Source: an optimization exercise on an open RTL-to-GDS flow (aim: small area and a short achievable clock period). Production flows keep margins and buffers that such runs may drop.
Where RTL was checked, it was by simulation tests only, not by an equivalence proof against the original.
Some runs may be left out. An edit can pass the tests and still lose a function that they never use.
Function not checked in run 2: the RTL went through the layout flow alone.
No activity file was given, so power comes from the tool's default toggle rates.

Fig. 1: run 1, floorplan with the power grid
Pins as bars on the die edge.
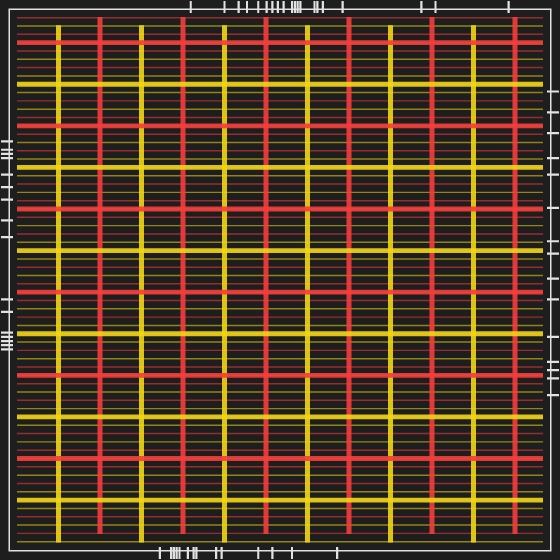
Fig. 2: run 1, placement by cell class
The bar under the picture is 50 um long.
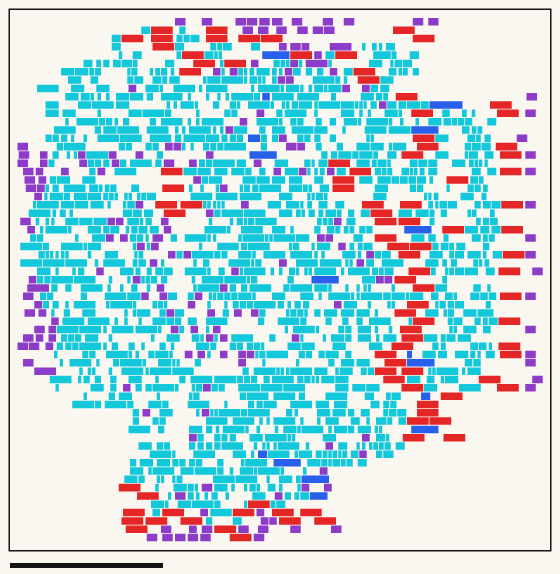
Fig. 3: run 1, clock network drawn from the DEF
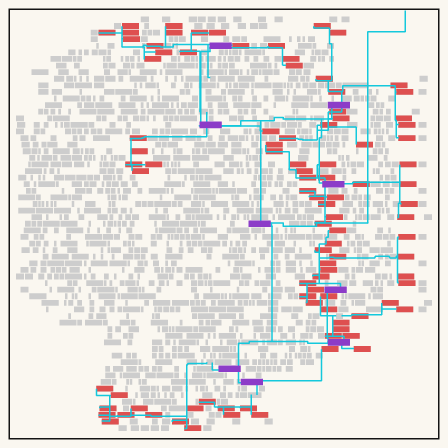
## run.sh

```bash
#!/bin/bash
# synth_recipe.tcl (not shown) runs the flow's synth.tcl, then flattens the netlist and writes it again
# the make line also repeats each setting of config.mk as NAME=value (left out here)
make -C /OpenROAD-flow-scripts/flow DESIGN_CONFIG=/design/flow/config.mk WORK_HOME=/design/flow/orfs CLKGATE_MAP_FILE= SYNTH_SCRIPT=/design/flow/synth_recipe.tcl finish
```

## config.mk

```make
export PLATFORM = sky130hd
export DESIGN_NAME = mul16
export DESIGN_NICKNAME = mul16
export VERILOG_FILES = /design/flow/design.v
export SDC_FILE = /design/flow/constraint.sdc
export NUM_CORES = 4
export LEC_CHECK = 0
export CAP_MARGIN = 20
export CORE_MARGIN = 2
export CORE_UTILIZATION = 40
export SLEW_MARGIN = 20
```

## constraint.sdc

```tcl
create_clock -name core_clock -period 5.5 [get_ports {clk}]
set_input_delay 1.1000 -clock core_clock [delete_from_list [all_inputs] [get_ports {clk}]]
set_output_delay 1.1000 -clock core_clock [all_outputs]
set_load 0.01 [all_outputs]
```

## design.v

```verilog
module mul8(
    input clk,
    input logic[7:0] a,
    input logic[7:0] b,
    output logic[15:0] r
);
    logic[15:0] r_temp;
    always @(*) begin
        r_temp = a*b;
    end
    always_ff  @(posedge clk) begin
        r <= r_temp;
    end
endmodule
module mul16(
    input clk,
    input logic[15:0] a,
    input logic[15:0] b,
    output logic[31:0] r
);
    logic [15:0] aLow_bLow, aHigh_bLow, aLow_bHigh, aHigh_bHigh;
    logic [16:0] aHbL_add;
    logic [31:0] temp_r, temp1, temp2;
    assign aHbL_add=aHigh_bLow + aLow_bHigh;
    always @(*) begin
        temp_r = { 16'h0000, aLow_bLow } + {7'b0000000,aHbL_add,8'h00} + {aHigh_bHigh,16'h0000};
    end
    mul8 mul1(.clk(clk), .a(a[7:0]), .b(b[7:0]), .r(aLow_bLow));
    mul8 mul2(.clk(clk), .a(a[15:8]), .b(b[7:0]), .r(aHigh_bLow));
    mul8 mul3(.clk(clk), .a(a[7:0]), .b(b[15:8]), .r(aLow_bHigh));
    mul8 mul4(.clk(clk), .a(a[15:8]), .b(b[15:8]), .r(aHigh_bHigh));
    always_ff  @(posedge clk) begin
        r <= temp_r;
    end
endmodule
```

==> key figures, run 1 <==
Routing
  – Routed WL: 25.9 mm
  – Via density: 4.72
  – DRC errors left: 0
  – Routed WL per cell: 13.9 um
  – ANT nets after route: 0
  – First DRT Iteration DRCs: 297
  – Via Count: 8813
  – DR pass1 iterations: 5

Clock network
  – Clk buf depth: 2
  – Clock sink count: 96
  – Clk root buf: clkbuf_16
  – CTS clock-pin slew for the worst setup and hold paths: 0.07 ns
  – H-tree depth: 3
  – # hold bufs at CTS: 0
  – TritonCTS clock tree: yes
  – CTS buffer count: 9
  – Clock Latency Late Sink: 0.36 ns

Floorplanning
  – Die H: 177 um
  – Row count: 63
  – Width of the die: 177 um
  – Core area: 29500 um^2
  – Initial Util: 40.4%
  – Die footprint: 31200 um^2
  – Io pins: 65

Yosys
  – Syn Nets: 1665
  – Post-synthesis cell type count: 49
  – Post-Synthesis Cells: 1309
  – Synthesized flop and latch total: 96
  – EDFF count, synth: 0
  – Syn Area/Cell: 9.10 um^2
  – Primary FF master, synth: dfxtp_1
  – Post-synth ARST share: 0%
  – Post-Syn Area: 11900 um^2
  – Sequential fraction of the synthesis area: 16.1%
  – Yosys warnings: 2

Critical path
  – Slowest-stage cell, CP: clkdlybuf4s50_1
  – Critical path fanouts, max: 8
  – Crit start category: input pin
  – CP Class: input pin to flop
  – Crit path DAT: 5.59 ns
  – Most common cell on crit path: fa_1
  – R2R setup slack: 1.46 ns
  – CP delay by family, top: adder cells
  – Crit path buf inv count: 3
  – Max incr delay on CP: 0.63 ns
  – CP Cell Sequence: clkdlybuf4s50_1 > and2_1 > fa_1 > fa_1 > fa_1 > inv_1 > fa_1 > inv_1 > ha_1 > or2_2 > o31ai_1 > a21oi_1 > a41o_1 > o41ai_1 > xnor2_1
  – Required @ worst endpoint: 5.80 ns
  – Critical path endpoint category: flop

Timing
  – Max-Slew Margin vs Limit: 61.6%
  – RSZ-0062 raised after global routing: no
  – Setup TNS: 0 ns
  – Slew Viols, Final: 0
  – Final setup viols: 0
  – Period Utilization, post-route: 96.2%
  – Slew @ Worst Pin: 0.567 ns
  – Max Freq: 0.189 GHz
  – Endpoints failing hold: 0
  – Final min period: 5.29 ns
  – Final setup skew: 0.0133 ns

Status
  – Status: no timing/DRC/antenna violations

Run
  – Max Cap Violations: 0

Global route
  – Grt total ovfl: 0
  – Largest net degree at the start of global routing: 19
  – Vias in the first global route: 9290
  – Initial antenna violation count: 2
  – First-pass GRT wire length: 45.1 mm
  – Total GRT Usage: 18.1%

Finish
  – Antenna fix cells: 0
  – Most common cell after layout, fill and taps aside: inv_1
  – Layout area overhead: 19.1%
  – Non-filler instance count after layout: 1866
  – Finished Cell Area: 14200 um^2
  – Layout cells sized above 1: 10.1%
  – Fin nets: 1827
  – Final Util: 48.1%
  – Most frequent cells in the layout: 220 x inv_1, 215 x and2_1, 177 x ha_1

Hold path
  – Min-Delay Path Class: flop to flop

Power
  – Final Power: 7.31 mW
  – Pwr Density: 515 nW/um^2
  – Leakage: 7.14 nW
  – Maximum vdd drop: 0.000250 V

Placed design
  – Placement Cell Area: 13900 um^2
  – Inst Count DP: 1850
  – DP Wirelength: 22.4 mm
  – GPL Wtd Cong: 0.875
  – I/O Buffers: 64
About Fig. 1:
net	color
VDD	red
VSS	yellow
rows	63
signal pins	65
met1 rails	64
met4 straps	12

About Fig. 2:
class	color	cells	share of their area
clock drivers and dummy loads	blue	16	2.3%
registers	red	96	14%
remaining logic cells	cyan	1178	72%
remaining buffers and delay cells	purple	186	12%

About Fig. 3:
[clock wires] cyan | length: 1430 um
[flip-flops] red | count: 96
[clock-net drivers] purple | count: 9
flops lie	widely spread

==> run 1: metrics by stage <==
stage	setup slack, ns	hold slack, ns
6_report	0.209	0.328
5_1_grt	0.0140	0.335
4_1_cts	0.168	0.331
3_5_place_dp	-0.204	0.314
3_3_place_gp	-0.124	0.313
2_1_floorplan	0.517	0.310
==> run 1: kinds of logic (layout without fill, tap and decap cells) <==
kind of cell               count (synthesis)  count (layout)  share of synthesized area (%)
buffers and inverters                    255             422                           8.06
adders and majority gates                323             323                           43.1
and+or+nand+nor                          417             417                           19.3
DFF                                       96              96                           16.1
AOI/OAI and AO/OA                        148             148                           8.25
muxes                                      2               2                          0.168
xor gates and xnor gates                  68              68                           5.00
==> run 1: what timing repair did <==
item                       in CTS  in global routing
hold endpoints to repair        0                  0
setup buffers                   0                  0
setup endpoints to repair       0                  7
gates resized for setup         0                  6
==> run 1: power by group <==
part	internal, mW	switching [mW]	total [mW]
clock network	0.362	0.301	0.663
logic	2.66	2.79	5.45
registers	1.08	0.124	1.20
==> run 1: synthesized netlist by cell type (2+ instances only) <==
cell / instances / area share (%)
inv_1: 220 / 6.9
and2_1: 215 / 11
ha_1: 177 / 19
fa_1: 146 / 25
dfxtp_1: 96 / 16
nand2_1: 74 / 2.3
xnor2_1: 55 / 4.0
nor2_1: 43 / 1.4
a21oi_1: 41 / 1.7
clkbuf_1: 32 / 1.0
o21ai_0: 28 / 1.2
nor2b_1: 27 / 1.4
a21o_1: 19 / 1.2
nor3_1: 18 / 0.76
a211oi_1: 14 / 0.88
xor2_1: 13 / 0.96
nand2b_1: 10 / 0.52
a221oi_1: 9 / 0.66
and3_1: 9 / 0.47
o21a_1: 8 / 0.50
nand3_1: 6 / 0.25
or2_2: 6 / 0.32
nand4_1: 4 / 0.21
o311ai_0: 4 / 0.29
o21bai_1: 3 / 0.19
o31ai_1: 3 / 0.19
a211o_1: 2 / 0.15
buf_2: 2 / 0.084
mux2i_1: 2 / 0.17
o211a_1: 2 / 0.17
o21ai_1: 2 / 0.084
or4_1: 2 / 0.13
==> run 1: state kept, by name, summed over array words and instances, names as in the netlist <==
signal	count
mul1.r	16
mul3.r	16
mul4.r	16
r	32
mul2.r	16
==> run 1: per-layer routing <==
metal	GRT usage [%]	up-vias	part of all wire [%]
met5	0	-	0
met4	5.13	0	1.8
met3	2.43	28	2.8
met2	29.8	104	45
met1	24.9	4201	50
li1	-	4480	-
==> run 1: layout make-up <==
cell class                      instances  area (um^2)
Clock buffer                            9          225
Fill cell                            2822        15300
Clock inverter                          7         87.6
Timing Repair Buffer                  186         1610
Inverter                              220          826
Multi-Input combinational cell        958         9040
Sequential cell                        96         1920
Tap cell                              390          488
==> run 1: path summary, 6_finish.rpt <==
check,from,cells past startpoint,end
max,a[3],15,mul3.r[14]
min,mul1.r[7],0,r[7]
max reg2reg,mul2.r[0],17,r[31]
min reg2reg,mul1.r[7],0,r[7]
Fig. 4: run 1, metal layers overlaid
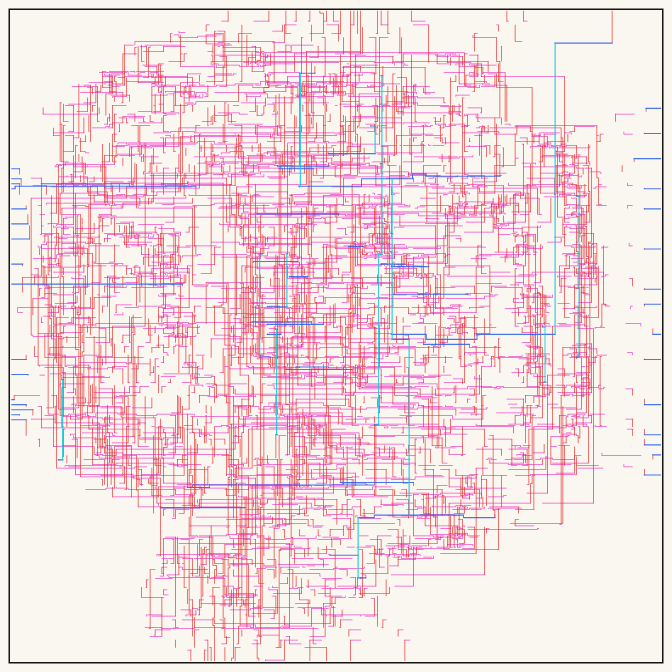

--- run 2 (changed files replaced; the others as in run 1) ---
removed: run.sh
==> design.v <==
module mul8(
    input clk,
    input logic[7:0] a,
    input logic[7:0] b,
    output logic[15:0] r
);
    logic[15:0] r_temp;
    always @(*) begin
        r_temp = a*b;
    end
    always_ff  @(posedge clk) begin
        r <= r_temp;
    end
endmodule
module mul16(
    input clk,
    input logic[15:0] a,
    input logic[15:0] b,
    output logic[31:0] r
);
    wire pp0_0;
    wire pp0_1;
    wire pp0_2;
    wire pp0_3;
    wire pp0_4;
    wire pp0_5;
    wire pp0_6;
    wire pp0_7;
    wire pp0_8;
    wire pp0_9;
    wire pp0_10;
    wire pp0_11;
    wire pp0_12;
    wire pp0_13;
    wire pp0_14;
    wire pp0_15;
    wire pp1_0;
    wire pp1_1;
    wire pp1_2;
    wire pp1_3;
    wire pp1_4;
    wire pp1_5;
    wire pp1_6;
    wire pp1_7;
    wire pp1_8;
    wire pp1_9;
    wire pp1_10;
    wire pp1_11;
    wire pp1_12;
    wire pp1_13;
    wire pp1_14;
    wire pp1_15;
    wire pp2_0;
    wire pp2_1;
    wire pp2_2;
    wire pp2_3;
    wire pp2_4;
    wire pp2_5;
    wire pp2_6;
    wire pp2_7;
    wire pp2_8;
    wire pp2_9;
    wire pp2_10;
    wire pp2_11;
    wire pp2_12;
    wire pp2_13;
    wire pp2_14;
    wire pp2_15;
    wire pp3_0;
    wire pp3_1;
    wire pp3_2;
    wire pp3_3;
    wire pp3_4;
    wire pp3_5;
    wire pp3_6;
    wire pp3_7;
    wire pp3_8;
    wire pp3_9;
    wire pp3_10;
    wire pp3_11;
    wire pp3_12;
    wire pp3_13;
    wire pp3_14;
    wire pp3_15;
    wire pp4_0;
    wire pp4_1;
    wire pp4_2;
    wire pp4_3;
    wire pp4_4;
    wire pp4_5;
    wire pp4_6;
    wire pp4_7;
    wire pp4_8;
    wire pp4_9;
    wire pp4_10;
    wire pp4_11;
    wire pp4_12;
    wire pp4_13;
    wire pp4_14;
    wire pp4_15;
    wire pp5_0;
    wire pp5_1;
    wire pp5_2;
    wire pp5_3;
    wire pp5_4;
    wire pp5_5;
    wire pp5_6;
    wire pp5_7;
    wire pp5_8;
    wire pp5_9;
    wire pp5_10;
    wire pp5_11;
    wire pp5_12;
    wire pp5_13;
    wire pp5_14;
    wire pp5_15;
    wire pp6_0;
    wire pp6_1;
    wire pp6_2;
    wire pp6_3;
    wire pp6_4;
    wire pp6_5;
    wire pp6_6;
    wire pp6_7;
    wire pp6_8;
    wire pp6_9;
    wire pp6_10;
    wire pp6_11;
    wire pp6_12;
    wire pp6_13;
    wire pp6_14;
    wire pp6_15;
    wire pp7_0;
    wire pp7_1;
    wire pp7_2;
    wire pp7_3;
    wire pp7_4;
    wire pp7_5;
    wire pp7_6;
    wire pp7_7;
    wire pp7_8;
    wire pp7_9;
    wire pp7_10;
    wire pp7_11;
    wire pp7_12;
    wire pp7_13;
    wire pp7_14;
    wire pp7_15;
    wire pp8_0;
    wire pp8_1;
    wire pp8_2;
    wire pp8_3;
    wire pp8_4;
    wire pp8_5;
    wire pp8_6;
    wire pp8_7;
    wire pp8_8;
    wire pp8_9;
    wire pp8_10;
    wire pp8_11;
    wire pp8_12;
    wire pp8_13;
    wire pp8_14;
    wire pp8_15;
    wire pp9_0;
    wire pp9_1;
    wire pp9_2;
    wire pp9_3;
    wire pp9_4;
    wire pp9_5;
    wire pp9_6;
    wire pp9_7;
    wire pp9_8;
    wire pp9_9;
    wire pp9_10;
    wire pp9_11;
    wire pp9_12;
    wire pp9_13;
    wire pp9_14;
    wire pp9_15;
    wire pp10_0;
    wire pp10_1;
    wire pp10_2;
    wire pp10_3;
    wire pp10_4;
    wire pp10_5;
    wire pp10_6;
    wire pp10_7;
    wire pp10_8;
    wire pp10_9;
    wire pp10_10;
    wire pp10_11;
    wire pp10_12;
    wire pp10_13;
    wire pp10_14;
    wire pp10_15;
    wire pp11_0;
    wire pp11_1;
    wire pp11_2;
    wire pp11_3;
    wire pp11_4;
    wire pp11_5;
    wire pp11_6;
    wire pp11_7;
    wire pp11_8;
    wire pp11_9;
    wire pp11_10;
    wire pp11_11;
    wire pp11_12;
    wire pp11_13;
    wire pp11_14;
    wire pp11_15;
    wire pp12_0;
    wire pp12_1;
    wire pp12_2;
    wire pp12_3;
    wire pp12_4;
    wire pp12_5;
    wire pp12_6;
    wire pp12_7;
    wire pp12_8;
    wire pp12_9;
    wire pp12_10;
    wire pp12_11;
    wire pp12_12;
    wire pp12_13;
    wire pp12_14;
    wire pp12_15;
    wire pp13_0;
    wire pp13_1;
    wire pp13_2;
    wire pp13_3;
    wire pp13_4;
    wire pp13_5;
    wire pp13_6;
    wire pp13_7;
    wire pp13_8;
    wire pp13_9;
    wire pp13_10;
    wire pp13_11;
    wire pp13_12;
    wire pp13_13;
    wire pp13_14;
    wire pp13_15;
    wire pp14_0;
    wire pp14_1;
    wire pp14_2;
    wire pp14_3;
    wire pp14_4;
    wire pp14_5;
    wire pp14_6;
    wire pp14_7;
    wire pp14_8;
    wire pp14_9;
    wire pp14_10;
    wire pp14_11;
    wire pp14_12;
    wire pp14_13;
    wire pp14_14;
    wire pp14_15;
    wire pp15_0;
    wire pp15_1;
    wire pp15_2;
    wire pp15_3;
    wire pp15_4;
    wire pp15_5;
    wire pp15_6;
    wire pp15_7;
    wire pp15_8;
    wire pp15_9;
    wire pp15_10;
    wire pp15_11;
    wire pp15_12;
    wire pp15_13;
    wire pp15_14;
    wire pp15_15;
    wire s1, c2;
    wire s3, c4;
    wire s5, c6;
    wire s7, c8;
    wire s9, c10;
    wire s11, c12;
    wire s13, c14;
    wire s15, c16;
    wire s17, c18;
    wire s19, c20;
    wire s21, c22;
    wire s23, c24;
    wire s25, c26;
    wire s27, c28;
    wire s29, c30;
    wire s31, c32;
    wire s33, c34;
    wire s35, c36;
    wire s37, c38;
    wire s39, c40;
    wire s41, c42;
    wire s43, c44;
    wire s45, c46;
    wire s47, c48;
    wire s49, c50;
    wire s51, c52;
    wire s53, c54;
    wire s55, c56;
    wire s57, c58;
    wire s59, c60;
    wire s61, c62;
    wire s63, c64;
    wire s65, c66;
    wire s67, c68;
    wire s69, c70;
    wire s71, c72;
    wire s73, c74;
    wire s75, c76;
    wire s77, c78;
    wire s79, c80;
    wire s81, c82;
    wire s83, c84;
    wire s85, c86;
    wire s87, c88;
    wire s89, c90;
    wire s91, c92;
    wire s93, c94;
    wire s95, c96;
    wire s97, c98;
    wire s99, c100;
    wire s101, c102;
    wire s103, c104;
    wire s105, c106;
    wire s107, c108;
    wire s109, c110;
    wire s111, c112;
    wire s113, c114;
    wire s115, c116;
    wire s117, c118;
    wire s119, c120;
    wire s121, c122;
    wire s123, c124;
    wire s125, c126;
    wire s127, c128;
    wire s129, c130;
    wire s131, c132;
    wire s133, c134;
    wire s135, c136;
    wire s137, c138;
    wire s139, c140;
    wire s141, c142;
    wire s143, c144;
    wire s145, c146;
    wire s147, c148;
    wire s149, c150;
    wire s151, c152;
    wire s153, c154;
    wire s155, c156;
    wire s157, c158;
    wire s159, c160;
    wire s161, c162;
    wire s163, c164;
    wire s165, c166;
    wire s167, c168;
    wire s169, c170;
    wire s171, c172;
    wire s173, c174;
    wire s175, c176;
    wire s177, c178;
    wire s179, c180;
    wire s181, c182;
    wire s183, c184;
    wire s185, c186;
    wire s187, c188;
    wire s189, c190;
    wire s191, c192;
    wire s193, c194;
    wire s195, c196;
    wire s197, c198;
    wire s199, c200;
    wire s201, c202;
    wire s203, c204;
    wire s205, c206;
    wire s207, c208;
    wire s209, c210;
    wire s211, c212;
    wire s213, c214;
    wire s215, c216;
    wire s217, c218;
    wire s219, c220;
    wire s221, c222;
    wire s223, c224;
    wire s225, c226;
    wire s227, c228;
    wire s229, c230;
    wire s231, c232;
    wire s233, c234;
    wire s235, c236;
    wire s237, c238;
    wire s239, c240;
    wire s241, c242;
    wire s243, c244;
    wire s245, c246;
    wire s247, c248;
    wire s249, c250;
    wire s251, c252;
    wire s253, c254;
    wire s255, c256;
    wire s257, c258;
    wire s259, c260;
    wire s261, c262;
    wire s263, c264;
    wire s265, c266;
    wire s267, c268;
    wire s269, c270;
    wire s271, c272;
    wire s273, c274;
    wire s275, c276;
    wire s277, c278;
    wire s279, c280;
    wire s281, c282;
    wire s283, c284;
    wire s285, c286;
    wire s287, c288;
    wire s289, c290;
    wire s291, c292;
    wire s293, c294;
    wire s295, c296;
    wire s297, c298;
    wire s299, c300;
    wire s301, c302;
    wire s303, c304;
    wire s305, c306;
    wire s307, c308;
    wire s309, c310;
    wire s311, c312;
    wire s313, c314;
    wire s315, c316;
    wire s317, c318;
    wire s319, c320;
    wire s321, c322;
    wire s323, c324;
    wire s325, c326;
    wire s327, c328;
    wire s329, c330;
    wire s331, c332;
    wire s333, c334;
    wire s335, c336;
    wire s337, c338;
    wire s339, c340;
    wire s341, c342;
    wire s343, c344;
    wire s345, c346;
    wire s347, c348;
    wire s349, c350;
    wire s351, c352;
    wire s353, c354;
    wire s355, c356;
    wire s357, c358;
    wire s359, c360;
    wire s361, c362;
    wire s363, c364;
    wire s365, c366;
    wire s367, c368;
    wire s369, c370;
    wire s371, c372;
    wire s373, c374;
    wire s375, c376;
    wire s377, c378;
    wire s379, c380;
    wire s381, c382;
    wire s383, c384;
    wire s385, c386;
    wire s387, c388;
    wire s389, c390;
    wire s391, c392;
    wire s393, c394;
    wire s395, c396;
    wire s397, c398;
    wire s399, c400;
    wire s463, c464;
    wire s465, c466;
    wire s467, c468;
    wire s469, c470;
    wire s471, c472;
    wire s473, c474;
    wire s475, c476;
    wire s477, c478;
    wire s479, c480;
    wire s481, c482;
    wire s483, c484;
    wire s485, c486;
    wire s487, c488;
    wire s489, c490;
    wire s491, c492;
    wire s493, c494;
    logic [61:0] q;
    wire q401 = q[0];
    wire q402 = q[1];
    wire q403 = q[2];
    wire q404 = q[3];
    wire q405 = q[4];
    wire q406 = q[5];
    wire q407 = q[6];
    wire q408 = q[7];
    wire q409 = q[8];
    wire q410 = q[9];
    wire q411 = q[10];
    wire q412 = q[11];
    wire q413 = q[12];
    wire q414 = q[13];
    wire q415 = q[14];
    wire q416 = q[15];
    wire q417 = q[16];
    wire q418 = q[17];
    wire q419 = q[18];
    wire q420 = q[19];
    wire q421 = q[20];
    wire q422 = q[21];
    wire q423 = q[22];
    wire q424 = q[23];
    wire q425 = q[24];
    wire q426 = q[25];
    wire q427 = q[26];
    wire q428 = q[27];
    wire q429 = q[28];
    wire q430 = q[29];
    wire q431 = q[30];
    wire q432 = q[31];
    wire q433 = q[32];
    wire q434 = q[33];
    wire q435 = q[34];
    wire q436 = q[35];
    wire q437 = q[36];
    wire q438 = q[37];
    wire q439 = q[38];
    wire q440 = q[39];
    wire q441 = q[40];
    wire q442 = q[41];
    wire q443 = q[42];
    wire q444 = q[43];
    wire q445 = q[44];
    wire q446 = q[45];
    wire q447 = q[46];
    wire q448 = q[47];
    wire q449 = q[48];
    wire q450 = q[49];
    wire q451 = q[50];
    wire q452 = q[51];
    wire q453 = q[52];
    wire q454 = q[53];
    wire q455 = q[54];
    wire q456 = q[55];
    wire q457 = q[56];
    wire q458 = q[57];
    wire q459 = q[58];
    wire q460 = q[59];
    wire q461 = q[60];
    wire q462 = q[61];
    wire [31:0] xn = {1'b1, q461, q459, q457, q455, q453, q451, q449, q447, q446, c492, c490, c488, s487, c484, s483, s479, s477, s475, s473, s471, s469, s467, s465, q411, q407, q406, q405, q404, q403, q402, q401};
    wire [31:0] yn = {1'b1, q462, q460, q458, q456, q454, q452, q450, q448, c494, s493, s491, s489, c486, s485, s481, c478, c476, c474, c472, c470, c468, c466, c464, s463, 1'b1, 1'b1, 1'b1, 1'b1, 1'b1, 1'b1, 1'b1};
    assign pp0_0 = ~(a[0] & b[0]);
    assign pp0_1 = ~(a[0] & b[1]);
    assign pp0_2 = ~(a[0] & b[2]);
    assign pp0_3 = ~(a[0] & b[3]);
    assign pp0_4 = ~(a[0] & b[4]);
    assign pp0_5 = ~(a[0] & b[5]);
    assign pp0_6 = ~(a[0] & b[6]);
    assign pp0_7 = ~(a[0] & b[7]);
    assign pp0_8 = ~(a[0] & b[8]);
    assign pp0_9 = ~(a[0] & b[9]);
    assign pp0_10 = ~(a[0] & b[10]);
    assign pp0_11 = ~(a[0] & b[11]);
    assign pp0_12 = ~(a[0] & b[12]);
    assign pp0_13 = ~(a[0] & b[13]);
    assign pp0_14 = ~(a[0] & b[14]);
    assign pp0_15 = ~(a[0] & b[15]);
    assign pp1_0 = ~(a[1] & b[0]);
    assign pp1_1 = ~(a[1] & b[1]);
    assign pp1_2 = ~(a[1] & b[2]);
    assign pp1_3 = ~(a[1] & b[3]);
    assign pp1_4 = ~(a[1] & b[4]);
    assign pp1_5 = ~(a[1] & b[5]);
    assign pp1_6 = ~(a[1] & b[6]);
    assign pp1_7 = ~(a[1] & b[7]);
    assign pp1_8 = ~(a[1] & b[8]);
    assign pp1_9 = ~(a[1] & b[9]);
    assign pp1_10 = ~(a[1] & b[10]);
    assign pp1_11 = ~(a[1] & b[11]);
    assign pp1_12 = ~(a[1] & b[12]);
    assign pp1_13 = ~(a[1] & b[13]);
    assign pp1_14 = ~(a[1] & b[14]);
    assign pp1_15 = ~(a[1] & b[15]);
    assign pp2_0 = ~(a[2] & b[0]);
    assign pp2_1 = ~(a[2] & b[1]);
    assign pp2_2 = ~(a[2] & b[2]);
    assign pp2_3 = ~(a[2] & b[3]);
    assign pp2_4 = ~(a[2] & b[4]);
    assign pp2_5 = ~(a[2] & b[5]);
    assign pp2_6 = ~(a[2] & b[6]);
    assign pp2_7 = ~(a[2] & b[7]);
    assign pp2_8 = ~(a[2] & b[8]);
    assign pp2_9 = ~(a[2] & b[9]);
    assign pp2_10 = ~(a[2] & b[10]);
    assign pp2_11 = ~(a[2] & b[11]);
    assign pp2_12 = ~(a[2] & b[12]);
    assign pp2_13 = ~(a[2] & b[13]);
    assign pp2_14 = ~(a[2] & b[14]);
    assign pp2_15 = ~(a[2] & b[15]);
    assign pp3_0 = ~(a[3] & b[0]);
    assign pp3_1 = ~(a[3] & b[1]);
    assign pp3_2 = ~(a[3] & b[2]);
    assign pp3_3 = ~(a[3] & b[3]);
    assign pp3_4 = ~(a[3] & b[4]);
    assign pp3_5 = ~(a[3] & b[5]);
    assign pp3_6 = ~(a[3] & b[6]);
    assign pp3_7 = ~(a[3] & b[7]);
    assign pp3_8 = ~(a[3] & b[8]);
    assign pp3_9 = ~(a[3] & b[9]);
    assign pp3_10 = ~(a[3] & b[10]);
    assign pp3_11 = ~(a[3] & b[11]);
    assign pp3_12 = ~(a[3] & b[12]);
    assign pp3_13 = ~(a[3] & b[13]);
    assign pp3_14 = ~(a[3] & b[14]);
    assign pp3_15 = ~(a[3] & b[15]);
    assign pp4_0 = ~(a[4] & b[0]);
    assign pp4_1 = ~(a[4] & b[1]);
    assign pp4_2 = ~(a[4] & b[2]);
    assign pp4_3 = ~(a[4] & b[3]);
    assign pp4_4 = ~(a[4] & b[4]);
    assign pp4_5 = ~(a[4] & b[5]);
    assign pp4_6 = ~(a[4] & b[6]);
    assign pp4_7 = ~(a[4] & b[7]);
    assign pp4_8 = ~(a[4] & b[8]);
    assign pp4_9 = ~(a[4] & b[9]);
    assign pp4_10 = ~(a[4] & b[10]);
    assign pp4_11 = ~(a[4] & b[11]);
    assign pp4_12 = ~(a[4] & b[12]);
    assign pp4_13 = ~(a[4] & b[13]);
    assign pp4_14 = ~(a[4] & b[14]);
    assign pp4_15 = ~(a[4] & b[15]);
    assign pp5_0 = ~(a[5] & b[0]);
    assign pp5_1 = ~(a[5] & b[1]);
    assign pp5_2 = ~(a[5] & b[2]);
    assign pp5_3 = ~(a[5] & b[3]);
    assign pp5_4 = ~(a[5] & b[4]);
    assign pp5_5 = ~(a[5] & b[5]);
    assign pp5_6 = ~(a[5] & b[6]);
    assign pp5_7 = ~(a[5] & b[7]);
    assign pp5_8 = ~(a[5] & b[8]);
    assign pp5_9 = ~(a[5] & b[9]);
    assign pp5_10 = ~(a[5] & b[10]);
    assign pp5_11 = ~(a[5] & b[11]);
    assign pp5_12 = ~(a[5] & b[12]);
    assign pp5_13 = ~(a[5] & b[13]);
    assign pp5_14 = ~(a[5] & b[14]);
    assign pp5_15 = ~(a[5] & b[15]);
    assign pp6_0 = ~(a[6] & b[0]);
    assign pp6_1 = ~(a[6] & b[1]);
    assign pp6_2 = ~(a[6] & b[2]);
    assign pp6_3 = ~(a[6] & b[3]);
    assign pp6_4 = ~(a[6] & b[4]);
    assign pp6_5 = ~(a[6] & b[5]);
    assign pp6_6 = ~(a[6] & b[6]);
    assign pp6_7 = ~(a[6] & b[7]);
    assign pp6_8 = ~(a[6] & b[8]);
    assign pp6_9 = ~(a[6] & b[9]);
    assign pp6_10 = ~(a[6] & b[10]);
    assign pp6_11 = ~(a[6] & b[11]);
    assign pp6_12 = ~(a[6] & b[12]);
    assign pp6_13 = ~(a[6] & b[13]);
    assign pp6_14 = ~(a[6] & b[14]);
    assign pp6_15 = ~(a[6] & b[15]);
    assign pp7_0 = ~(a[7] & b[0]);
    assign pp7_1 = ~(a[7] & b[1]);
    assign pp7_2 = ~(a[7] & b[2]);
    assign pp7_3 = ~(a[7] & b[3]);
    assign pp7_4 = ~(a[7] & b[4]);
    assign pp7_5 = ~(a[7] & b[5]);
    assign pp7_6 = ~(a[7] & b[6]);
    assign pp7_7 = ~(a[7] & b[7]);
    assign pp7_8 = ~(a[7] & b[8]);
    assign pp7_9 = ~(a[7] & b[9]);
    assign pp7_10 = ~(a[7] & b[10]);
    assign pp7_11 = ~(a[7] & b[11]);
    assign pp7_12 = ~(a[7] & b[12]);
    assign pp7_13 = ~(a[7] & b[13]);
    assign pp7_14 = ~(a[7] & b[14]);
    assign pp7_15 = ~(a[7] & b[15]);
    assign pp8_0 = ~(a[8] & b[0]);
    assign pp8_1 = ~(a[8] & b[1]);
    assign pp8_2 = ~(a[8] & b[2]);
    assign pp8_3 = ~(a[8] & b[3]);
    assign pp8_4 = ~(a[8] & b[4]);
    assign pp8_5 = ~(a[8] & b[5]);
    assign pp8_6 = ~(a[8] & b[6]);
    assign pp8_7 = ~(a[8] & b[7]);
    assign pp8_8 = ~(a[8] & b[8]);
    assign pp8_9 = ~(a[8] & b[9]);
    assign pp8_10 = ~(a[8] & b[10]);
    assign pp8_11 = ~(a[8] & b[11]);
    assign pp8_12 = ~(a[8] & b[12]);
    assign pp8_13 = ~(a[8] & b[13]);
    assign pp8_14 = ~(a[8] & b[14]);
    assign pp8_15 = ~(a[8] & b[15]);
    assign pp9_0 = ~(a[9] & b[0]);
    assign pp9_1 = ~(a[9] & b[1]);
    assign pp9_2 = ~(a[9] & b[2]);
    assign pp9_3 = ~(a[9] & b[3]);
    assign pp9_4 = ~(a[9] & b[4]);
    assign pp9_5 = ~(a[9] & b[5]);
    assign pp9_6 = ~(a[9] & b[6]);
    assign pp9_7 = ~(a[9] & b[7]);
    assign pp9_8 = ~(a[9] & b[8]);
    assign pp9_9 = ~(a[9] & b[9]);
    assign pp9_10 = ~(a[9] & b[10]);
    assign pp9_11 = ~(a[9] & b[11]);
    assign pp9_12 = ~(a[9] & b[12]);
    assign pp9_13 = ~(a[9] & b[13]);
    assign pp9_14 = ~(a[9] & b[14]);
    assign pp9_15 = ~(a[9] & b[15]);
    assign pp10_0 = ~(a[10] & b[0]);
    assign pp10_1 = ~(a[10] & b[1]);
    assign pp10_2 = ~(a[10] & b[2]);
    assign pp10_3 = ~(a[10] & b[3]);
    assign pp10_4 = ~(a[10] & b[4]);
    assign pp10_5 = ~(a[10] & b[5]);
    assign pp10_6 = ~(a[10] & b[6]);
    assign pp10_7 = ~(a[10] & b[7]);
    assign pp10_8 = ~(a[10] & b[8]);
    assign pp10_9 = ~(a[10] & b[9]);
    assign pp10_10 = ~(a[10] & b[10]);
    assign pp10_11 = ~(a[10] & b[11]);
    assign pp10_12 = ~(a[10] & b[12]);
    assign pp10_13 = ~(a[10] & b[13]);
    assign pp10_14 = ~(a[10] & b[14]);
    assign pp10_15 = ~(a[10] & b[15]);
    assign pp11_0 = ~(a[11] & b[0]);
    assign pp11_1 = ~(a[11] & b[1]);
    assign pp11_2 = ~(a[11] & b[2]);
    assign pp11_3 = ~(a[11] & b[3]);
    assign pp11_4 = ~(a[11] & b[4]);
    assign pp11_5 = ~(a[11] & b[5]);
    assign pp11_6 = ~(a[11] & b[6]);
    assign pp11_7 = ~(a[11] & b[7]);
    assign pp11_8 = ~(a[11] & b[8]);
    assign pp11_9 = ~(a[11] & b[9]);
    assign pp11_10 = ~(a[11] & b[10]);
    assign pp11_11 = ~(a[11] & b[11]);
    assign pp11_12 = ~(a[11] & b[12]);
    assign pp11_13 = ~(a[11] & b[13]);
    assign pp11_14 = ~(a[11] & b[14]);
    assign pp11_15 = ~(a[11] & b[15]);
    assign pp12_0 = ~(a[12] & b[0]);
    assign pp12_1 = ~(a[12] & b[1]);
    assign pp12_2 = ~(a[12] & b[2]);
    assign pp12_3 = ~(a[12] & b[3]);
    assign pp12_4 = ~(a[12] & b[4]);
    assign pp12_5 = ~(a[12] & b[5]);
    assign pp12_6 = ~(a[12] & b[6]);
    assign pp12_7 = ~(a[12] & b[7]);
    assign pp12_8 = ~(a[12] & b[8]);
    assign pp12_9 = ~(a[12] & b[9]);
    assign pp12_10 = ~(a[12] & b[10]);
    assign pp12_11 = ~(a[12] & b[11]);
    assign pp12_12 = ~(a[12] & b[12]);
    assign pp12_13 = ~(a[12] & b[13]);
    assign pp12_14 = ~(a[12] & b[14]);
    assign pp12_15 = ~(a[12] & b[15]);
    assign pp13_0 = ~(a[13] & b[0]);
    assign pp13_1 = ~(a[13] & b[1]);
    assign pp13_2 = ~(a[13] & b[2]);
    assign pp13_3 = ~(a[13] & b[3]);
    assign pp13_4 = ~(a[13] & b[4]);
    assign pp13_5 = ~(a[13] & b[5]);
    assign pp13_6 = ~(a[13] & b[6]);
    assign pp13_7 = ~(a[13] & b[7]);
    assign pp13_8 = ~(a[13] & b[8]);
    assign pp13_9 = ~(a[13] & b[9]);
    assign pp13_10 = ~(a[13] & b[10]);
    assign pp13_11 = ~(a[13] & b[11]);
    assign pp13_12 = ~(a[13] & b[12]);
    assign pp13_13 = ~(a[13] & b[13]);
    assign pp13_14 = ~(a[13] & b[14]);
    assign pp13_15 = ~(a[13] & b[15]);
    assign pp14_0 = ~(a[14] & b[0]);
    assign pp14_1 = ~(a[14] & b[1]);
    assign pp14_2 = ~(a[14] & b[2]);
    assign pp14_3 = ~(a[14] & b[3]);
    assign pp14_4 = ~(a[14] & b[4]);
    assign pp14_5 = ~(a[14] & b[5]);
    assign pp14_6 = ~(a[14] & b[6]);
    assign pp14_7 = ~(a[14] & b[7]);
    assign pp14_8 = ~(a[14] & b[8]);
    assign pp14_9 = ~(a[14] & b[9]);
    assign pp14_10 = ~(a[14] & b[10]);
    assign pp14_11 = ~(a[14] & b[11]);
    assign pp14_12 = ~(a[14] & b[12]);
    assign pp14_13 = ~(a[14] & b[13]);
    assign pp14_14 = ~(a[14] & b[14]);
    assign pp14_15 = ~(a[14] & b[15]);
    assign pp15_0 = ~(a[15] & b[0]);
    assign pp15_1 = ~(a[15] & b[1]);
    assign pp15_2 = ~(a[15] & b[2]);
    assign pp15_3 = ~(a[15] & b[3]);
    assign pp15_4 = ~(a[15] & b[4]);
    assign pp15_5 = ~(a[15] & b[5]);
    assign pp15_6 = ~(a[15] & b[6]);
    assign pp15_7 = ~(a[15] & b[7]);
    assign pp15_8 = ~(a[15] & b[8]);
    assign pp15_9 = ~(a[15] & b[9]);
    assign pp15_10 = ~(a[15] & b[10]);
    assign pp15_11 = ~(a[15] & b[11]);
    assign pp15_12 = ~(a[15] & b[12]);
    assign pp15_13 = ~(a[15] & b[13]);
    assign pp15_14 = ~(a[15] & b[14]);
    assign pp15_15 = ~(a[15] & b[15]);
    mul16_xnor us1 (.x(pp0_1), .y(pp1_0), .s(s1));
    assign c2 = pp0_1 | pp1_0;
    mul16_fa us3 (.x(pp0_2), .y(pp1_1), .z(pp2_0), .s(s3), .c(c4));
    mul16_xnor us5 (.x(c2), .y(s3), .s(s5));
    assign c6 = c2 | s3;
    mul16_fa us7 (.x(pp0_3), .y(pp1_2), .z(pp2_1), .s(s7), .c(c8));
    mul16_fa us9 (.x(pp3_0), .y(c4), .z(s7), .s(s9), .c(c10));
    mul16_xnor us11 (.x(c6), .y(s9), .s(s11));
    assign c12 = c6 | s9;
    mul16_fa us13 (.x(pp0_4), .y(pp1_3), .z(pp2_2), .s(s13), .c(c14));
    mul16_fa us15 (.x(pp3_1), .y(pp4_0), .z(c8), .s(s15), .c(c16));
    mul16_fa us17 (.x(s13), .y(s15), .z(c10), .s(s17), .c(c18));
    mul16_xnor us19 (.x(c12), .y(s17), .s(s19));
    assign c20 = c12 | s17;
    mul16_fa us21 (.x(pp0_5), .y(pp1_4), .z(pp2_3), .s(s21), .c(c22));
    mul16_fa us23 (.x(pp3_2), .y(pp4_1), .z(pp5_0), .s(s23), .c(c24));
    mul16_fa us25 (.x(c14), .y(s21), .z(s23), .s(s25), .c(c26));
    mul16_fa us27 (.x(c16), .y(s25), .z(c18), .s(s27), .c(c28));
    mul16_xnor us29 (.x(c20), .y(s27), .s(s29));
    assign c30 = c20 | s27;
    mul16_fa us31 (.x(pp0_6), .y(pp1_5), .z(pp2_4), .s(s31), .c(c32));
    mul16_fa us33 (.x(pp3_3), .y(pp4_2), .z(pp5_1), .s(s33), .c(c34));
    mul16_fa us35 (.x(pp6_0), .y(c22), .z(c24), .s(s35), .c(c36));
    mul16_fa us37 (.x(s31), .y(s33), .z(c26), .s(s37), .c(c38));
    mul16_fa us39 (.x(s35), .y(s37), .z(c28), .s(s39), .c(c40));
    mul16_xnor us41 (.x(c30), .y(s39), .s(s41));
    assign c42 = c30 | s39;
    mul16_fa us43 (.x(pp0_7), .y(pp1_6), .z(pp2_5), .s(s43), .c(c44));
    mul16_fa us45 (.x(pp3_4), .y(pp4_3), .z(pp5_2), .s(s45), .c(c46));
    mul16_fa us47 (.x(pp6_1), .y(pp7_0), .z(c32), .s(s47), .c(c48));
    mul16_fa us49 (.x(c34), .y(s43), .z(s45), .s(s49), .c(c50));
    mul16_fa us51 (.x(c36), .y(s47), .z(s49), .s(s51), .c(c52));
    mul16_fa us53 (.x(pp0_8), .y(pp1_7), .z(pp2_6), .s(s53), .c(c54));
    mul16_fa us55 (.x(pp3_5), .y(pp4_4), .z(pp5_3), .s(s55), .c(c56));
    mul16_fa us57 (.x(pp6_2), .y(pp7_1), .z(pp8_0), .s(s57), .c(c58));
    mul16_fa us59 (.x(c44), .y(c46), .z(s53), .s(s59), .c(c60));
    mul16_fa us61 (.x(s55), .y(s57), .z(c48), .s(s61), .c(c62));
    mul16_fa us63 (.x(c50), .y(s59), .z(s61), .s(s63), .c(c64));
    mul16_fa us65 (.x(pp0_9), .y(pp1_8), .z(pp2_7), .s(s65), .c(c66));
    mul16_fa us67 (.x(pp3_6), .y(pp4_5), .z(pp5_4), .s(s67), .c(c68));
    mul16_fa us69 (.x(pp6_3), .y(pp7_2), .z(pp8_1), .s(s69), .c(c70));
    mul16_fa us71 (.x(pp9_0), .y(c54), .z(c56), .s(s71), .c(c72));
    mul16_fa us73 (.x(c58), .y(s65), .z(s67), .s(s73), .c(c74));
    mul16_fa us75 (.x(s69), .y(c60), .z(s71), .s(s75), .c(c76));
    mul16_fa us77 (.x(s73), .y(c62), .z(s75), .s(s77), .c(c78));
    mul16_fa us79 (.x(pp0_10), .y(pp1_9), .z(pp2_8), .s(s79), .c(c80));
    mul16_fa us81 (.x(pp3_7), .y(pp4_6), .z(pp5_5), .s(s81), .c(c82));
    mul16_fa us83 (.x(pp6_4), .y(pp7_3), .z(pp8_2), .s(s83), .c(c84));
    mul16_fa us85 (.x(pp9_1), .y(pp10_0), .z(c66), .s(s85), .c(c86));
    mul16_fa us87 (.x(c68), .y(c70), .z(s79), .s(s87), .c(c88));
    mul16_fa us89 (.x(s81), .y(s83), .z(c72), .s(s89), .c(c90));
    mul16_fa us91 (.x(s85), .y(c74), .z(s87), .s(s91), .c(c92));
    mul16_fa us93 (.x(s89), .y(c76), .z(s91), .s(s93), .c(c94));
    mul16_fa us95 (.x(pp0_11), .y(pp1_10), .z(pp2_9), .s(s95), .c(c96));
    mul16_fa us97 (.x(pp3_8), .y(pp4_7), .z(pp5_6), .s(s97), .c(c98));
    mul16_fa us99 (.x(pp6_5), .y(pp7_4), .z(pp8_3), .s(s99), .c(c100));
    mul16_fa us101 (.x(pp9_2), .y(pp10_1), .z(pp11_0), .s(s101), .c(c102));
    mul16_fa us103 (.x(c80), .y(c82), .z(c84), .s(s103), .c(c104));
    mul16_fa us105 (.x(s95), .y(s97), .z(s99), .s(s105), .c(c106));
    mul16_fa us107 (.x(s101), .y(c86), .z(c88), .s(s107), .c(c108));
    mul16_fa us109 (.x(s103), .y(s105), .z(c90), .s(s109), .c(c110));
    mul16_fa us111 (.x(c92), .y(s107), .z(s109), .s(s111), .c(c112));
    mul16_fa us113 (.x(pp0_12), .y(pp1_11), .z(pp2_10), .s(s113), .c(c114));
    mul16_fa us115 (.x(pp3_9), .y(pp4_8), .z(pp5_7), .s(s115), .c(c116));
    mul16_fa us117 (.x(pp6_6), .y(pp7_5), .z(pp8_4), .s(s117), .c(c118));
    mul16_fa us119 (.x(pp9_3), .y(pp10_2), .z(pp11_1), .s(s119), .c(c120));
    mul16_fa us121 (.x(pp12_0), .y(c96), .z(c98), .s(s121), .c(c122));
    mul16_fa us123 (.x(c100), .y(c102), .z(s113), .s(s123), .c(c124));
    mul16_fa us125 (.x(s115), .y(s117), .z(s119), .s(s125), .c(c126));
    mul16_fa us127 (.x(c104), .y(s121), .z(c106), .s(s127), .c(c128));
    mul16_fa us129 (.x(s123), .y(s125), .z(c108), .s(s129), .c(c130));
    mul16_fa us131 (.x(s127), .y(c110), .z(s129), .s(s131), .c(c132));
    mul16_fa us133 (.x(pp0_13), .y(pp1_12), .z(pp2_11), .s(s133), .c(c134));
    mul16_fa us135 (.x(pp3_10), .y(pp4_9), .z(pp5_8), .s(s135), .c(c136));
    mul16_fa us137 (.x(pp6_7), .y(pp7_6), .z(pp8_5), .s(s137), .c(c138));
    mul16_fa us139 (.x(pp9_4), .y(pp10_3), .z(pp11_2), .s(s139), .c(c140));
    mul16_fa us141 (.x(pp12_1), .y(pp13_0), .z(c114), .s(s141), .c(c142));
    mul16_fa us143 (.x(c116), .y(c118), .z(c120), .s(s143), .c(c144));
    mul16_fa us145 (.x(s133), .y(s135), .z(s137), .s(s145), .c(c146));
    mul16_fa us147 (.x(s139), .y(c122), .z(s141), .s(s147), .c(c148));
    mul16_fa us149 (.x(c124), .y(c126), .z(s143), .s(s149), .c(c150));
    mul16_fa us151 (.x(s145), .y(c128), .z(s147), .s(s151), .c(c152));
    mul16_fa us153 (.x(s149), .y(c130), .z(s151), .s(s153), .c(c154));
    mul16_fa us155 (.x(pp0_14), .y(pp1_13), .z(pp2_12), .s(s155), .c(c156));
    mul16_fa us157 (.x(pp3_11), .y(pp4_10), .z(pp5_9), .s(s157), .c(c158));
    mul16_fa us159 (.x(pp6_8), .y(pp7_7), .z(pp8_6), .s(s159), .c(c160));
    mul16_fa us161 (.x(pp9_5), .y(pp10_4), .z(pp11_3), .s(s161), .c(c162));
    mul16_fa us163 (.x(pp12_2), .y(pp13_1), .z(pp14_0), .s(s163), .c(c164));
    mul16_fa us165 (.x(c134), .y(c136), .z(c138), .s(s165), .c(c166));
    mul16_fa us167 (.x(c140), .y(s155), .z(s157), .s(s167), .c(c168));
    mul16_fa us169 (.x(s159), .y(s161), .z(s163), .s(s169), .c(c170));
    mul16_fa us171 (.x(c142), .y(c144), .z(c146), .s(s171), .c(c172));
    mul16_fa us173 (.x(s165), .y(s167), .z(s169), .s(s173), .c(c174));
    mul16_fa us175 (.x(c148), .y(c150), .z(s171), .s(s175), .c(c176));
    mul16_fa us177 (.x(s173), .y(c152), .z(s175), .s(s177), .c(c178));
    mul16_fa us179 (.x(pp0_15), .y(pp1_14), .z(pp2_13), .s(s179), .c(c180));
    mul16_fa us181 (.x(pp3_12), .y(pp4_11), .z(pp5_10), .s(s181), .c(c182));
    mul16_fa us183 (.x(pp6_9), .y(pp7_8), .z(pp8_7), .s(s183), .c(c184));
    mul16_fa us185 (.x(pp9_6), .y(pp10_5), .z(pp11_4), .s(s185), .c(c186));
    mul16_fa us187 (.x(pp12_3), .y(pp13_2), .z(pp14_1), .s(s187), .c(c188));
    mul16_fa us189 (.x(pp15_0), .y(c156), .z(c158), .s(s189), .c(c190));
    mul16_fa us191 (.x(c160), .y(c162), .z(c164), .s(s191), .c(c192));
    mul16_fa us193 (.x(s179), .y(s181), .z(s183), .s(s193), .c(c194));
    mul16_fa us195 (.x(s185), .y(s187), .z(c166), .s(s195), .c(c196));
    mul16_fa us197 (.x(c168), .y(s189), .z(c170), .s(s197), .c(c198));
    mul16_fa us199 (.x(s191), .y(s193), .z(s195), .s(s199), .c(c200));
    mul16_fa us201 (.x(c172), .y(c174), .z(s197), .s(s201), .c(c202));
    mul16_fa us203 (.x(s199), .y(c176), .z(s201), .s(s203), .c(c204));
    mul16_fa us205 (.x(pp1_15), .y(pp2_14), .z(pp3_13), .s(s205), .c(c206));
    mul16_fa us207 (.x(pp4_12), .y(pp5_11), .z(pp6_10), .s(s207), .c(c208));
    mul16_fa us209 (.x(pp7_9), .y(pp8_8), .z(pp9_7), .s(s209), .c(c210));
    mul16_fa us211 (.x(pp10_6), .y(pp11_5), .z(pp12_4), .s(s211), .c(c212));
    mul16_fa us213 (.x(pp13_3), .y(pp14_2), .z(pp15_1), .s(s213), .c(c214));
    mul16_fa us215 (.x(c180), .y(c182), .z(c184), .s(s215), .c(c216));
    mul16_fa us217 (.x(c186), .y(c188), .z(s205), .s(s217), .c(c218));
    mul16_fa us219 (.x(s207), .y(s209), .z(s211), .s(s219), .c(c220));
    mul16_fa us221 (.x(s213), .y(c190), .z(c192), .s(s221), .c(c222));
    mul16_fa us223 (.x(c194), .y(s215), .z(s217), .s(s223), .c(c224));
    mul16_fa us225 (.x(s219), .y(c196), .z(s221), .s(s225), .c(c226));
    mul16_fa us227 (.x(c198), .y(s223), .z(c200), .s(s227), .c(c228));
    mul16_fa us229 (.x(pp2_15), .y(pp3_14), .z(pp4_13), .s(s229), .c(c230));
    mul16_fa us231 (.x(pp5_12), .y(pp6_11), .z(pp7_10), .s(s231), .c(c232));
    mul16_fa us233 (.x(pp8_9), .y(pp9_8), .z(pp10_7), .s(s233), .c(c234));
    mul16_fa us235 (.x(pp11_6), .y(pp12_5), .z(pp13_4), .s(s235), .c(c236));
    mul16_fa us237 (.x(pp14_3), .y(pp15_2), .z(c206), .s(s237), .c(c238));
    mul16_fa us239 (.x(c208), .y(c210), .z(c212), .s(s239), .c(c240));
    mul16_fa us241 (.x(c214), .y(s229), .z(s231), .s(s241), .c(c242));
    mul16_fa us243 (.x(s233), .y(s235), .z(c216), .s(s243), .c(c244));
    mul16_fa us245 (.x(s237), .y(c218), .z(c220), .s(s245), .c(c246));
    mul16_fa us247 (.x(s239), .y(s241), .z(c222), .s(s247), .c(c248));
    mul16_fa us249 (.x(s243), .y(c224), .z(s245), .s(s249), .c(c250));
    mul16_fa us251 (.x(c226), .y(s247), .z(s249), .s(s251), .c(c252));
    mul16_fa us253 (.x(pp3_15), .y(pp4_14), .z(pp5_13), .s(s253), .c(c254));
    mul16_fa us255 (.x(pp6_12), .y(pp7_11), .z(pp8_10), .s(s255), .c(c256));
    mul16_fa us257 (.x(pp9_9), .y(pp10_8), .z(pp11_7), .s(s257), .c(c258));
    mul16_fa us259 (.x(pp12_6), .y(pp13_5), .z(pp14_4), .s(s259), .c(c260));
    mul16_fa us261 (.x(pp15_3), .y(c230), .z(c232), .s(s261), .c(c262));
    mul16_fa us263 (.x(c234), .y(c236), .z(s253), .s(s263), .c(c264));
    mul16_fa us265 (.x(s255), .y(s257), .z(s259), .s(s265), .c(c266));
    mul16_fa us267 (.x(c238), .y(c240), .z(c242), .s(s267), .c(c268));
    mul16_fa us269 (.x(s261), .y(s263), .z(s265), .s(s269), .c(c270));
    mul16_fa us271 (.x(c244), .y(c246), .z(s267), .s(s271), .c(c272));
    mul16_fa us273 (.x(s269), .y(c248), .z(c250), .s(s273), .c(c274));
    mul16_fa us275 (.x(pp4_15), .y(pp5_14), .z(pp6_13), .s(s275), .c(c276));
    mul16_fa us277 (.x(pp7_12), .y(pp8_11), .z(pp9_10), .s(s277), .c(c278));
    mul16_fa us279 (.x(pp10_9), .y(pp11_8), .z(pp12_7), .s(s279), .c(c280));
    mul16_fa us281 (.x(pp13_6), .y(pp14_5), .z(pp15_4), .s(s281), .c(c282));
    mul16_fa us283 (.x(c254), .y(c256), .z(c258), .s(s283), .c(c284));
    mul16_fa us285 (.x(c260), .y(s275), .z(s277), .s(s285), .c(c286));
    mul16_fa us287 (.x(s279), .y(s281), .z(c262), .s(s287), .c(c288));
    mul16_fa us289 (.x(c264), .y(c266), .z(s283), .s(s289), .c(c290));
    mul16_fa us291 (.x(s285), .y(s287), .z(c268), .s(s291), .c(c292));
    mul16_fa us293 (.x(c270), .y(s289), .z(c272), .s(s293), .c(c294));
    mul16_fa us295 (.x(pp5_15), .y(pp6_14), .z(pp7_13), .s(s295), .c(c296));
    mul16_fa us297 (.x(pp8_12), .y(pp9_11), .z(pp10_10), .s(s297), .c(c298));
    mul16_fa us299 (.x(pp11_9), .y(pp12_8), .z(pp13_7), .s(s299), .c(c300));
    mul16_fa us301 (.x(pp14_6), .y(pp15_5), .z(c276), .s(s301), .c(c302));
    mul16_fa us303 (.x(c278), .y(c280), .z(c282), .s(s303), .c(c304));
    mul16_fa us305 (.x(s295), .y(s297), .z(s299), .s(s305), .c(c306));
    mul16_fa us307 (.x(c284), .y(s301), .z(c286), .s(s307), .c(c308));
    mul16_fa us309 (.x(s303), .y(s305), .z(c288), .s(s309), .c(c310));
    mul16_fa us311 (.x(c290), .y(s307), .z(s309), .s(s311), .c(c312));
    mul16_fa us313 (.x(pp6_15), .y(pp7_14), .z(pp8_13), .s(s313), .c(c314));
    mul16_fa us315 (.x(pp9_12), .y(pp10_11), .z(pp11_10), .s(s315), .c(c316));
    mul16_fa us317 (.x(pp12_9), .y(pp13_8), .z(pp14_7), .s(s317), .c(c318));
    mul16_fa us319 (.x(pp15_6), .y(c296), .z(c298), .s(s319), .c(c320));
    mul16_fa us321 (.x(c300), .y(s313), .z(s315), .s(s321), .c(c322));
    mul16_fa us323 (.x(s317), .y(c302), .z(c304), .s(s323), .c(c324));
    mul16_fa us325 (.x(s319), .y(c306), .z(s321), .s(s325), .c(c326));
    mul16_fa us327 (.x(c308), .y(s323), .z(s325), .s(s327), .c(c328));
    mul16_fa us329 (.x(pp7_15), .y(pp8_14), .z(pp9_13), .s(s329), .c(c330));
    mul16_fa us331 (.x(pp10_12), .y(pp11_11), .z(pp12_10), .s(s331), .c(c332));
    mul16_fa us333 (.x(pp13_9), .y(pp14_8), .z(pp15_7), .s(s333), .c(c334));
    mul16_fa us335 (.x(c314), .y(c316), .z(c318), .s(s335), .c(c336));
    mul16_fa us337 (.x(s329), .y(s331), .z(s333), .s(s337), .c(c338));
    mul16_fa us339 (.x(c320), .y(c322), .z(s335), .s(s339), .c(c340));
    mul16_fa us341 (.x(s337), .y(c324), .z(c326), .s(s341), .c(c342));
    mul16_fa us343 (.x(s339), .y(c328), .z(s341), .s(s343), .c(c344));
    mul16_fa us345 (.x(pp8_15), .y(pp9_14), .z(pp10_13), .s(s345), .c(c346));
    mul16_fa us347 (.x(pp11_12), .y(pp12_11), .z(pp13_10), .s(s347), .c(c348));
    mul16_fa us349 (.x(pp14_9), .y(pp15_8), .z(c330), .s(s349), .c(c350));
    mul16_fa us351 (.x(c332), .y(c334), .z(s345), .s(s351), .c(c352));
    mul16_fa us353 (.x(s347), .y(c336), .z(s349), .s(s353), .c(c354));
    mul16_fa us355 (.x(c338), .y(s351), .z(c340), .s(s355), .c(c356));
    mul16_fa us357 (.x(s353), .y(c342), .z(s355), .s(s357), .c(c358));
    mul16_fa us359 (.x(pp9_15), .y(pp10_14), .z(pp11_13), .s(s359), .c(c360));
    mul16_fa us361 (.x(pp12_12), .y(pp13_11), .z(pp14_10), .s(s361), .c(c362));
    mul16_fa us363 (.x(pp15_9), .y(c346), .z(c348), .s(s363), .c(c364));
    mul16_fa us365 (.x(s359), .y(s361), .z(c350), .s(s365), .c(c366));
    mul16_fa us367 (.x(c352), .y(s363), .z(c354), .s(s367), .c(c368));
    mul16_fa us369 (.x(s365), .y(c356), .z(s367), .s(s369), .c(c370));
    mul16_fa us371 (.x(pp10_15), .y(pp11_14), .z(pp12_13), .s(s371), .c(c372));
    mul16_fa us373 (.x(pp13_12), .y(pp14_11), .z(pp15_10), .s(s373), .c(c374));
    mul16_fa us375 (.x(c360), .y(c362), .z(s371), .s(s375), .c(c376));
    mul16_fa us377 (.x(s373), .y(c364), .z(s375), .s(s377), .c(c378));
    mul16_fa us379 (.x(c366), .y(s377), .z(c368), .s(s379), .c(c380));
    mul16_fa us381 (.x(pp11_15), .y(pp12_14), .z(pp13_13), .s(s381), .c(c382));
    mul16_fa us383 (.x(pp14_12), .y(pp15_11), .z(c372), .s(s383), .c(c384));
    mul16_fa us385 (.x(c374), .y(s381), .z(s383), .s(s385), .c(c386));
    mul16_fa us387 (.x(c376), .y(s385), .z(c378), .s(s387), .c(c388));
    mul16_fa us389 (.x(pp12_15), .y(pp13_14), .z(pp14_13), .s(s389), .c(c390));
    mul16_fa us391 (.x(pp15_12), .y(c382), .z(s389), .s(s391), .c(c392));
    mul16_fa us393 (.x(c384), .y(s391), .z(c386), .s(s393), .c(c394));
    mul16_fa us395 (.x(pp13_15), .y(pp14_14), .z(pp15_13), .s(s395), .c(c396));
    mul16_fa us397 (.x(c390), .y(s395), .z(c392), .s(s397), .c(c398));
    mul16_fa us399 (.x(pp14_15), .y(pp15_14), .z(c396), .s(s399), .c(c400));
    mul16_fa us463 (.x(q408), .y(q409), .z(q410), .s(s463), .c(c464));
    mul16_xnor us465 (.x(q412), .y(q413), .s(s465));
    assign c466 = q412 | q413;
    mul16_xnor us467 (.x(q414), .y(q415), .s(s467));
    assign c468 = q414 | q415;
    mul16_xnor us469 (.x(q416), .y(q417), .s(s469));
    assign c470 = q416 | q417;
    mul16_xnor us471 (.x(q418), .y(q419), .s(s471));
    assign c472 = q418 | q419;
    mul16_xnor us473 (.x(q420), .y(q421), .s(s473));
    assign c474 = q420 | q421;
    mul16_xnor us475 (.x(q422), .y(q423), .s(s475));
    assign c476 = q422 | q423;
    mul16_xnor us477 (.x(q424), .y(q425), .s(s477));
    assign c478 = q424 | q425;
    mul16_xnor us479 (.x(q426), .y(q427), .s(s479));
    assign c480 = q426 | q427;
    mul16_fa us481 (.x(q428), .y(q429), .z(q430), .s(s481), .c(c482));
    mul16_xnor us483 (.x(q431), .y(c480), .s(s483));
    assign c484 = q431 | c480;
    mul16_fa us485 (.x(q432), .y(q433), .z(c482), .s(s485), .c(c486));
    mul16_fa us487 (.x(q434), .y(q435), .z(q436), .s(s487), .c(c488));
    mul16_fa us489 (.x(q437), .y(q438), .z(q439), .s(s489), .c(c490));
    mul16_fa us491 (.x(q440), .y(q441), .z(q442), .s(s491), .c(c492));
    mul16_fa us493 (.x(q443), .y(q444), .z(q445), .s(s493), .c(c494));
    wire [24:0] cg, cp, cs;
    assign cg[0] = xn[7] & yn[7];
    assign cp[0] = xn[7] ^ yn[7];
    assign cg[1] = xn[8] & yn[8];
    assign cp[1] = xn[8] ^ yn[8];
    assign cg[2] = xn[9] & yn[9];
    assign cp[2] = xn[9] ^ yn[9];
    assign cg[3] = xn[10] & yn[10];
    assign cp[3] = xn[10] ^ yn[10];
    assign cg[4] = xn[11] & yn[11];
    assign cp[4] = xn[11] ^ yn[11];
    assign cg[5] = xn[12] & yn[12];
    assign cp[5] = xn[12] ^ yn[12];
    assign cg[6] = xn[13] & yn[13];
    assign cp[6] = xn[13] ^ yn[13];
    assign cg[7] = xn[14] & yn[14];
    assign cp[7] = xn[14] ^ yn[14];
    assign cg[8] = xn[15] & yn[15];
    assign cp[8] = xn[15] ^ yn[15];
    assign cg[9] = xn[16] & yn[16];
    assign cp[9] = xn[16] ^ yn[16];
    assign cg[10] = xn[17] & yn[17];
    assign cp[10] = xn[17] ^ yn[17];
    assign cg[11] = xn[18] & yn[18];
    assign cp[11] = xn[18] ^ yn[18];
    assign cg[12] = xn[19] & yn[19];
    assign cp[12] = xn[19] ^ yn[19];
    assign cg[13] = xn[20] & yn[20];
    assign cp[13] = xn[20] ^ yn[20];
    assign cg[14] = xn[21] & yn[21];
    assign cp[14] = xn[21] ^ yn[21];
    assign cg[15] = xn[22] & yn[22];
    assign cp[15] = xn[22] ^ yn[22];
    assign cg[16] = xn[23] & yn[23];
    assign cp[16] = xn[23] ^ yn[23];
    assign cg[17] = xn[24] & yn[24];
    assign cp[17] = xn[24] ^ yn[24];
    assign cg[18] = xn[25] & yn[25];
    assign cp[18] = xn[25] ^ yn[25];
    assign cg[19] = xn[26] & yn[26];
    assign cp[19] = xn[26] ^ yn[26];
    assign cg[20] = xn[27] & yn[27];
    assign cp[20] = xn[27] ^ yn[27];
    assign cg[21] = xn[28] & yn[28];
    assign cp[21] = xn[28] ^ yn[28];
    assign cg[22] = xn[29] & yn[29];
    assign cp[22] = xn[29] ^ yn[29];
    assign cg[23] = xn[30] & yn[30];
    assign cp[23] = xn[30] ^ yn[30];
    assign cg[24] = xn[31] & yn[31];
    assign cp[24] = xn[31] ^ yn[31];
    mul16_cpa ucpa (.gi(cg), .pi(cp), .co(cco));
    wire [23:0] cco;
    assign cs = {~(cp[24] ^ cco[23]), ~(cp[23] ^ cco[22]), ~(cp[22] ^ cco[21]), ~(cp[21] ^ cco[20]), ~(cp[20] ^ cco[19]), ~(cp[19] ^ cco[18]), ~(cp[18] ^ cco[17]), ~(cp[17] ^ cco[16]), ~(cp[16] ^ cco[15]), ~(cp[15] ^ cco[14]), ~(cp[14] ^ cco[13]), ~(cp[13] ^ cco[12]), ~(cp[12] ^ cco[11]), ~(cp[11] ^ cco[10]), ~(cp[10] ^ cco[9]), ~(cp[9] ^ cco[8]), ~(cp[8] ^ cco[7]), ~(cp[7] ^ cco[6]), ~(cp[6] ^ cco[5]), ~(cp[5] ^ cco[4]), ~(cp[4] ^ cco[3]), ~(cp[3] ^ cco[2]), ~(cp[2] ^ cco[1]), ~(cp[1] ^ cco[0]), cp[0]};
    wire [31:0] sum = {cs, ~xn[6], ~xn[5], ~xn[4], ~xn[3], ~xn[2], ~xn[1], ~xn[0]};
    always_ff @(posedge clk) begin
        q <= {c400, pp15_15, c398, s399, c394, s397, c388, s393, c380, s387, s379, c370, s369, c358, s357, c344, s343, c312, s327, c310, c294, s311, c292, s293, c274, s291, s273, c252, s271, s251, c228, c204, s227, c202, s225, s203, c178, s177, c154, s153, c132, s131, c112, s111, c94, s93, c78, s77, c64, s63, c52, c42, c40, s51, c38, s41, s29, s19, s11, s5, s1, pp0_0};
        r <= sum;
    end
endmodule
module mul16_fa(input x, input y, input z, output s, output c);
    assign s = x ^ y ^ z;
    assign c = (x & y) | (x & z) | (y & z);
endmodule
module mul16_cpa(input [24:0] gi, input [24:0] pi, output [23:0] co);
    wire g0 = gi[0] | pi[0];
    wire p0 = pi[0];
    wire g1 = gi[1];
    wire p1 = pi[1];
    wire g2 = gi[2];
    wire p2 = pi[2];
    wire g3 = gi[3];
    wire p3 = pi[3];
    wire g4 = gi[4];
    wire p4 = pi[4];
    wire g5 = gi[5];
    wire p5 = pi[5];
    wire g6 = gi[6];
    wire p6 = pi[6];
    wire g7 = gi[7];
    wire p7 = pi[7];
    wire g8 = gi[8];
    wire p8 = pi[8];
    wire g9 = gi[9];
    wire p9 = pi[9];
    wire g10 = gi[10];
    wire p10 = pi[10];
    wire g11 = gi[11];
    wire p11 = pi[11];
    wire g12 = gi[12];
    wire p12 = pi[12];
    wire g13 = gi[13];
    wire p13 = pi[13];
    wire g14 = gi[14];
    wire p14 = pi[14];
    wire g15 = gi[15];
    wire p15 = pi[15];
    wire g16 = gi[16];
    wire p16 = pi[16];
    wire g17 = gi[17];
    wire p17 = pi[17];
    wire g18 = gi[18];
    wire p18 = pi[18];
    wire g19 = gi[19];
    wire p19 = pi[19];
    wire g20 = gi[20];
    wire p20 = pi[20];
    wire g21 = gi[21];
    wire p21 = pi[21];
    wire g22 = gi[22];
    wire p22 = pi[22];
    wire g23 = gi[23];
    wire p23 = pi[23];
    wire g24 = gi[24];
    wire p24 = pi[24];
    wire G1 = g2 | (p2 & g1);
    wire P1 = p2 & p1;
    wire G2 = g1 | (p1 & g0);
    wire P2 = p1 & p0;
    wire G3 = G1 | (P1 & g0);
    wire P3 = P1 & p0;
    wire G4 = g4 | (p4 & g3);
    wire P4 = p4 & p3;
    wire G5 = g5 | (p5 & G4);
    wire P5 = p5 & P4;
    wire G6 = g6 | (p6 & G5);
    wire P6 = p6 & P5;
    wire G7 = g8 | (p8 & g7);
    wire P7 = p8 & p7;
    wire G8 = g9 | (p9 & G7);
    wire P8 = p9 & P7;
    wire G9 = g7 | (p7 & G6);
    wire P9 = p7 & P6;
    wire G10 = G7 | (P7 & G6);
    wire P10 = P7 & P6;
    wire G11 = G8 | (P8 & G6);
    wire P11 = P8 & P6;
    wire G12 = g3 | (p3 & G3);
    wire P12 = p3 & P3;
    wire G13 = G4 | (P4 & G3);
    wire P13 = P4 & P3;
    wire G14 = G5 | (P5 & G3);
    wire P14 = P5 & P3;
    wire G15 = G6 | (P6 & G3);
    wire P15 = P6 & P3;
    wire G16 = G9 | (P9 & G3);
    wire P16 = P9 & P3;
    wire G17 = G10 | (P10 & G3);
    wire P17 = P10 & P3;
    wire G18 = G11 | (P11 & G3);
    wire P18 = P11 & P3;
    wire G19 = g11 | (p11 & g10);
    wire P19 = p11 & p10;
    wire G20 = g10 | (p10 & G18);
    wire P20 = p10 & P18;
    wire G21 = G19 | (P19 & G18);
    wire P21 = P19 & P18;
    wire G22 = g13 | (p13 & g12);
    wire P22 = p13 & p12;
    wire G23 = g14 | (p14 & G22);
    wire P23 = p14 & P22;
    wire G24 = g15 | (p15 & G23);
    wire P24 = p15 & P23;
    wire G25 = g17 | (p17 & g16);
    wire P25 = p17 & p16;
    wire G26 = g18 | (p18 & G25);
    wire P26 = p18 & P25;
    wire G27 = g19 | (p19 & G26);
    wire P27 = p19 & P26;
    wire G28 = g20 | (p20 & G27);
    wire P28 = p20 & P27;
    wire G29 = g16 | (p16 & G24);
    wire P29 = p16 & P24;
    wire G30 = G25 | (P25 & G24);
    wire P30 = P25 & P24;
    wire G31 = G26 | (P26 & G24);
    wire P31 = P26 & P24;
    wire G32 = G27 | (P27 & G24);
    wire P32 = P27 & P24;
    wire G33 = G28 | (P28 & G24);
    wire P33 = P28 & P24;
    wire G34 = g22 | (p22 & g21);
    wire P34 = p22 & p21;
    wire G35 = g21 | (p21 & G33);
    wire P35 = p21 & P33;
    wire G36 = G34 | (P34 & G33);
    wire P36 = P34 & P33;
    wire G37 = g24 | (p24 & g23);
    wire P37 = p24 & p23;
    wire G38 = g23 | (p23 & G36);
    wire P38 = p23 & P36;
    wire G39 = G37 | (P37 & G36);
    wire P39 = P37 & P36;
    wire G40 = g12 | (p12 & G21);
    wire P40 = p12 & P21;
    wire G41 = G22 | (P22 & G21);
    wire P41 = P22 & P21;
    wire G42 = G23 | (P23 & G21);
    wire P42 = P23 & P21;
    wire G43 = G24 | (P24 & G21);
    wire P43 = P24 & P21;
    wire G44 = G29 | (P29 & G21);
    wire P44 = P29 & P21;
    wire G45 = G30 | (P30 & G21);
    wire P45 = P30 & P21;
    wire G46 = G31 | (P31 & G21);
    wire P46 = P31 & P21;
    wire G47 = G32 | (P32 & G21);
    wire P47 = P32 & P21;
    wire G48 = G33 | (P33 & G21);
    wire P48 = P33 & P21;
    wire G49 = G35 | (P35 & G21);
    wire P49 = P35 & P21;
    wire G50 = G36 | (P36 & G21);
    wire P50 = P36 & P21;
    wire G51 = G38 | (P38 & G21);
    wire P51 = P38 & P21;
    wire G52 = G39 | (P39 & G21);
    wire P52 = P39 & P21;
    assign co = {G51, G50, G49, G48, G47, G46, G45, G44, G43, G42, G41, G40, G21, G20, G18, G17, G16, G15, G14, G13, G12, G3, G2, g0};
endmodule
module mul16_xnor(input x, input y, output s);
    assign s = ~(x ^ y);
endmodule
==> flow/run.sh <==
#!/bin/bash
set -uo pipefail
here=$(pwd)
export BUFFER_PORTS_ARGS="-buffer_cell sky130_fd_sc_hd__buf_4"
export PRE_RESIZE_TCL="$here/flow/outbuf.tcl"
bash standard.sh > standard.log 2>&1
==> flow/outbuf.tcl <==
# Sourced by ORFS's resize.tcl before repair_design: the buffer that buffer_ports put on
# each output port becomes a sky130_fd_sc_hd__buf_1.
set n 0
foreach port [get_ports -filter "direction==output"] {
  set net [get_nets [get_full_name $port]]
  foreach pin [get_pins -of_objects $net -filter "direction==output"] {
    set inst [get_cells -of_objects $pin]
    if {[get_property $inst ref_name] eq "sky130_fd_sc_hd__buf_4"} {
      replace_cell $inst sky130_fd_sc_hd__buf_1
      incr n
    }
  }
}
puts "outbuf.tcl: $n output buffers made buf_1"
==> standard.sh <==
#!/bin/bash
# synth_recipe.tcl (not shown) runs the flow's synth.tcl, then flattens the netlist and writes it again
# the make line also repeats each setting of config.mk as NAME=value (left out here)
make -C /OpenROAD-flow-scripts/flow DESIGN_CONFIG=/design/flow/config.mk WORK_HOME=/design/flow/orfs CLKGATE_MAP_FILE= SYNTH_SCRIPT=/design/flow/synth_recipe.tcl "${@:-finish}"
==> config.mk <==
export PLATFORM = sky130hd
export DESIGN_NAME = mul16
export DESIGN_NICKNAME = mul16
export VERILOG_FILES = /design/flow/design.v
export SDC_FILE = /design/flow/constraint.sdc
export NUM_CORES = 4
export LEC_CHECK = 0
export CAP_MARGIN = 20
export CORE_MARGIN = 2
export CORE_UTILIZATION = 40
export CTS_BUF_LIST = sky130_fd_sc_hd__clkbuf_8
export CTS_CLUSTER_SIZE = 12
export SETUP_SLACK_MARGIN = 2.0
export SLEW_MARGIN = 20
export SYNTH_HIERARCHICAL = 1
export SYNTH_MINIMUM_KEEP_SIZE = 0
Fig. 5: run 2, metal layers overlaid
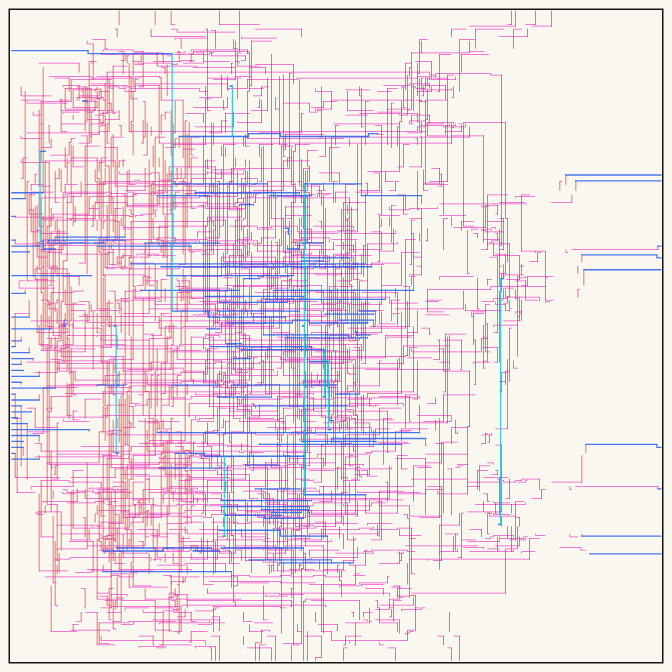
layer	color	wire length
M3	blue	1560 um
M1	magenta	8810 um
M4	cyan	294 um
M2	red	9210 um

Fig. 6: run 2, floorplan with the power grid
Pins as bars on the die edge.
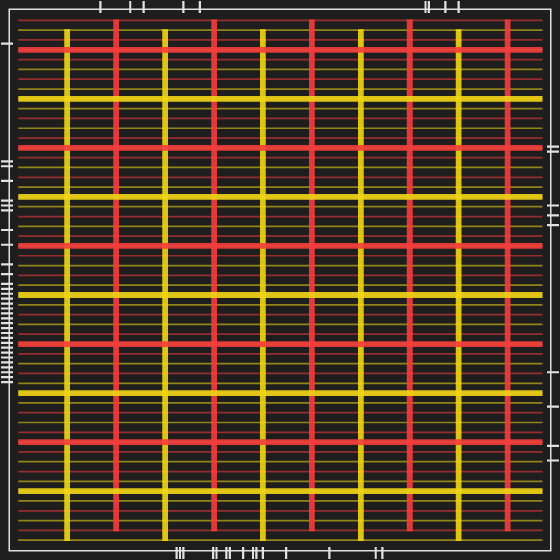
net	color
VSS	yellow
VDD	red
met5 straps	10
met1 rails	54
rows	53
signal pins	65
met4 straps	10

Fig. 7: run 2, clock network drawn from the DEF
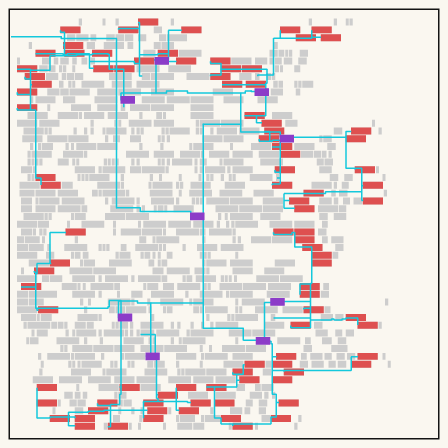
[flip-flops] red | count: 94
[clock-net drivers] purple | count: 9
[clock wires] cyan | length: 1370 um
flops lie	widely spread
routed clock nets	10

==> run 2 against run 1 <==
Still clean. Die area decreased by 28%. Flip-flop and latch count decreased by 2. Cell count decreased by 43%. Utilization decreased by 2.3 points. Final area decreased by 32%. Clock skew decreased by 0.0030 ns. Hold slack improved by 0.037 ns. Total power decreased by 34%. Routed wire length decreased by 23%. Sequential share of layout area increased by 6.1 points. Sequential power about the same. Non-clock buffer count decreased by 119. Critical path type unchanged.
==> key figures, run 2 <==
Global route
  – Total GRT Usage: 19.0% (+0.92 points)
  – Vias in the first global route: 5912 (-36%)
  – First-pass GRT wire length: 31.9 mm (-29%)
  – Initial antenna violation count: 0 (-2)
  – Largest net degree at the start of global routing: 18 (-1)
  – Grt total ovfl: 0 (unchanged)

Routing
  – DRC errors left: 0 (unchanged)
  – DR pass1 iterations: 5 (unchanged)
  – Routed WL per cell: 18.7 um (+35%)
  – Wl on met1: 8.81 mm (-32%)
  – First DRT Iteration DRCs: 330 (+11%)
  – Max layer used: met4
  – ANT nets after route: 0 (unchanged)
  – Met3 WL: 1.56 mm (+120%)
  – Via density: 5.04 (+6.6%)
  – Via Count: 5358 (-39%)
  – Routed WL: 19.9 mm (-23%)
  – Met2 wire len: 9.21 mm (-21%)

Yosys
  – Syn Nets: 1052 (-37%)
  – Post-Syn Area: 8500 um^2 (-29%)
  – Post-Synthesis Cells: 794 (-39%)
  – Syn Area/Cell: 10.7 um^2 (+18%)
  – Yosys warnings: 7 (+5)

Clock network
  – CTS buffer count: 9 (unchanged)
  – Clock Latency Late Sink: 0.39 ns (+0.03 ns)
  – Clk buf depth: 2 (unchanged)
  – Clk root buf: clkbuf_8
  – H-tree depth: 3 (unchanged)
  – Clock sink count: 94 (-2.1%)
  – TritonCTS clock tree: yes
  – CTS clock-pin slew for the worst setup and hold paths: 0.10 ns (+0.03 ns)
  – # hold bufs at CTS: 0 (unchanged)

Critical path
  – Max incr delay on CP: 0.57 ns (-0.06 ns)
  – Slowest-stage cell, CP: fa_2
  – Critical path endpoint category: flop
  – Worst reg2reg endpoint: r[21]
  – Most common cell on crit path: fa_1
  – Crit path DAT: 3.77 ns (-1.82 ns)
  – Crit start category: input pin
  – R2R depth: 11 (-6)
  – Critical path fanouts, max: 16 (+8)
  – CP startpoint: b[15]
  – Worst R2R Start: q[8]
  – CP Class: input pin to flop
  – R2R setup slack: 2.47 ns (+1.01 ns)
  – Required @ worst endpoint: 5.77 ns (-0.03 ns)

Finish
  – Largest registers: q x62, r x32
  – Largest register FFs: 62 (+94%)
  – Fin nets: 1042 (-43%)
  – Most frequent cells in the layout: 228 x nand2_1, 105 x fa_1, 96 x fa_2
  – Largest Register: q
  – Antenna fix cells: 0 (unchanged)
  – Finished Cell Area: 9600 um^2 (-32%)
  – Layout cells sized above 1: 25.3% (+15 points)
  – Layout area overhead: 13.0%
  – Most common cell after layout, fill and taps aside: nand2_1

Floorplanning
  – Die footprint: 22400 um^2 (-28%)
  – Die H: 150 um (-15%)
  – Initial Util: 40.6% (+0.13 points)
  – Width of the die: 150 um (-15%)
  – Row count: 53 (-16%)
  – Core area: 21000 um^2 (-29%)
  – Io pins: 65 (unchanged)

Status
  – Status: no timing/DRC/antenna violations

Timing
  – Period Utilization, post-route: 63.5% (-33 points)
  – Final setup viols: 0 (unchanged)
  – RSZ-0062 raised after global routing: yes
  – Min Hold Slack: 0.365 ns (+0.0368 ns)
  – Slew Viols, Final: 0 (unchanged)
  – Slew @ Worst Pin: 0.664 ns (+0.0969 ns)
  – Endpoints failing hold: 0 (unchanged)
  – Final min period: 3.49 ns (-1.80 ns)
  – Max Freq: 0.286 GHz (+51%)
  – Final setup skew: 0.0103 ns (-0.00298 ns)
  – Setup TNS: 0 ns (unchanged)
  – Max-Slew Margin vs Limit: 55.3% (-6.3 points)

Hold path
  – Hold path start: q[3]
  – Hold path endpoint: r[3]
  – Min-Delay Path Class: flop to flop
  – Min-Delay Path Depth: 1 (+1)

Placed design
  – DP Wirelength: 15.2 mm (-32%)
  – Placement Cell Area: 9140 um^2 (-34%)
  – I/O Buffers: 64 (unchanged)
  – GPL Wtd Cong: 0.838 (-4.2%)

Power
  – Maximum vdd drop: 0.000282 V (+13%)
  – Leakage: 3.42 nW (-52%)
  – Pwr Density: 500 nW/um^2 (-3.0%)

Run
  – Max Cap Violations: 0 (unchanged)
==> run 2: stage by stage <==
step,setup WS (ns),utilization [%],std cells,power [mW]
floorplan,1.63,-,794,4.07
global placement,1.55,44.2,1045,4.43
detailed placement,1.52,43.6,1045,4.40
CTS,1.98,44.7,1061,4.85
global route,1.98,45.8,1064,5.34
finish,2.01,45.8,1064,4.80
==> run 2: timing repair <==
item / CTS / global route
endpoints found under the setup margin: 5 / 10
gates resized for setup: 13 / 52
pin swaps: 0 / 8
setup buffers: 0 / 3
==> run 2: area by class of cell <==
| class | instances | area, um^2 |
|---|---|---|
| tap | 275 | 344 |
| clock inverter | 6 | 36.3 |
| timing repair buffer | 67 | 632 |
| inverter | 12 | 45.0 |
| fill | 2009 | 11400 |
| multi-input combinational | 600 | 6530 |
| sequential | 94 | 1880 |
| clock buffer | 10 | 138 |
==> run 2: power by group <==
part           switching (mW)  leakage, nW  internal [mW]
Combinational            1.69         2.53           1.50
Sequential              0.117        0.791           1.06
Clock                   0.260       0.0980          0.176
==> run 2: how the worst max path moves through the flow <==
stage	end	slack, ns	depth (start not counted)
after global placement	q[26]	1.55	7
after global routing	q[26]	1.98	7
after CTS	q[26]	1.98	7
final	q[32]	2.01	7
after floorplan	q[26]	1.63	8
after detailed placement	q[32]	1.52	7
==> run 2: layer usage <==
metal  up-vias  track usage, %
met5         -               0
met4         0            5.42
met3        20            4.48
met2       201            29.5
met1      2770            26.9
li1       2367               -
==> run 2: worst max-delay path, delay by kind of cell <==
| family | cells | cell delay [ns] |
|---|---|---|
| AND/OR/NAND/NOR | 1 | 0.11 |
| adder cells (fa/ha/maj) | 5 | 2.38 |
| buffers and inverters | 1 | 0.17 |
Fig. 8: run 2, signal routing as the flow saved it
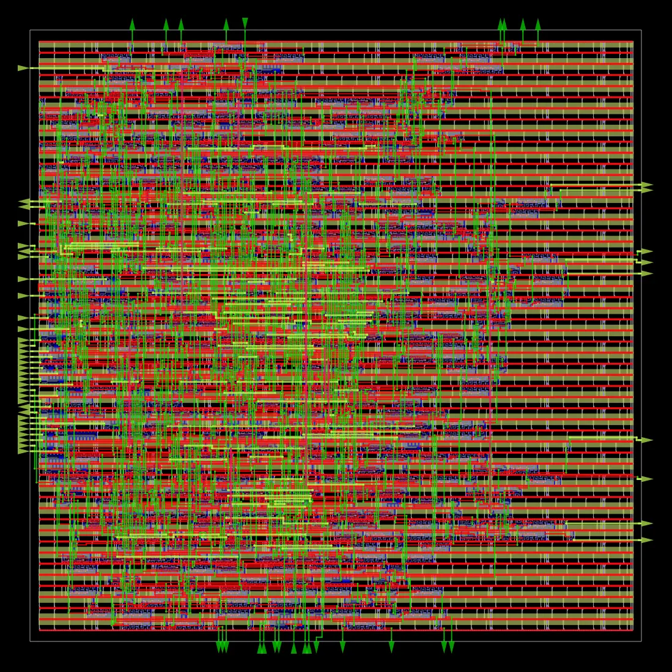

==> run 3: too many edits to list; what changed since run 2 <==
design.v: 1268 -> 1270 lines; modules unchanged: 2
  mul16: edited, 1090 -> 1105 lines
  mul16_cpa: edited, 157 -> 147 lines
  removed: mul16_xnor
==> module mul16_cpa as of run 3 <==
module mul16_cpa(input [26:0] gi, input [26:0] pi, output [26:0] s);
    wire g0 = gi[0];
    wire p0 = pi[0];
    wire g1 = gi[1];
    wire p1 = pi[1];
    wire g2 = gi[2];
    wire p2 = pi[2];
    wire g3 = gi[3];
    wire p3 = pi[3];
    wire g4 = gi[4];
    wire p4 = pi[4];
    wire g5 = gi[5];
    wire p5 = pi[5];
    wire g6 = gi[6];
    wire p6 = pi[6];
    wire g7 = gi[7];
    wire p7 = pi[7];
    wire g8 = gi[8];
    wire p8 = pi[8];
    wire g9 = gi[9];
    wire p9 = pi[9];
    wire g10 = gi[10];
    wire p10 = pi[10];
    wire g11 = gi[11];
    wire p11 = pi[11];
    wire g12 = gi[12];
    wire p12 = pi[12];
    wire g13 = gi[13];
    wire p13 = pi[13];
    wire g14 = gi[14];
    wire p14 = pi[14];
    wire g15 = gi[15];
    wire p15 = pi[15];
    wire g16 = gi[16];
    wire p16 = pi[16];
    wire g17 = gi[17];
    wire p17 = pi[17];
    wire g18 = gi[18];
    wire p18 = pi[18];
    wire g19 = gi[19];
    wire p19 = pi[19];
    wire g20 = gi[20];
    wire p20 = pi[20];
    wire g21 = gi[21];
    wire p21 = pi[21];
    wire g22 = gi[22];
    wire p22 = pi[22];
    wire g23 = gi[23];
    wire p23 = pi[23];
    wire g24 = gi[24];
    wire p24 = pi[24];
    wire g25 = gi[25];
    wire p25 = pi[25];
    wire g26 = gi[26];
    wire p26 = pi[26];
    wire G1 = g1 | (p1 & g0);
    wire P1 = p1 & p0;
    wire G2 = g3 | (p3 & g2);
    wire P2 = p3 & p2;
    wire G3 = g5 | (p5 & g4);
    wire P3 = p5 & p4;
    wire G4 = g7 | (p7 & g6);
    wire P4 = p7 & p6;
    wire G5 = g9 | (p9 & g8);
    wire P5 = p9 & p8;
    wire G6 = g11 | (p11 & g10);
    wire P6 = p11 & p10;
    wire G7 = g13 | (p13 & g12);
    wire P7 = p13 & p12;
    wire G8 = g15 | (p15 & g14);
    wire P8 = p15 & p14;
    wire G9 = g17 | (p17 & g16);
    wire P9 = p17 & p16;
    wire G10 = g19 | (p19 & g18);
    wire P10 = p19 & p18;
    wire G11 = g21 | (p21 & g20);
    wire P11 = p21 & p20;
    wire G12 = g23 | (p23 & g22);
    wire P12 = p23 & p22;
    wire G13 = g25 | (p25 & g24);
    wire P13 = p25 & p24;
    wire G14 = G2 | (P2 & G1);
    wire P14 = P2 & P1;
    wire G15 = G4 | (P4 & G3);
    wire P15 = P4 & P3;
    wire G16 = G6 | (P6 & G5);
    wire P16 = P6 & P5;
    wire G17 = G8 | (P8 & G7);
    wire P17 = P8 & P7;
    wire G18 = G10 | (P10 & G9);
    wire P18 = P10 & P9;
    wire G19 = G12 | (P12 & G11);
    wire P19 = P12 & P11;
    wire G20 = G15 | (P15 & G14);
    wire P20 = P15 & P14;
    wire G21 = G17 | (P17 & G16);
    wire P21 = P17 & P16;
    wire G22 = G19 | (P19 & G18);
    wire P22 = P19 & P18;
    wire G23 = G21 | (P21 & G20);
    wire P23 = P21 & P20;
    wire G24 = G22 | (P22 & G23);
    wire P24 = P22 & P23;
    wire G25 = G16 | (P16 & G20);
    wire P25 = P16 & P20;
    wire G26 = G18 | (P18 & G23);
    wire P26 = P18 & P23;
    wire G27 = G3 | (P3 & G14);
    wire P27 = P3 & P14;
    wire G28 = G5 | (P5 & G20);
    wire P28 = P5 & P20;
    wire G29 = G7 | (P7 & G25);
    wire P29 = P7 & P25;
    wire G30 = G9 | (P9 & G23);
    wire P30 = P9 & P23;
    wire G31 = G11 | (P11 & G26);
    wire P31 = P11 & P26;
    wire G32 = G13 | (P13 & G24);
    wire P32 = P13 & P24;
    wire G33 = g2 | (p2 & G1);
    wire P33 = p2 & P1;
    wire G34 = g4 | (p4 & G14);
    wire P34 = p4 & P14;
    wire G35 = g6 | (p6 & G27);
    wire P35 = p6 & P27;
    wire G36 = g8 | (p8 & G20);
    wire P36 = p8 & P20;
    wire G37 = g10 | (p10 & G28);
    wire P37 = p10 & P28;
    wire G38 = g12 | (p12 & G25);
    wire P38 = p12 & P25;
    wire G39 = g14 | (p14 & G29);
    wire P39 = p14 & P29;
    wire G40 = g16 | (p16 & G23);
    wire P40 = p16 & P23;
    wire G41 = g18 | (p18 & G30);
    wire P41 = p18 & P30;
    wire G42 = g20 | (p20 & G26);
    wire P42 = p20 & P26;
    wire G43 = g22 | (p22 & G31);
    wire P43 = p22 & P31;
    wire G44 = g24 | (p24 & G24);
    wire P44 = p24 & P24;
    wire G45 = g26 | (p26 & G32);
    wire P45 = p26 & P32;
    assign s = {p26 ^ G32, p25 ^ G44, p24 ^ G24, p23 ^ G43, p22 ^ G31, p21 ^ G42, p20 ^ G26, p19 ^ G41, p18 ^ G30, p17 ^ G40, p16 ^ G23, p15 ^ G39, p14 ^ G29, p13 ^ G38, p12 ^ G25, p11 ^ G37, p10 ^ G28, p9 ^ G36, p8 ^ G20, p7 ^ G35, p6 ^ G27, p5 ^ G34, p4 ^ G14, p3 ^ G33, p2 ^ G1, p1 ^ g0, p0};
endmodule
==> run.sh (new file) <==
#!/bin/bash
# synth_recipe.tcl (not shown) runs the flow's synth.tcl, then flattens the netlist and writes it again
# the make line also repeats each setting of config.mk as NAME=value (left out here)
make -C /OpenROAD-flow-scripts/flow DESIGN_CONFIG=/design/flow/config.mk WORK_HOME=/design/flow/orfs CLKGATE_MAP_FILE= SYNTH_SCRIPT=/design/flow/synth_recipe.tcl finish
--- a/config.mk
+++ b/config.mk
@@ -9,6 +9,4 @@
 export CORE_MARGIN = 2
 export CORE_UTILIZATION = 40
-export CTS_BUF_LIST = sky130_fd_sc_hd__clkbuf_8
-export CTS_CLUSTER_SIZE = 12
 export SETUP_SLACK_MARGIN = 2.0
 export SLEW_MARGIN = 20
removed: flow/run.sh
removed: flow/outbuf.tcl
removed: standard.sh
Fig. 9: run 3, signal routing as the flow saved it
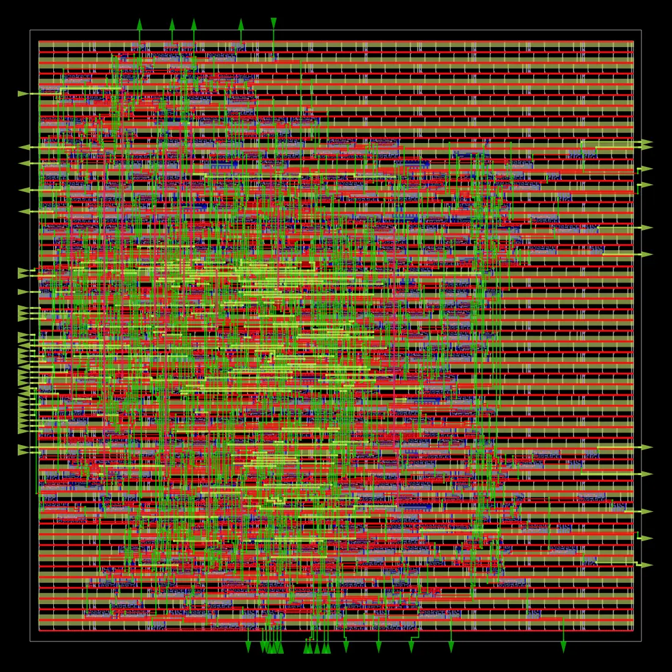
Routed WL per cell: 17.8 um
wl on met1: 8.53 mm
Total GRT Usage: 18.3%
met3 WL: 1.89 mm

Fig. 10: run 3, clock network drawn from the DEF
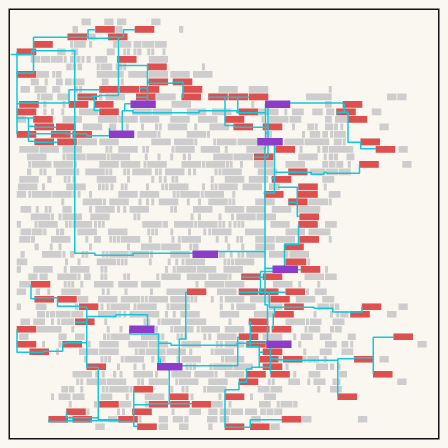
[flip-flops] red | count: 111
[clock-net drivers] purple | count: 9
[clock wires] cyan | length: 1520 um
flops lie	widely spread

==> run 3 against run 2 <==
Still clean on timing, DRC and antenna. First-iteration DRC count down 3.0%. Total power rose by 20%. Sequential power grew 15%. Clock power is 56% higher. Clock skew barely moved. Global-route usage down 0.72 points. Register-to-register slack got worse by 0.42 ns. Routed wire length is 2.5% higher. Largest power group unchanged. Highest routed layer unchanged.
==> key figures, run 3 <==
Timing
  – RSZ-0062 raised after global routing: yes
  – Slew @ Worst Pin: 0.888 ns (+0.224 ns)
  – Endpoints failing hold: 0 (unchanged)
  – Final worst setup slack: 2.04 ns (+0.0317 ns)
  – Setup TNS: 0 ns (unchanged)
  – Final setup skew: 0.00996 ns (-0.000369 ns)
  – Final min period: 3.46 ns (-0.0317 ns)
  – Slew Viols, Final: 0 (unchanged)
  – Period Utilization, post-route: 63.0% (-0.58 points)
  – Final setup viols: 0 (unchanged)
  – Max-Slew Margin vs Limit: 40.8% (-14 points)
  – Max Freq: 0.289 GHz (+0.91%)

Finish
  – Layout area overhead: 9.80%
  – Fill count: 2157 (+7.4%)
  – Most common cell after layout, fill and taps aside: nand2_1
  – Largest Register: q
  – Final Util: 44.5% (-1.3 points)
  – Layout cells sized above 1: 9.42% (-16 points)
  – Fin nets: 1142 (+9.6%)
  – Antenna fix cells: 0 (unchanged)
  – Largest registers: q x79, r x32
  – Largest register FFs: 79 (+27%)
  – Most frequent cells in the layout: 262 x nand2_1, 197 x fa_1, 109 x dfxtp_1

Routing
  – DRC errors left: 0 (unchanged)
  – Met2 wire len: 9.40 mm (+2.0%)
  – Routed WL: 20.4 mm (+2.5%)
  – Max layer used: met4
  – Via density: 5.01 (-0.47%)
  – ANT nets after route: 0 (unchanged)
  – First DRT Iteration DRCs: 320 (-3.0%)
  – Via Count: 5739 (+7.1%)
  – DR pass1 iterations: 6 (+1)

Clock network
  – CTS clock-pin slew for the worst setup and hold paths: 0.08 ns (-0.02 ns)
  – Clock Latency Late Sink: 0.36 ns (-0.03 ns)
  – Clock sink count: 111 (+18%)
  – Clk root buf: clkbuf_16
  – Clk buf depth: 2 (unchanged)
  – H-tree depth: 3 (unchanged)

Global route
  – Grt total ovfl: 0 (unchanged)
  – Initial antenna violation count: 0 (unchanged)
  – Vias in the first global route: 6301 (+6.6%)

Power
  – Maximum vdd drop: 0.000340 V (+20%)
  – Pwr Density: 573 nW/um^2 (+15%)
  – Final Power: 5.76 mW (+20%)

Yosys
  – Yosys warnings: 7 (unchanged)
  – Post-Syn Area: 9150 um^2 (+7.7%)
  – Syn Nets: 1116 (+6.1%)
  – Post-Synthesis Cells: 830 (+4.5%)
  – Post-synth ARST share: 0%

Floorplanning
  – Die footprint: 24100 um^2 (+7.5%)
  – Core area: 22600 um^2 (+7.7%)
  – Width of the die: 155 um (+3.7%)
  – Initial Util: 40.5% (about the same)
  – Die H: 155 um (+3.7%)
  – Io pins: 65 (unchanged)

Critical path
  – Crit start category: input pin
  – Crit path DAT: 3.76 ns (about the same)
  – CP Class: input pin to flop
  – Critical path fanouts, max: 16 (unchanged)
  – R2R depth: 15 (+4)
  – Max incr delay on CP: 0.58 ns (about the same)
  – Slowest-stage cell, CP: fa_1
  – Critical path endpoint category: flop
  – Required @ worst endpoint: 5.80 ns (+0.03 ns)

Placed design
  – Pre-CTS WS: 1.05 ns (-0.468 ns)
  – I/O Buffers: 64 (unchanged)
  – GPL Wtd Cong: 0.855 (+2.0%)
  – DP Wirelength: 15.2 mm (-0.33%)

Status
  – Status: no timing/DRC/antenna violations

Hold path
  – Min-Delay Path Class: flop to flop
  – Min-Delay Path Depth: 1 (unchanged)
Fig. 11: run 3, placement by cell class
The bar under the picture is 50 um long.
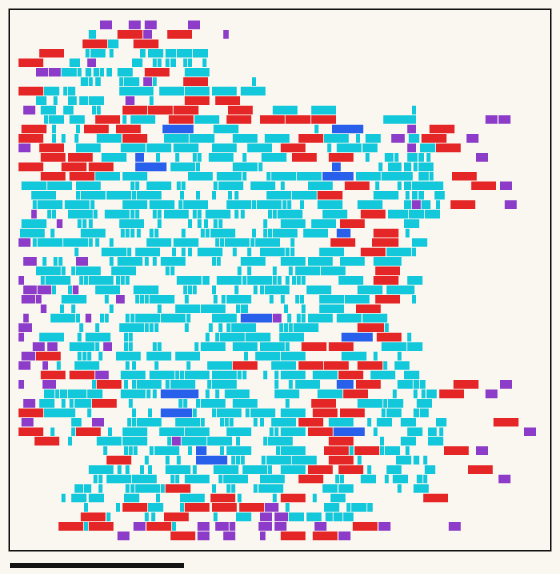
class	color	cells	share of their area
registers	red	111	23%
remaining buffers and delay cells	purple	76	7.0%
remaining logic cells	cyan	658	67%
clock drivers and dummy loads	blue	15	3.1%

## run 3: worst max-delay path, delay by kind of cell
kind	cells	cell delay, ns
buffers and inverters	1	0.42
AND/OR/NAND/NOR	1	0.13
adder cells (fa/ha/maj)	4	2.10
## run 3: cell families (layout without fill, tap and decap cells)
| family | count (synthesis) | after routing | synth area share [%] |
|---|---|---|---|
| buffers and inverters | 131 | 161 | 8.59 |
| other | 1 | 1 | 0.0410 |
| adders and majority gates | 253 | 253 | 50.9 |
| xor gates and xnor gates | 13 | 13 | 1.24 |
| DFF | 111 | 111 | 24.3 |
| and+or+nand+nor | 291 | 291 | 12.4 |
| AOI/OAI and AO/OA | 30 | 30 | 2.50 |
## run 3: report_power, final
part           internal, mW  total [mW]  switching, mW
sequential             1.21        1.34          0.129
combinational          1.80        3.74           1.93
clock                 0.368       0.679          0.310
total                  3.39        5.76           2.37
## run 3: final timing paths
path | from | end | slack, ns
setup reg to reg | q[32] | r[30] | 2.05
hold reg to reg | q[4] | r[4] | 0.36
setup / recovery | b[12] | q[34] | 2.04
hold / removal | q[4] | r[4] | 0.36
## run 3: Yosys stat by module, one instance, submodules excluded
module / cells inside / flops+latches / area (um^2) / times used
mul16: 534 / 111 / 4470 / 1
mul16_cpa: 97 / 0 / 696 / 1
mul16_fa: 1 / 0 / 20.0 / 199
## run 3: metal layers
| layer | GRT usage [%] | up-vias |
|---|---|---|
| met4 | 6.51 | 0 |
| met5 | 0 | - |
| met1 | 24.7 | 2905 |
| met3 | 4.12 | 29 |
| li1 | - | 2529 |
| met2 | 29.4 | 276 |
## run 3: metrics by stage
stage          hold WS, ns  instance area, um^2  instances
3_5_place_dp         0.341                 9650       1122
6_report             0.360                10000       1145
3_3_place_gp         0.340                 9650       1122
4_1_cts              0.354                10100       1141
2_1_floorplan        0.338                 9150        830
5_1_grt              0.383                10000       1145
## run 3: timing repair
action,4_1_cts,5_1_grt
gates cloned,0,0
pin swaps,6,1
setup endpoints to repair,70,23
gates resized for setup,103,37
setup buffers,4,4
hold buffers,0,0
## run 3: cell type report
type | instances | share of cell area [%]
Inverter | 70 | 2.62
Clock buffer | 10 | 2.38
Timing Repair Buffer | 76 | 6.75
Tap cell | 285 | 3.55
Multi-Input combinational cell | 588 | 61.9
Sequential cell | 111 | 22.1
Clock inverter | 5 | 0.648
Fig. 12: run 3, floorplan with the power grid
Pins as bars on the die edge.
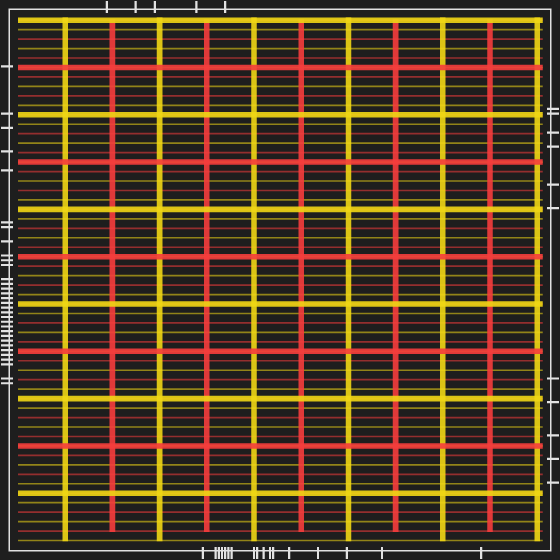

--- run 4 (diff from run 3) ---
--- a/config.mk
+++ b/config.mk
@@ -8,7 +8,7 @@
 export CAP_MARGIN = 20
 export CORE_MARGIN = 2
 export CORE_UTILIZATION = 40
-export SETUP_SLACK_MARGIN = 2.0
+export SETUP_SLACK_MARGIN = 2.6
 export SLEW_MARGIN = 20
 export SYNTH_HIERARCHICAL = 1
 export SYNTH_MINIMUM_KEEP_SIZE = 0
Fig. 13: run 4, floorplan with the power grid
Pins as bars on the die edge.
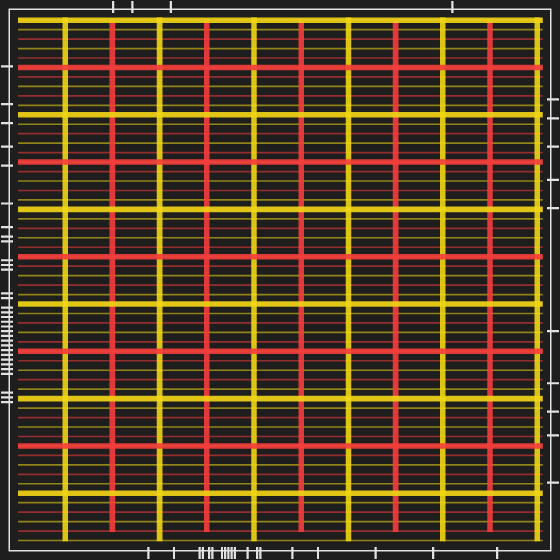
net	color
VDD	red
VSS	yellow
met5 straps	11
met1 rails	56

Fig. 14: run 4, metal layers overlaid
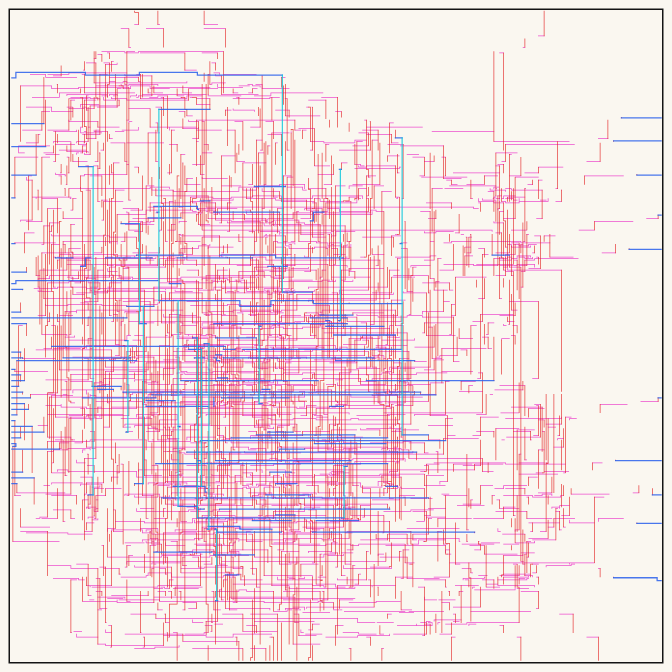
layer	color	wire length
M3	blue	1690 um
M4	cyan	586 um
M1	magenta	9390 um
M2	red	10600 um

==> run 4 against run 3 <==
Still clean. Utilization rose by 7.0 points. Combinational power rose by 14%. Synthesized cell count did not move. Sequential power barely moved. Largest cell class unchanged. Largest power group unchanged. Highest routed layer unchanged.
==> key figures, run 4 <==
Clock network
  – Clock sink count: 111 (unchanged)
  – Clk buf depth: 2 (unchanged)
  – CTS buffer count: 9
  – CTS clock-pin slew for the worst setup and hold paths: 0.08 ns (about the same)
  – Clock Latency Late Sink: 0.37 ns (about the same)
  – H-tree depth: 3 (unchanged)
  – Clk root buf: clkbuf_16
  – TritonCTS clock tree: yes

Floorplanning
  – Die footprint: 24100 um^2 (unchanged)
  – Core area: 22600 um^2 (unchanged)
  – Row count: 55
  – Die H: 155 um (unchanged)
  – Initial Util: 40.5% (unchanged)
  – Width of the die: 155 um (unchanged)
  – Io pins: 65 (unchanged)

Routing
  – Via Count: 5986 (+4.3%)
  – Via density: 5.01 (about the same)
  – First DRT Iteration DRCs: 305 (-4.7%)
  – Routed WL per cell: 18.6 um (+4.6%)
  – ANT nets after route: 0 (unchanged)
  – DRC errors left: 0 (unchanged)
  – DR pass1 iterations: 5 (-1)

Yosys
  – Post-Syn Area: 9150 um^2 (unchanged)
  – Yosys top cell area share: 43.5%
  – Sequential fraction of the synthesis area: 24.3%
  – Post-synth top cells: 262 x nand2_1, 199 x fa_1, 111 x dfxtp_1
  – Post-Synthesis Cells: 830 (unchanged)
  – Main combinational cell family by area after synthesis: adder cells
  – EDFF count, synth: 0
  – Syn Nets: 1116 (unchanged)
  – Top-count cell post-synth: nand2_1
  – Multiplexer share of the synthesized area: 0% (unchanged)
  – Post-synthesis cell type count: 36
  – Yosys warnings: 7 (unchanged)
  – Synth area leaders: fa_1 44%, dfxtp_1 24%, nand2_1 11%
  – Post-synthesis simple-gate area fraction: 12.4% (unchanged)
  – Synthesized flop and latch total: 111
  – Primary FF master, synth: dfxtp_1
  – Compound-Gate Fraction of Synth Area: 2.50% (unchanged)
  – Post-synth ARST share: 0% (unchanged)
  – Post-Synth Adder-Cell Area: 50.9% (unchanged)
  – Post-Synth XOR/XNOR Area: 1.24% (unchanged)
  – Post-synth top area cell: fa_1
  – Syn Area/Cell: 11.0 um^2

Placed design
  – I/O Buffers: 64 (unchanged)
  – Placement Cell Area: 10200 um^2 (+5.8%)
  – DP Wirelength: 16.3 mm (+7.2%)
  – GPL Wtd Cong: 0.869 (+1.7%)

Timing
  – Min Hold Slack: 0.355 ns (-0.00517 ns)
  – Final setup viols: 0 (unchanged)
  – RSZ-0062 raised after global routing: yes
  – Final min period: 3.46 ns (-0.00591 ns)
  – Slew @ Worst Pin: 0.706 ns (-0.182 ns)
  – Max Freq: 0.289 GHz (+0.17%)
  – Setup TNS: 0 ns (unchanged)
  – Period Utilization, post-route: 62.9% (-0.11 points)
  – Endpoints failing hold: 0 (unchanged)
  – Slew Viols, Final: 0 (unchanged)
  – Max-Slew Margin vs Limit: 52.9% (+12 points)
  – Final setup skew: 0.0129 ns (+0.00296 ns)

Finish
  – Fin nets: 1190 (+4.2%)
  – Most frequent cells in the layout: 213 x nand2_1, 121 x fa_2, 106 x dfxtp_1
  – Layout area overhead: 27.2%
  – Finished Cell Area: 11600 um^2 (+16%)
  – Largest register FFs: 79 (unchanged)
  – Layout cells sized above 1: 35.6% (+26 points)
  – Largest Register: q
  – Largest registers: q x79, r x32
  – Most common cell after layout, fill and taps aside: nand2_1
  – Antenna fix cells: 0 (unchanged)

Global route
  – Vias in the first global route: 6553 (+4.0%)
  – First-pass GRT wire length: 35.9 mm
  – Largest net degree at the start of global routing: 21
  – Initial antenna violation count: 0 (unchanged)
  – Grt total ovfl: 0 (unchanged)

Power
  – Leakage: 4.67 nW
  – Final Power: 6.37 mW (+11%)
  – Maximum vdd drop: 0.000368 V (+8.4%)
  – Pwr Density: 547 nW/um^2 (-4.6%)

Critical path
  – Max incr delay on CP: 0.51 ns (-0.07 ns)
  – Required @ worst endpoint: 5.80 ns (about the same)
  – CP Class: flop to flop
  – Crit path DAT: 3.75 ns (about the same)
  – Critical path endpoint category: flop
  – Critical path fanouts, max: 3 (-13)
  – Crit start category: flop
  – Crit path buf inv count: 2 (+1)
  – Slowest-stage cell, CP: fa_1
  – CP Cell Sequence: fa_2 > fa_2 > fa_1 > inv_2 > ha_4 > nand4_1 > nor2_2 > a221oi_4 > a2111oi_4 > buf_4 > nand2b_1 > ha_1 > nor2_1 > xnor2_1
  – CP delay by family, top: adder cells
  – Most common cell on crit path: fa_2

Hold path
  – Min-Delay Path Class: flop to flop

Status
  – Status: no timing/DRC/antenna violations

Run
  – Max Cap Violations: 0
Fig. 15: run 4, signal routing as the flow saved it
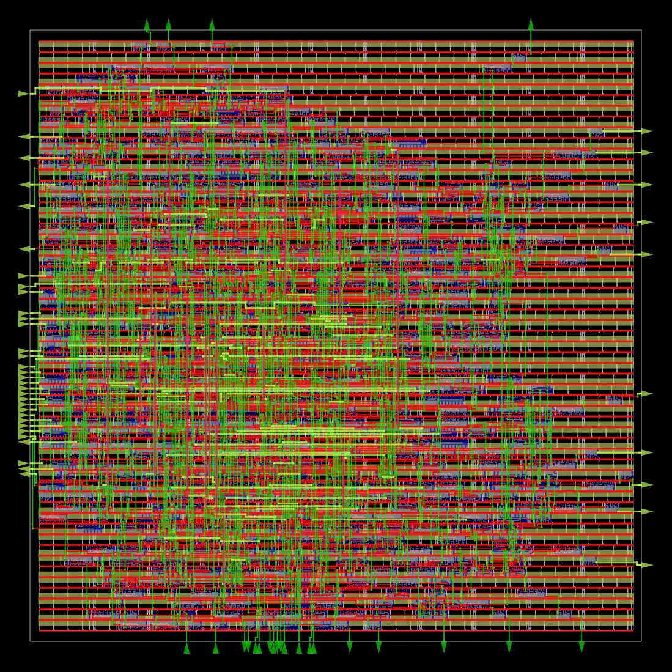
Total GRT Usage: 19.9%
wl on met1: 9.39 mm
met2 wire len: 10.6 mm
Routed WL: 22.2 mm

run 4: cell types whose count changed in the layout (fill, tap and decap cells not counted), sizes merged:
cell / before / now
buf: 24 / 91
clkdlybuf4s15: 12 / 0
clkdlybuf4s18: 5 / 0
clkbuf: 12 / 10
clkinv: 0 / 2
clkinvlp: 2 / 0
bufinv: 1 / 2
dlygate4sd2: 1 / 0
inv: 72 / 73
run 4: cell families (layout without fill, tap and decap cells):
family                   count (synthesis)  after routing
other                                    1              1
AO/OA/AOI/OAI                           30             30
adder cells (fa/ha/maj)                253            253
XOR/XNOR                                13             13
buffers and inverters                  131            210
flip-flops                             111            111
AND/OR/NAND/NOR                        291            291
run 4: power by group:
part           leakage (nW)  switching [mW]  total [mW]  internal (mW)
clock network         0.165           0.340       0.751          0.411
logic                  3.57            2.19        4.26           2.07
registers             0.933           0.138        1.35           1.22
run 4: routing by layer:
metal | share of wire, % | vias up | GRT usage (%)
met5 | 0 | - | 0
met4 | 2.6 | 0 | 7.30
met3 | 7.6 | 35 | 4.76
li1 | - | 2633 | -
met2 | 48 | 225 | 31.6
met1 | 42 | 3093 | 26.7
run 4: timing repair:
action	CTS	global route
pin swaps	80	49
endpoints found under the setup margin	90	48
gates cloned	3	0
setup buffers	39	2
resized for setup	333	46
hold buffers	0	0
run 4: through the flow:
| step | setup WS, ns | std cells | utilization [%] |
|---|---|---|---|
| final | 2.04 | 1194 | 51.5 |
| after global routing | 1.91 | 1194 | 51.5 |
| after CTS | 2.02 | 1192 | 50.8 |
| after detailed placement | 1.14 | 1134 | 45.3 |
| after global placement | 1.17 | 1134 | 45.3 |
| after floorplan | 2.13 | 830 | - |
run 4: final timing paths:
kind	end	cells past startpoint	slack (ns)	from
worst max-delay path	r[30]	14	2.04	q[32]
worst min-delay path	r[4]	1	0.36	q[4]
worst max register to register	r[30]	14	2.04	q[32]
worst min register to register	r[4]	1	0.36	q[4]
run 4: cell type report:
class	instances	area [um^2]
clock buffers	9	225
multi-input cells	588	6930
clock inverters	7	114
repair buffers	124	1520
flip-flops and latches	111	2230
fillers	1959	10900
inverters	70	263
well taps	285	357
run 4: modules after synthesis (local to each module, per instance):
module,cells,cell area [um^2]
mul16,534,4470
mul16_cpa,97,696
mul16_fa,1,20.0
run 4: worst reg2reg max path: stages (launching register included):
cell and delay, ns:
dfxtp_2 0.33, fa_2 0.38, fa_2 0.35, fa_1 0.51, inv_2 0.05, ha_4 0.22
nand4_1 0.10, nor2_2 0.07, a221oi_4 0.47, a2111oi_4 0.13, buf_4 0.18, nand2b_1 0.14
ha_1 0.20, nor2_1 0.13, xnor2_1 0.14
Fig. 16: run 4, clock network drawn from the DEF
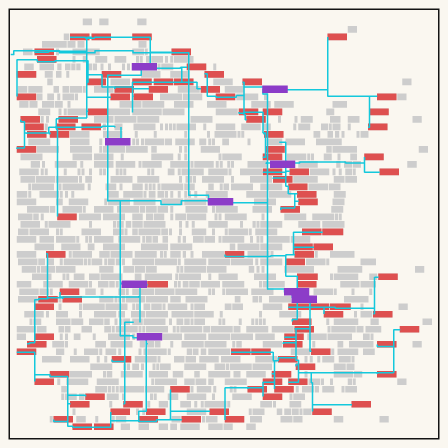

--- run 5 (diff from run 4) ---
--- a/config.mk
+++ b/config.mk
@@ -8,7 +8,6 @@
 export CAP_MARGIN = 20
 export CORE_MARGIN = 2
 export CORE_UTILIZATION = 40
-export SETUP_SLACK_MARGIN = 2.6
 export SLEW_MARGIN = 20
 export SYNTH_HIERARCHICAL = 1
 export SYNTH_MINIMUM_KEEP_SIZE = 0
Fig. 17: run 5, clock network drawn from the DEF
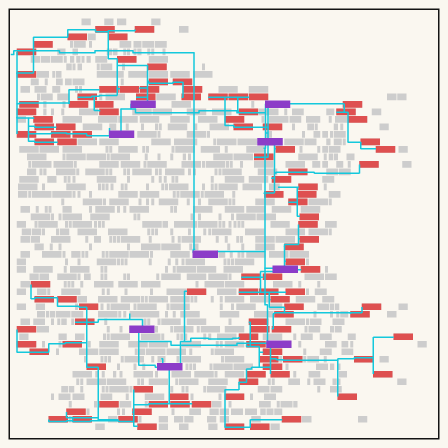
[clock-net drivers] purple | count: 9
[clock wires] cyan | length: 1510 um
[flip-flops] red | count: 111
routed clock nets	10

Fig. 18: run 5, signal routing as the flow saved it
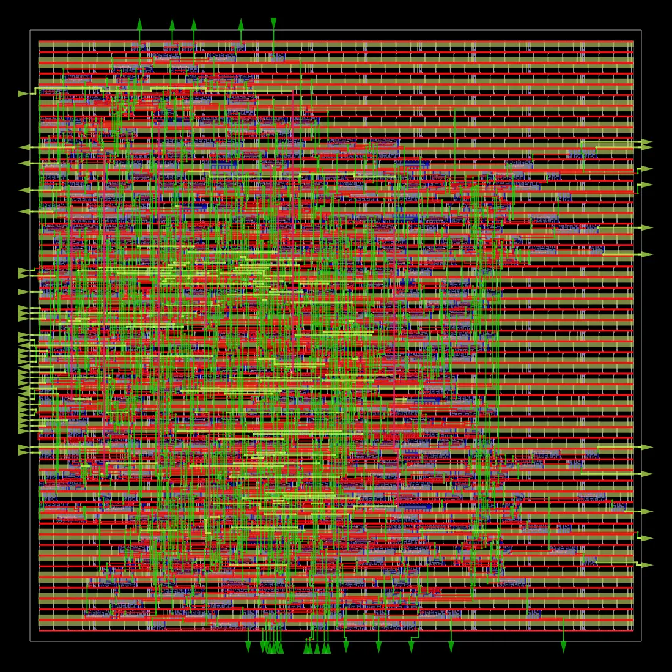
met2 wire len: 9.31 mm
met3 WL: 1.53 mm
Routed WL per cell: 17.7 um
wl on met1: 8.77 mm

==> run 5 against run 4 <==
Routed wire length shrank 9.7%. Register-to-register slack lost 0.39 ns. Hold slack gained 0.0030 ns. Global-route usage shrank 1.6 points. Worst setup slack lost 0.64 ns. Critical endpoint is now q[34]. Critical path type is now input pin to flop. Critical path depth shrank 8. Utilization shrank 7.4 points.
==> key figures, run 5 <==
Yosys
  – Yosys warnings: 7 (unchanged)
  – Post-Synthesis Cells: 830 (unchanged)
  – EDFF count, synth: 0 (unchanged)
  – Post-synth top area cell: fa_1
  – Sequential fraction of the synthesis area: 24.3% (unchanged)
  – Synth area leaders: fa_1 44%, dfxtp_1 24%, nand2_1 11%
  – Post-synthesis cell type count: 36 (unchanged)
  – Primary FF master, synth: dfxtp_1
  – Syn Nets: 1116 (unchanged)
  – Top-count cell post-synth: nand2_1
  – Post-synth top cells: 262 x nand2_1, 199 x fa_1, 111 x dfxtp_1
  – Post-synth ARST share: 0% (unchanged)
  – Post-Syn Area: 9150 um^2 (unchanged)
  – Syn Area/Cell: 11.0 um^2 (unchanged)

Critical path
  – Required @ worst endpoint: 5.73 ns (-0.07 ns)
  – CP Class: input pin to flop
  – Crit path DAT: 4.33 ns (+0.58 ns)
  – Critical path endpoint category: flop

Clock network
  – # hold bufs at CTS: 0 (unchanged)
  – H-tree depth: 3 (unchanged)
  – Clock Latency Late Sink: 0.36 ns (about the same)
  – Clk buf depth: 2 (unchanged)
  – TritonCTS clock tree: yes
  – Clock sink count: 111 (unchanged)
  – Post-cts sizing count: 0 (-100%)
  – # Post-CTS Setup Buffers: 0 (-100%)
  – Clk root buf: clkbuf_16
  – CTS buffer count: 9 (unchanged)
  – CTS clock-pin slew for the worst setup and hold paths: 0.08 ns (about the same)

Finish
  – Area occupied by registers: 2220 um^2 (-0.28%)
  – Most common cell after layout, fill and taps aside: nand2_1
  – Largest registers: q x79, r x32
  – Fin nets: 1134 (-4.7%)
  – Multi-input gate area: 6140 um^2 (-11%)
  – Largest register FFs: 79 (unchanged)
  – Layout cells sized above 1: 3.52% (-32 points)
  – Fill count: 2158 (+10%)
  – Layout area overhead: 8.83%
  – Final Util: 44.1% (-7.4 points)
  – Largest Register: q

Floorplanning
  – Row count: 55 (unchanged)
  – Die footprint: 24100 um^2 (unchanged)
  – Io pins: 65 (unchanged)
  – Die H: 155 um (unchanged)
  – Core area: 22600 um^2 (unchanged)
  – Initial Util: 40.5% (unchanged)
  – Width of the die: 155 um (unchanged)

Run
  – Max Cap Violations: 0 (unchanged)

Global route
  – Total GRT Usage: 18.2% (-1.6 points)
  – Grt total ovfl: 0 (unchanged)
  – Largest net degree at the start of global routing: 19 (-9.5%)
  – Initial antenna violation count: 0 (unchanged)
  – Vias in the first global route: 6268 (-4.3%)
  – First-pass GRT wire length: 33.5 mm (-6.7%)

Routing
  – Via density: 4.96 (-1.0%)
  – First DRT Iteration DRCs: 289 (-5.2%)
  – Routed WL: 20.1 mm (-9.7%)
  – ANT nets after route: 0 (unchanged)
  – DR pass1 iterations: 5 (unchanged)

Status
  – Status: no timing/DRC/antenna violations

Timing
  – RSZ-0062 raised after global routing: no
  – Final worst setup slack: 1.40 ns (-0.639 ns)
  – Slew Viols, Final: 0 (unchanged)
  – Endpoints failing hold: 0 (unchanged)
  – Final setup viols: 0 (unchanged)
  – Max-Slew Margin vs Limit: 39.5% (-13 points)
  – Min Hold Slack: 0.358 ns (+0.00303 ns)
  – Slew @ Worst Pin: 0.905 ns (+0.199 ns)
  – Final setup skew: 0.0108 ns (-0.00211 ns)
  – Period Utilization, post-route: 74.5% (+12 points)
  – Max Freq: 0.244 GHz (-16%)

Placed design
  – Pre-CTS WS: 1.05 ns (-0.0905 ns)
  – DP Wirelength: 15.2 mm (-6.7%)
  – I/O Buffers: 64 (unchanged)
  – GPL Wtd Cong: 0.855 (-1.6%)

Power
  – Maximum vdd drop: 0.000313 V (-15%)
  – Final Power: 5.33 mW (-16%)
  – Leakage: 4.07 nW (-13%)

Hold path
  – Min-Delay Path Class: flop to flop
Fig. 19: run 5, metal layers overlaid
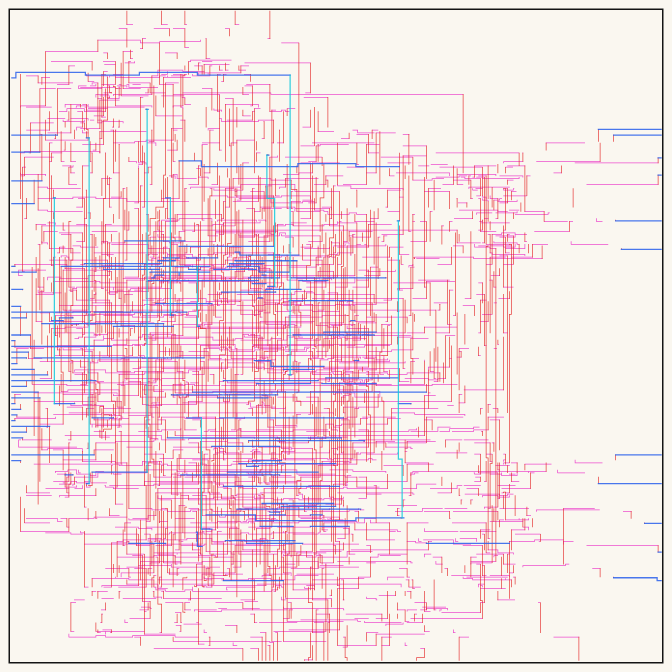
layer	color	wire length
M3	blue	1530 um
M2	red	9310 um
M4	cyan	462 um
M1	magenta	8770 um

## run 5: logic make-up (layout without fill, tap and decap cells)
kind of cell,count (synthesis),in the layout,synth area share [%]
flip-flops,111,111,24.3
AND/OR/NAND/NOR,291,291,12.4
XOR/XNOR,13,13,1.24
other,1,1,0.0410
buffers and inverters,131,153,8.59
adder cells (fa/ha/maj),253,253,50.9
AO/OA/AOI/OAI,30,30,2.50
## run 5: worst paths after layout
check,from,end,slack (ns),cells past startpoint
setup reg to reg,q[33],r[28],1.65,14
setup / recovery,a[8],q[34],1.40,6
hold / removal,q[1],r[1],0.36,1
hold reg to reg,q[1],r[1],0.36,1
## run 5: power by group
group	switching (mW)	internal, mW
combinational	1.78	1.53
clock	0.308	0.368
sequential	0.126	1.21
## run 5: per-layer routing
metal / up-vias / track usage (%) / share of wire (%)
met2: 235 / 29.4 / 46
met3: 20 / 3.76 / 7.6
met1: 2875 / 24.9 / 44
met5: - / 0 / 0
li1: 2513 / - / -
met4: 0 / 5.94 / 2.3
## run 5: critical path, cell delays in order
cell and delay (ns):
clkdlybuf4s50_1 1.06, nand2_1 0.20, fa_1 0.60, fa_1 0.45, fa_1 0.44, fa_1 0.47
## run 5: modules after synthesis, one instance, submodules excluded
| module | area, um^2 | cells | flip-flops and latches |
|---|---|---|---|
| mul16_cpa | 696 | 97 | 0 |
| mul16_fa | 20.0 | 1 | 0 |
| mul16 | 4470 | 534 | 111 |
## run 5: stage by stage
step | cells | instance area [um^2]
finish | 1137 | 9960
global route | 1137 | 9960
CTS | 1137 | 9960
detailed placement | 1122 | 9650
global placement | 1122 | 9650
floorplan | 830 | 9150
## run 5: area by class of cell
| cell class | instances | share of cell area (%) |
|---|---|---|
| clock buffers | 10 | 2.40 |
| clock inverters | 5 | 0.653 |
| inverters | 70 | 2.64 |
| multi-input cells | 588 | 61.7 |
| flip-flops and latches | 111 | 22.3 |
| well taps | 285 | 3.58 |
| repair buffers | 68 | 6.73 |
Fig. 20: run 5, placement by cell class
The bar under the picture is 50 um long.
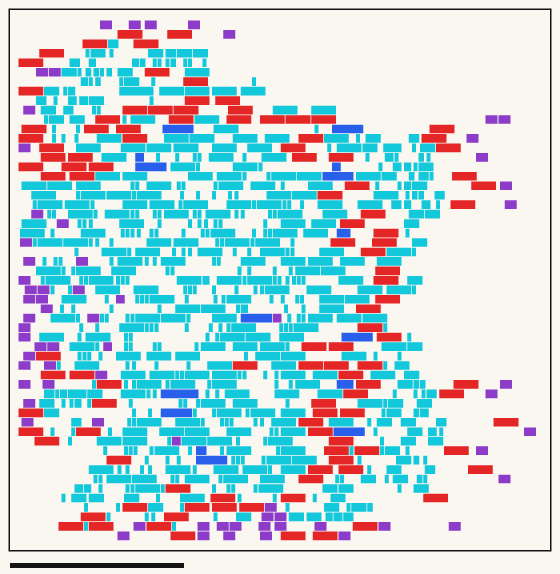

==> run 6: too many edits to list; what changed since run 5 <==
design.v: 1270 -> 1273 lines; modules unchanged: 2
  mul16: edited, 1105 -> 1105 lines
  mul16_cpa: edited, 147 -> 147 lines
  mul16_xnor: new, 3 lines
==> module mul16_xnor as of run 6 <==
module mul16_xnor(input x, input y, output s);
    assign s = ~(x ^ y);
endmodule
--- a/config.mk
+++ b/config.mk
@@ -9,4 +9,5 @@
 export CORE_MARGIN = 2
 export CORE_UTILIZATION = 40
+export SETUP_SLACK_MARGIN = 2.0
 export SLEW_MARGIN = 20
 export SYNTH_HIERARCHICAL = 1
Fig. 21: run 6, placement by cell class
The bar under the picture is 50 um long.
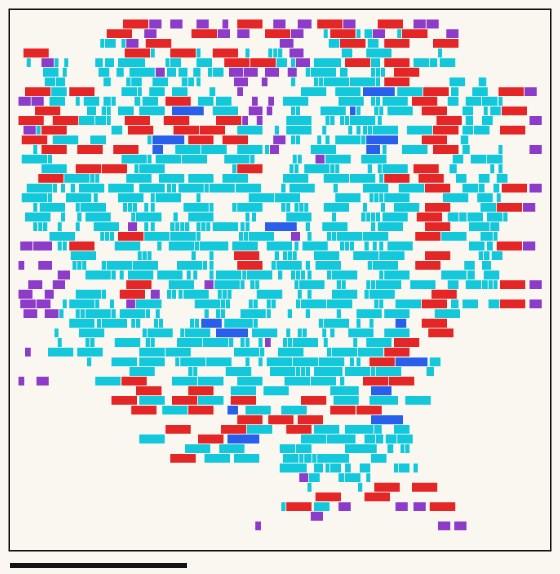
class	color	cells	share of their area
clock drivers and dummy loads	blue	16	3.1%
remaining logic cells	cyan	624	66%
registers	red	111	23%
remaining buffers and delay cells	purple	78	7.5%

Fig. 22: run 6, clock network drawn from the DEF
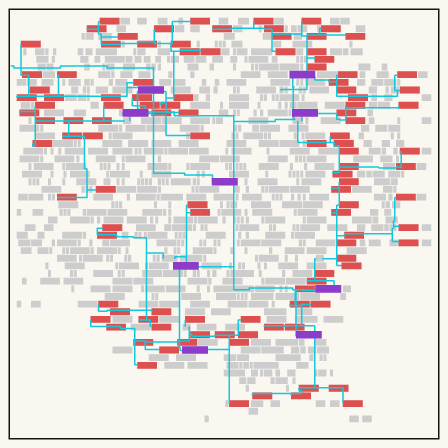
[flip-flops] red | count: 111
[clock wires] cyan | length: 1430 um
[clock-net drivers] purple | count: 9
flops lie	widely spread
routed clock nets	10

==> run 6 against run 5 <==
Global-route usage barely moved. Worst setup slack improved by 0.63 ns. Die area shrank 3.9%. Hold slack improved by 0.0068 ns. Non-clock buffer count increased by 10. Clock power down 3%. Utilization is 1.6 points higher. Cell count down 2.5%. Fmax is 18% higher. Clock skew increased by 0.0026 ns. Highest routed layer unchanged.
==> key figures, run 6 <==
Placed design
  – Inst Count DP: 1087 (-3.1%)
  – DP Wirelength: 14.8 mm (-2.5%)
  – GPL Wtd Cong: 0.834 (-2.4%)
  – Pre-CTS WS: 1.04 ns (-0.0163 ns)
  – Placement Cell Area: 9530 um^2 (-1.2%)
  – I/O Buffers: 64 (unchanged)

Timing
  – Final worst setup slack: 2.03 ns (+0.629 ns)
  – RSZ-0062 raised after global routing: yes
  – Max Freq: 0.288 GHz (+18%)
  – Min Hold Slack: 0.365 ns (+0.00685 ns)
  – Setup TNS: 0 ns
  – Period Utilization, post-route: 63.0% (-11 points)
  – Endpoints failing hold: 0 (unchanged)
  – Slew Viols, Final: 0 (unchanged)
  – Final setup viols: 0 (unchanged)
  – Slew @ Worst Pin: 0.512 ns (-0.393 ns)
  – Max-Slew Margin vs Limit: 65.9% (+26 points)
  – Final min period: 3.47 ns
  – Final setup skew: 0.0134 ns (+0.00264 ns)

Global route
  – First-pass GRT wire length: 32.8 mm (-2.0%)
  – Largest net degree at the start of global routing: 22 (+3)
  – Met1 usage: 22.4% (-2.4 points)
  – Gr busiest metal: met2
  – Met2 usage: 31.3% (+1.9 points)
  – Vias in the first global route: 6300 (+0.51%)
  – Grt total ovfl: 0 (unchanged)
  – M3 GR Usage: 4.15% (+0.39 points)
  – Total GRT Usage: 18.2% (-0.039 points)
  – Initial antenna violation count: 0 (unchanged)

Yosys
  – Yosys warnings: 7 (unchanged)
  – Post-Synthesis Cells: 800 (-3.6%)
  – Syn Area/Cell: 11.0 um^2 (-0.39%)
  – Post-Syn Area: 8780 um^2 (-4.0%)
  – Syn Nets: 1071 (-4.0%)

Power
  – Maximum vdd drop: 0.000409 V (+31%)
  – Leakage: 3.73 nW (-8.5%)
  – Final Power: 6.39 mW (+20%)
  – Pwr Density: 644 nW/um^2

Critical path
  – Worst R2R Start: q[33]
  – Crit start category: input pin
  – CP Class: input pin to flop
  – Critical path endpoint category: flop
  – R2R setup slack: 2.12 ns (+0.47 ns)
  – R2R depth: 12 (-2)
  – Required @ worst endpoint: 5.74 ns (about the same)
  – Critical path fanouts, max: 16
  – Worst reg2reg endpoint: r[28]
  – Crit path DAT: 3.71 ns (-0.62 ns)

Clock network
  – TritonCTS clock tree: yes
  – Clock sink count: 111 (unchanged)
  – CTS buffer count: 9 (unchanged)
  – H-tree depth: 3 (unchanged)
  – # hold bufs at CTS: 0 (unchanged)
  – Clk buf depth: 2 (unchanged)
  – CTS clock-pin slew for the worst setup and hold paths: 0.08 ns (about the same)
  – Clock Latency Late Sink: 0.37 ns (about the same)
  – Clk root buf: clkbuf_16

Finish
  – Layout cells sized above 1: 11.5% (+7.9 points)
  – Non-filler instance count after layout: 1109 (-2.5%)
  – Largest registers: q x79, r x32
  – Fin nets: 1095 (-3.4%)
  – Most frequent cells in the layout: 264 x nand2_1, 192 x fa_1, 111 x dfxtp_1
  – Area occupied by registers: 2220 um^2 (unchanged)
  – Multi-input gate area: 6260 um^2 (+1.9%)
  – Finished Cell Area: 9920 um^2 (-0.35%)
  – Fill count: 1997 (-7.5%)
  – Antenna fix cells: 0
  – Largest register FFs: 79 (unchanged)
  – Most common cell after layout, fill and taps aside: nand2_1
  – Final Util: 45.8% (+1.6 points)
  – Layout area overhead: 13.0%
  – Largest Register: q

Routing
  – DRC errors left: 0
  – DR pass1 iterations: 7 (+2)
  – Routed WL per cell: 18.1 um (+2.5%)
  – Via density: 5.08 (+2.3%)
  – Routed WL: 20.1 mm (about the same)
  – First DRT Iteration DRCs: 360 (+25%)
  – ANT nets after route: 0 (unchanged)
  – Via Count: 5630

Hold path
  – Min-Delay Path Depth: 1 (unchanged)
  – Hold path start: q[4]
  – Min-Delay Path Class: flop to flop
  – Hold path endpoint: r[4]

Floorplanning
  – Die footprint: 23200 um^2 (-3.9%)
  – Width of the die: 152 um (-2.0%)
  – Initial Util: 40.5% (about the same)
  – Core area: 21700 um^2 (-3.9%)
  – Row count: 54 (-1.8%)
  – Io pins: 65 (unchanged)
  – Die H: 152 um (-2.0%)

Status
  – Status: no timing/DRC/antenna violations

Run
  – Max Cap Violations: 0 (unchanged)
Fig. 23: run 6, floorplan with the power grid
Pins as bars on the die edge.
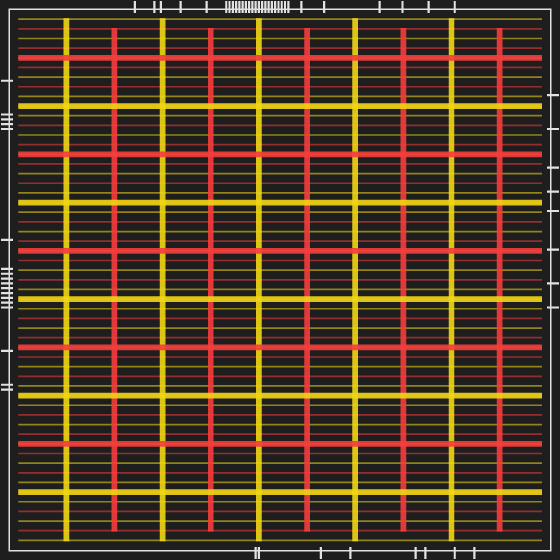
net	color
VSS	yellow
VDD	red
met5 straps	10
met1 rails	55
signal pins	65
met4 straps	10

## run 6: critical path: stages
cell             delay [ns]
clkdlybuf4s50_1        0.49
buf_8                  0.17
nand2_1                0.09
fa_1                   0.43
fa_1                   0.48
fa_1                   0.46
fa_1                   0.48
## run 6: worst max path at each step
stage	from	to	slack, ns	cells past startpoint
after CTS	a[14]	q[34]	1.99	7
after global routing	q[33]	r[28]	1.99	12
final	a[15]	q[60]	2.03	7
after detailed placement	b[10]	q[28]	1.04	6
after floorplan	b[13]	q[34]	1.98	7
after global placement	b[10]	q[28]	1.08	6
## run 6: layout make-up
| type | count | area share [%] |
|---|---|---|
| repair buffers | 78 | 7.20 |
| flip-flops and latches | 111 | 22.4 |
| clock buffers | 9 | 2.27 |
| multi-input cells | 603 | 63.1 |
| clock inverters | 7 | 0.757 |
| inverters | 21 | 0.794 |
| well taps | 280 | 3.53 |
## run 6: report_power, final
group	internal (mW)	total [mW]	switching, mW
registers	1.23	1.37	0.139
clock network	0.322	0.657	0.335
logic	2.03	4.36	2.33
total	3.59	6.39	2.81
## run 6: per-layer routing
metal | share of wire [%] | vias to the layer above
li1 | - | 2470
met1 | 40 | 2937
met2 | 51 | 186
met3 | 6.0 | 37
met4 | 2.7 | 0
met5 | 0 | -
## run 6: repair_timing
item | 4_1_cts | 5_1_grt
cloned | 0 | 1
resized for setup | 97 | 44
endpoints found under the setup margin | 71 | 21
pin swaps | 4 | 4
setup buffers | 5 | 0

## separate check: timing with driven ports
No port has a modelled driver above. Below, the same layouts with a new extraction and two added sets of constraints.
Step 1 sets driving cells, clkbuf_16 on the clock port and buf_2 on the other inputs (assumed; they add their load-dependent delay and slew).
Step 2 adds t to the input delays and takes it off the output delays; t is the mean of the earliest and latest rising clock arrival at the registers after step 1. Input paths then give back, and output paths get back, about the clock's delay inside the block.
Three values: no drivers, after step 1, after step 2; two values: the first two.
run | shift t [ns] | setup WS [ns] | hold slack, ns
run 1 | 0.402 | 0.209 / 0.223 / -0.180 | 0.328 / 0.328 / 0.328
run 2 | 0.427 | 2.005 / 1.988 / 1.561 | 0.365 / 0.365 / 0.365
run 3 | 0.400 | 2.037 / 2.048 / 1.662 | 0.360 / 0.360 / 0.360
run 4 | 0.407 | 2.043 / 2.043 / 1.990 | 0.355 / 0.355 / 0.355
run 5 | 0.398 | 1.403 / 1.424 / 1.026 | 0.358 / 0.358 / 0.358
run 6 | 0.403 | 2.033 / 2.052 / 1.649 | 0.365 / 0.365 / 0.365
Met with ideal ports but missed after step 2: setup timing in run 1. The setup slack of run 2, which loses most, moves by -0.017 ns with the drivers and by -0.444 ns with both steps.
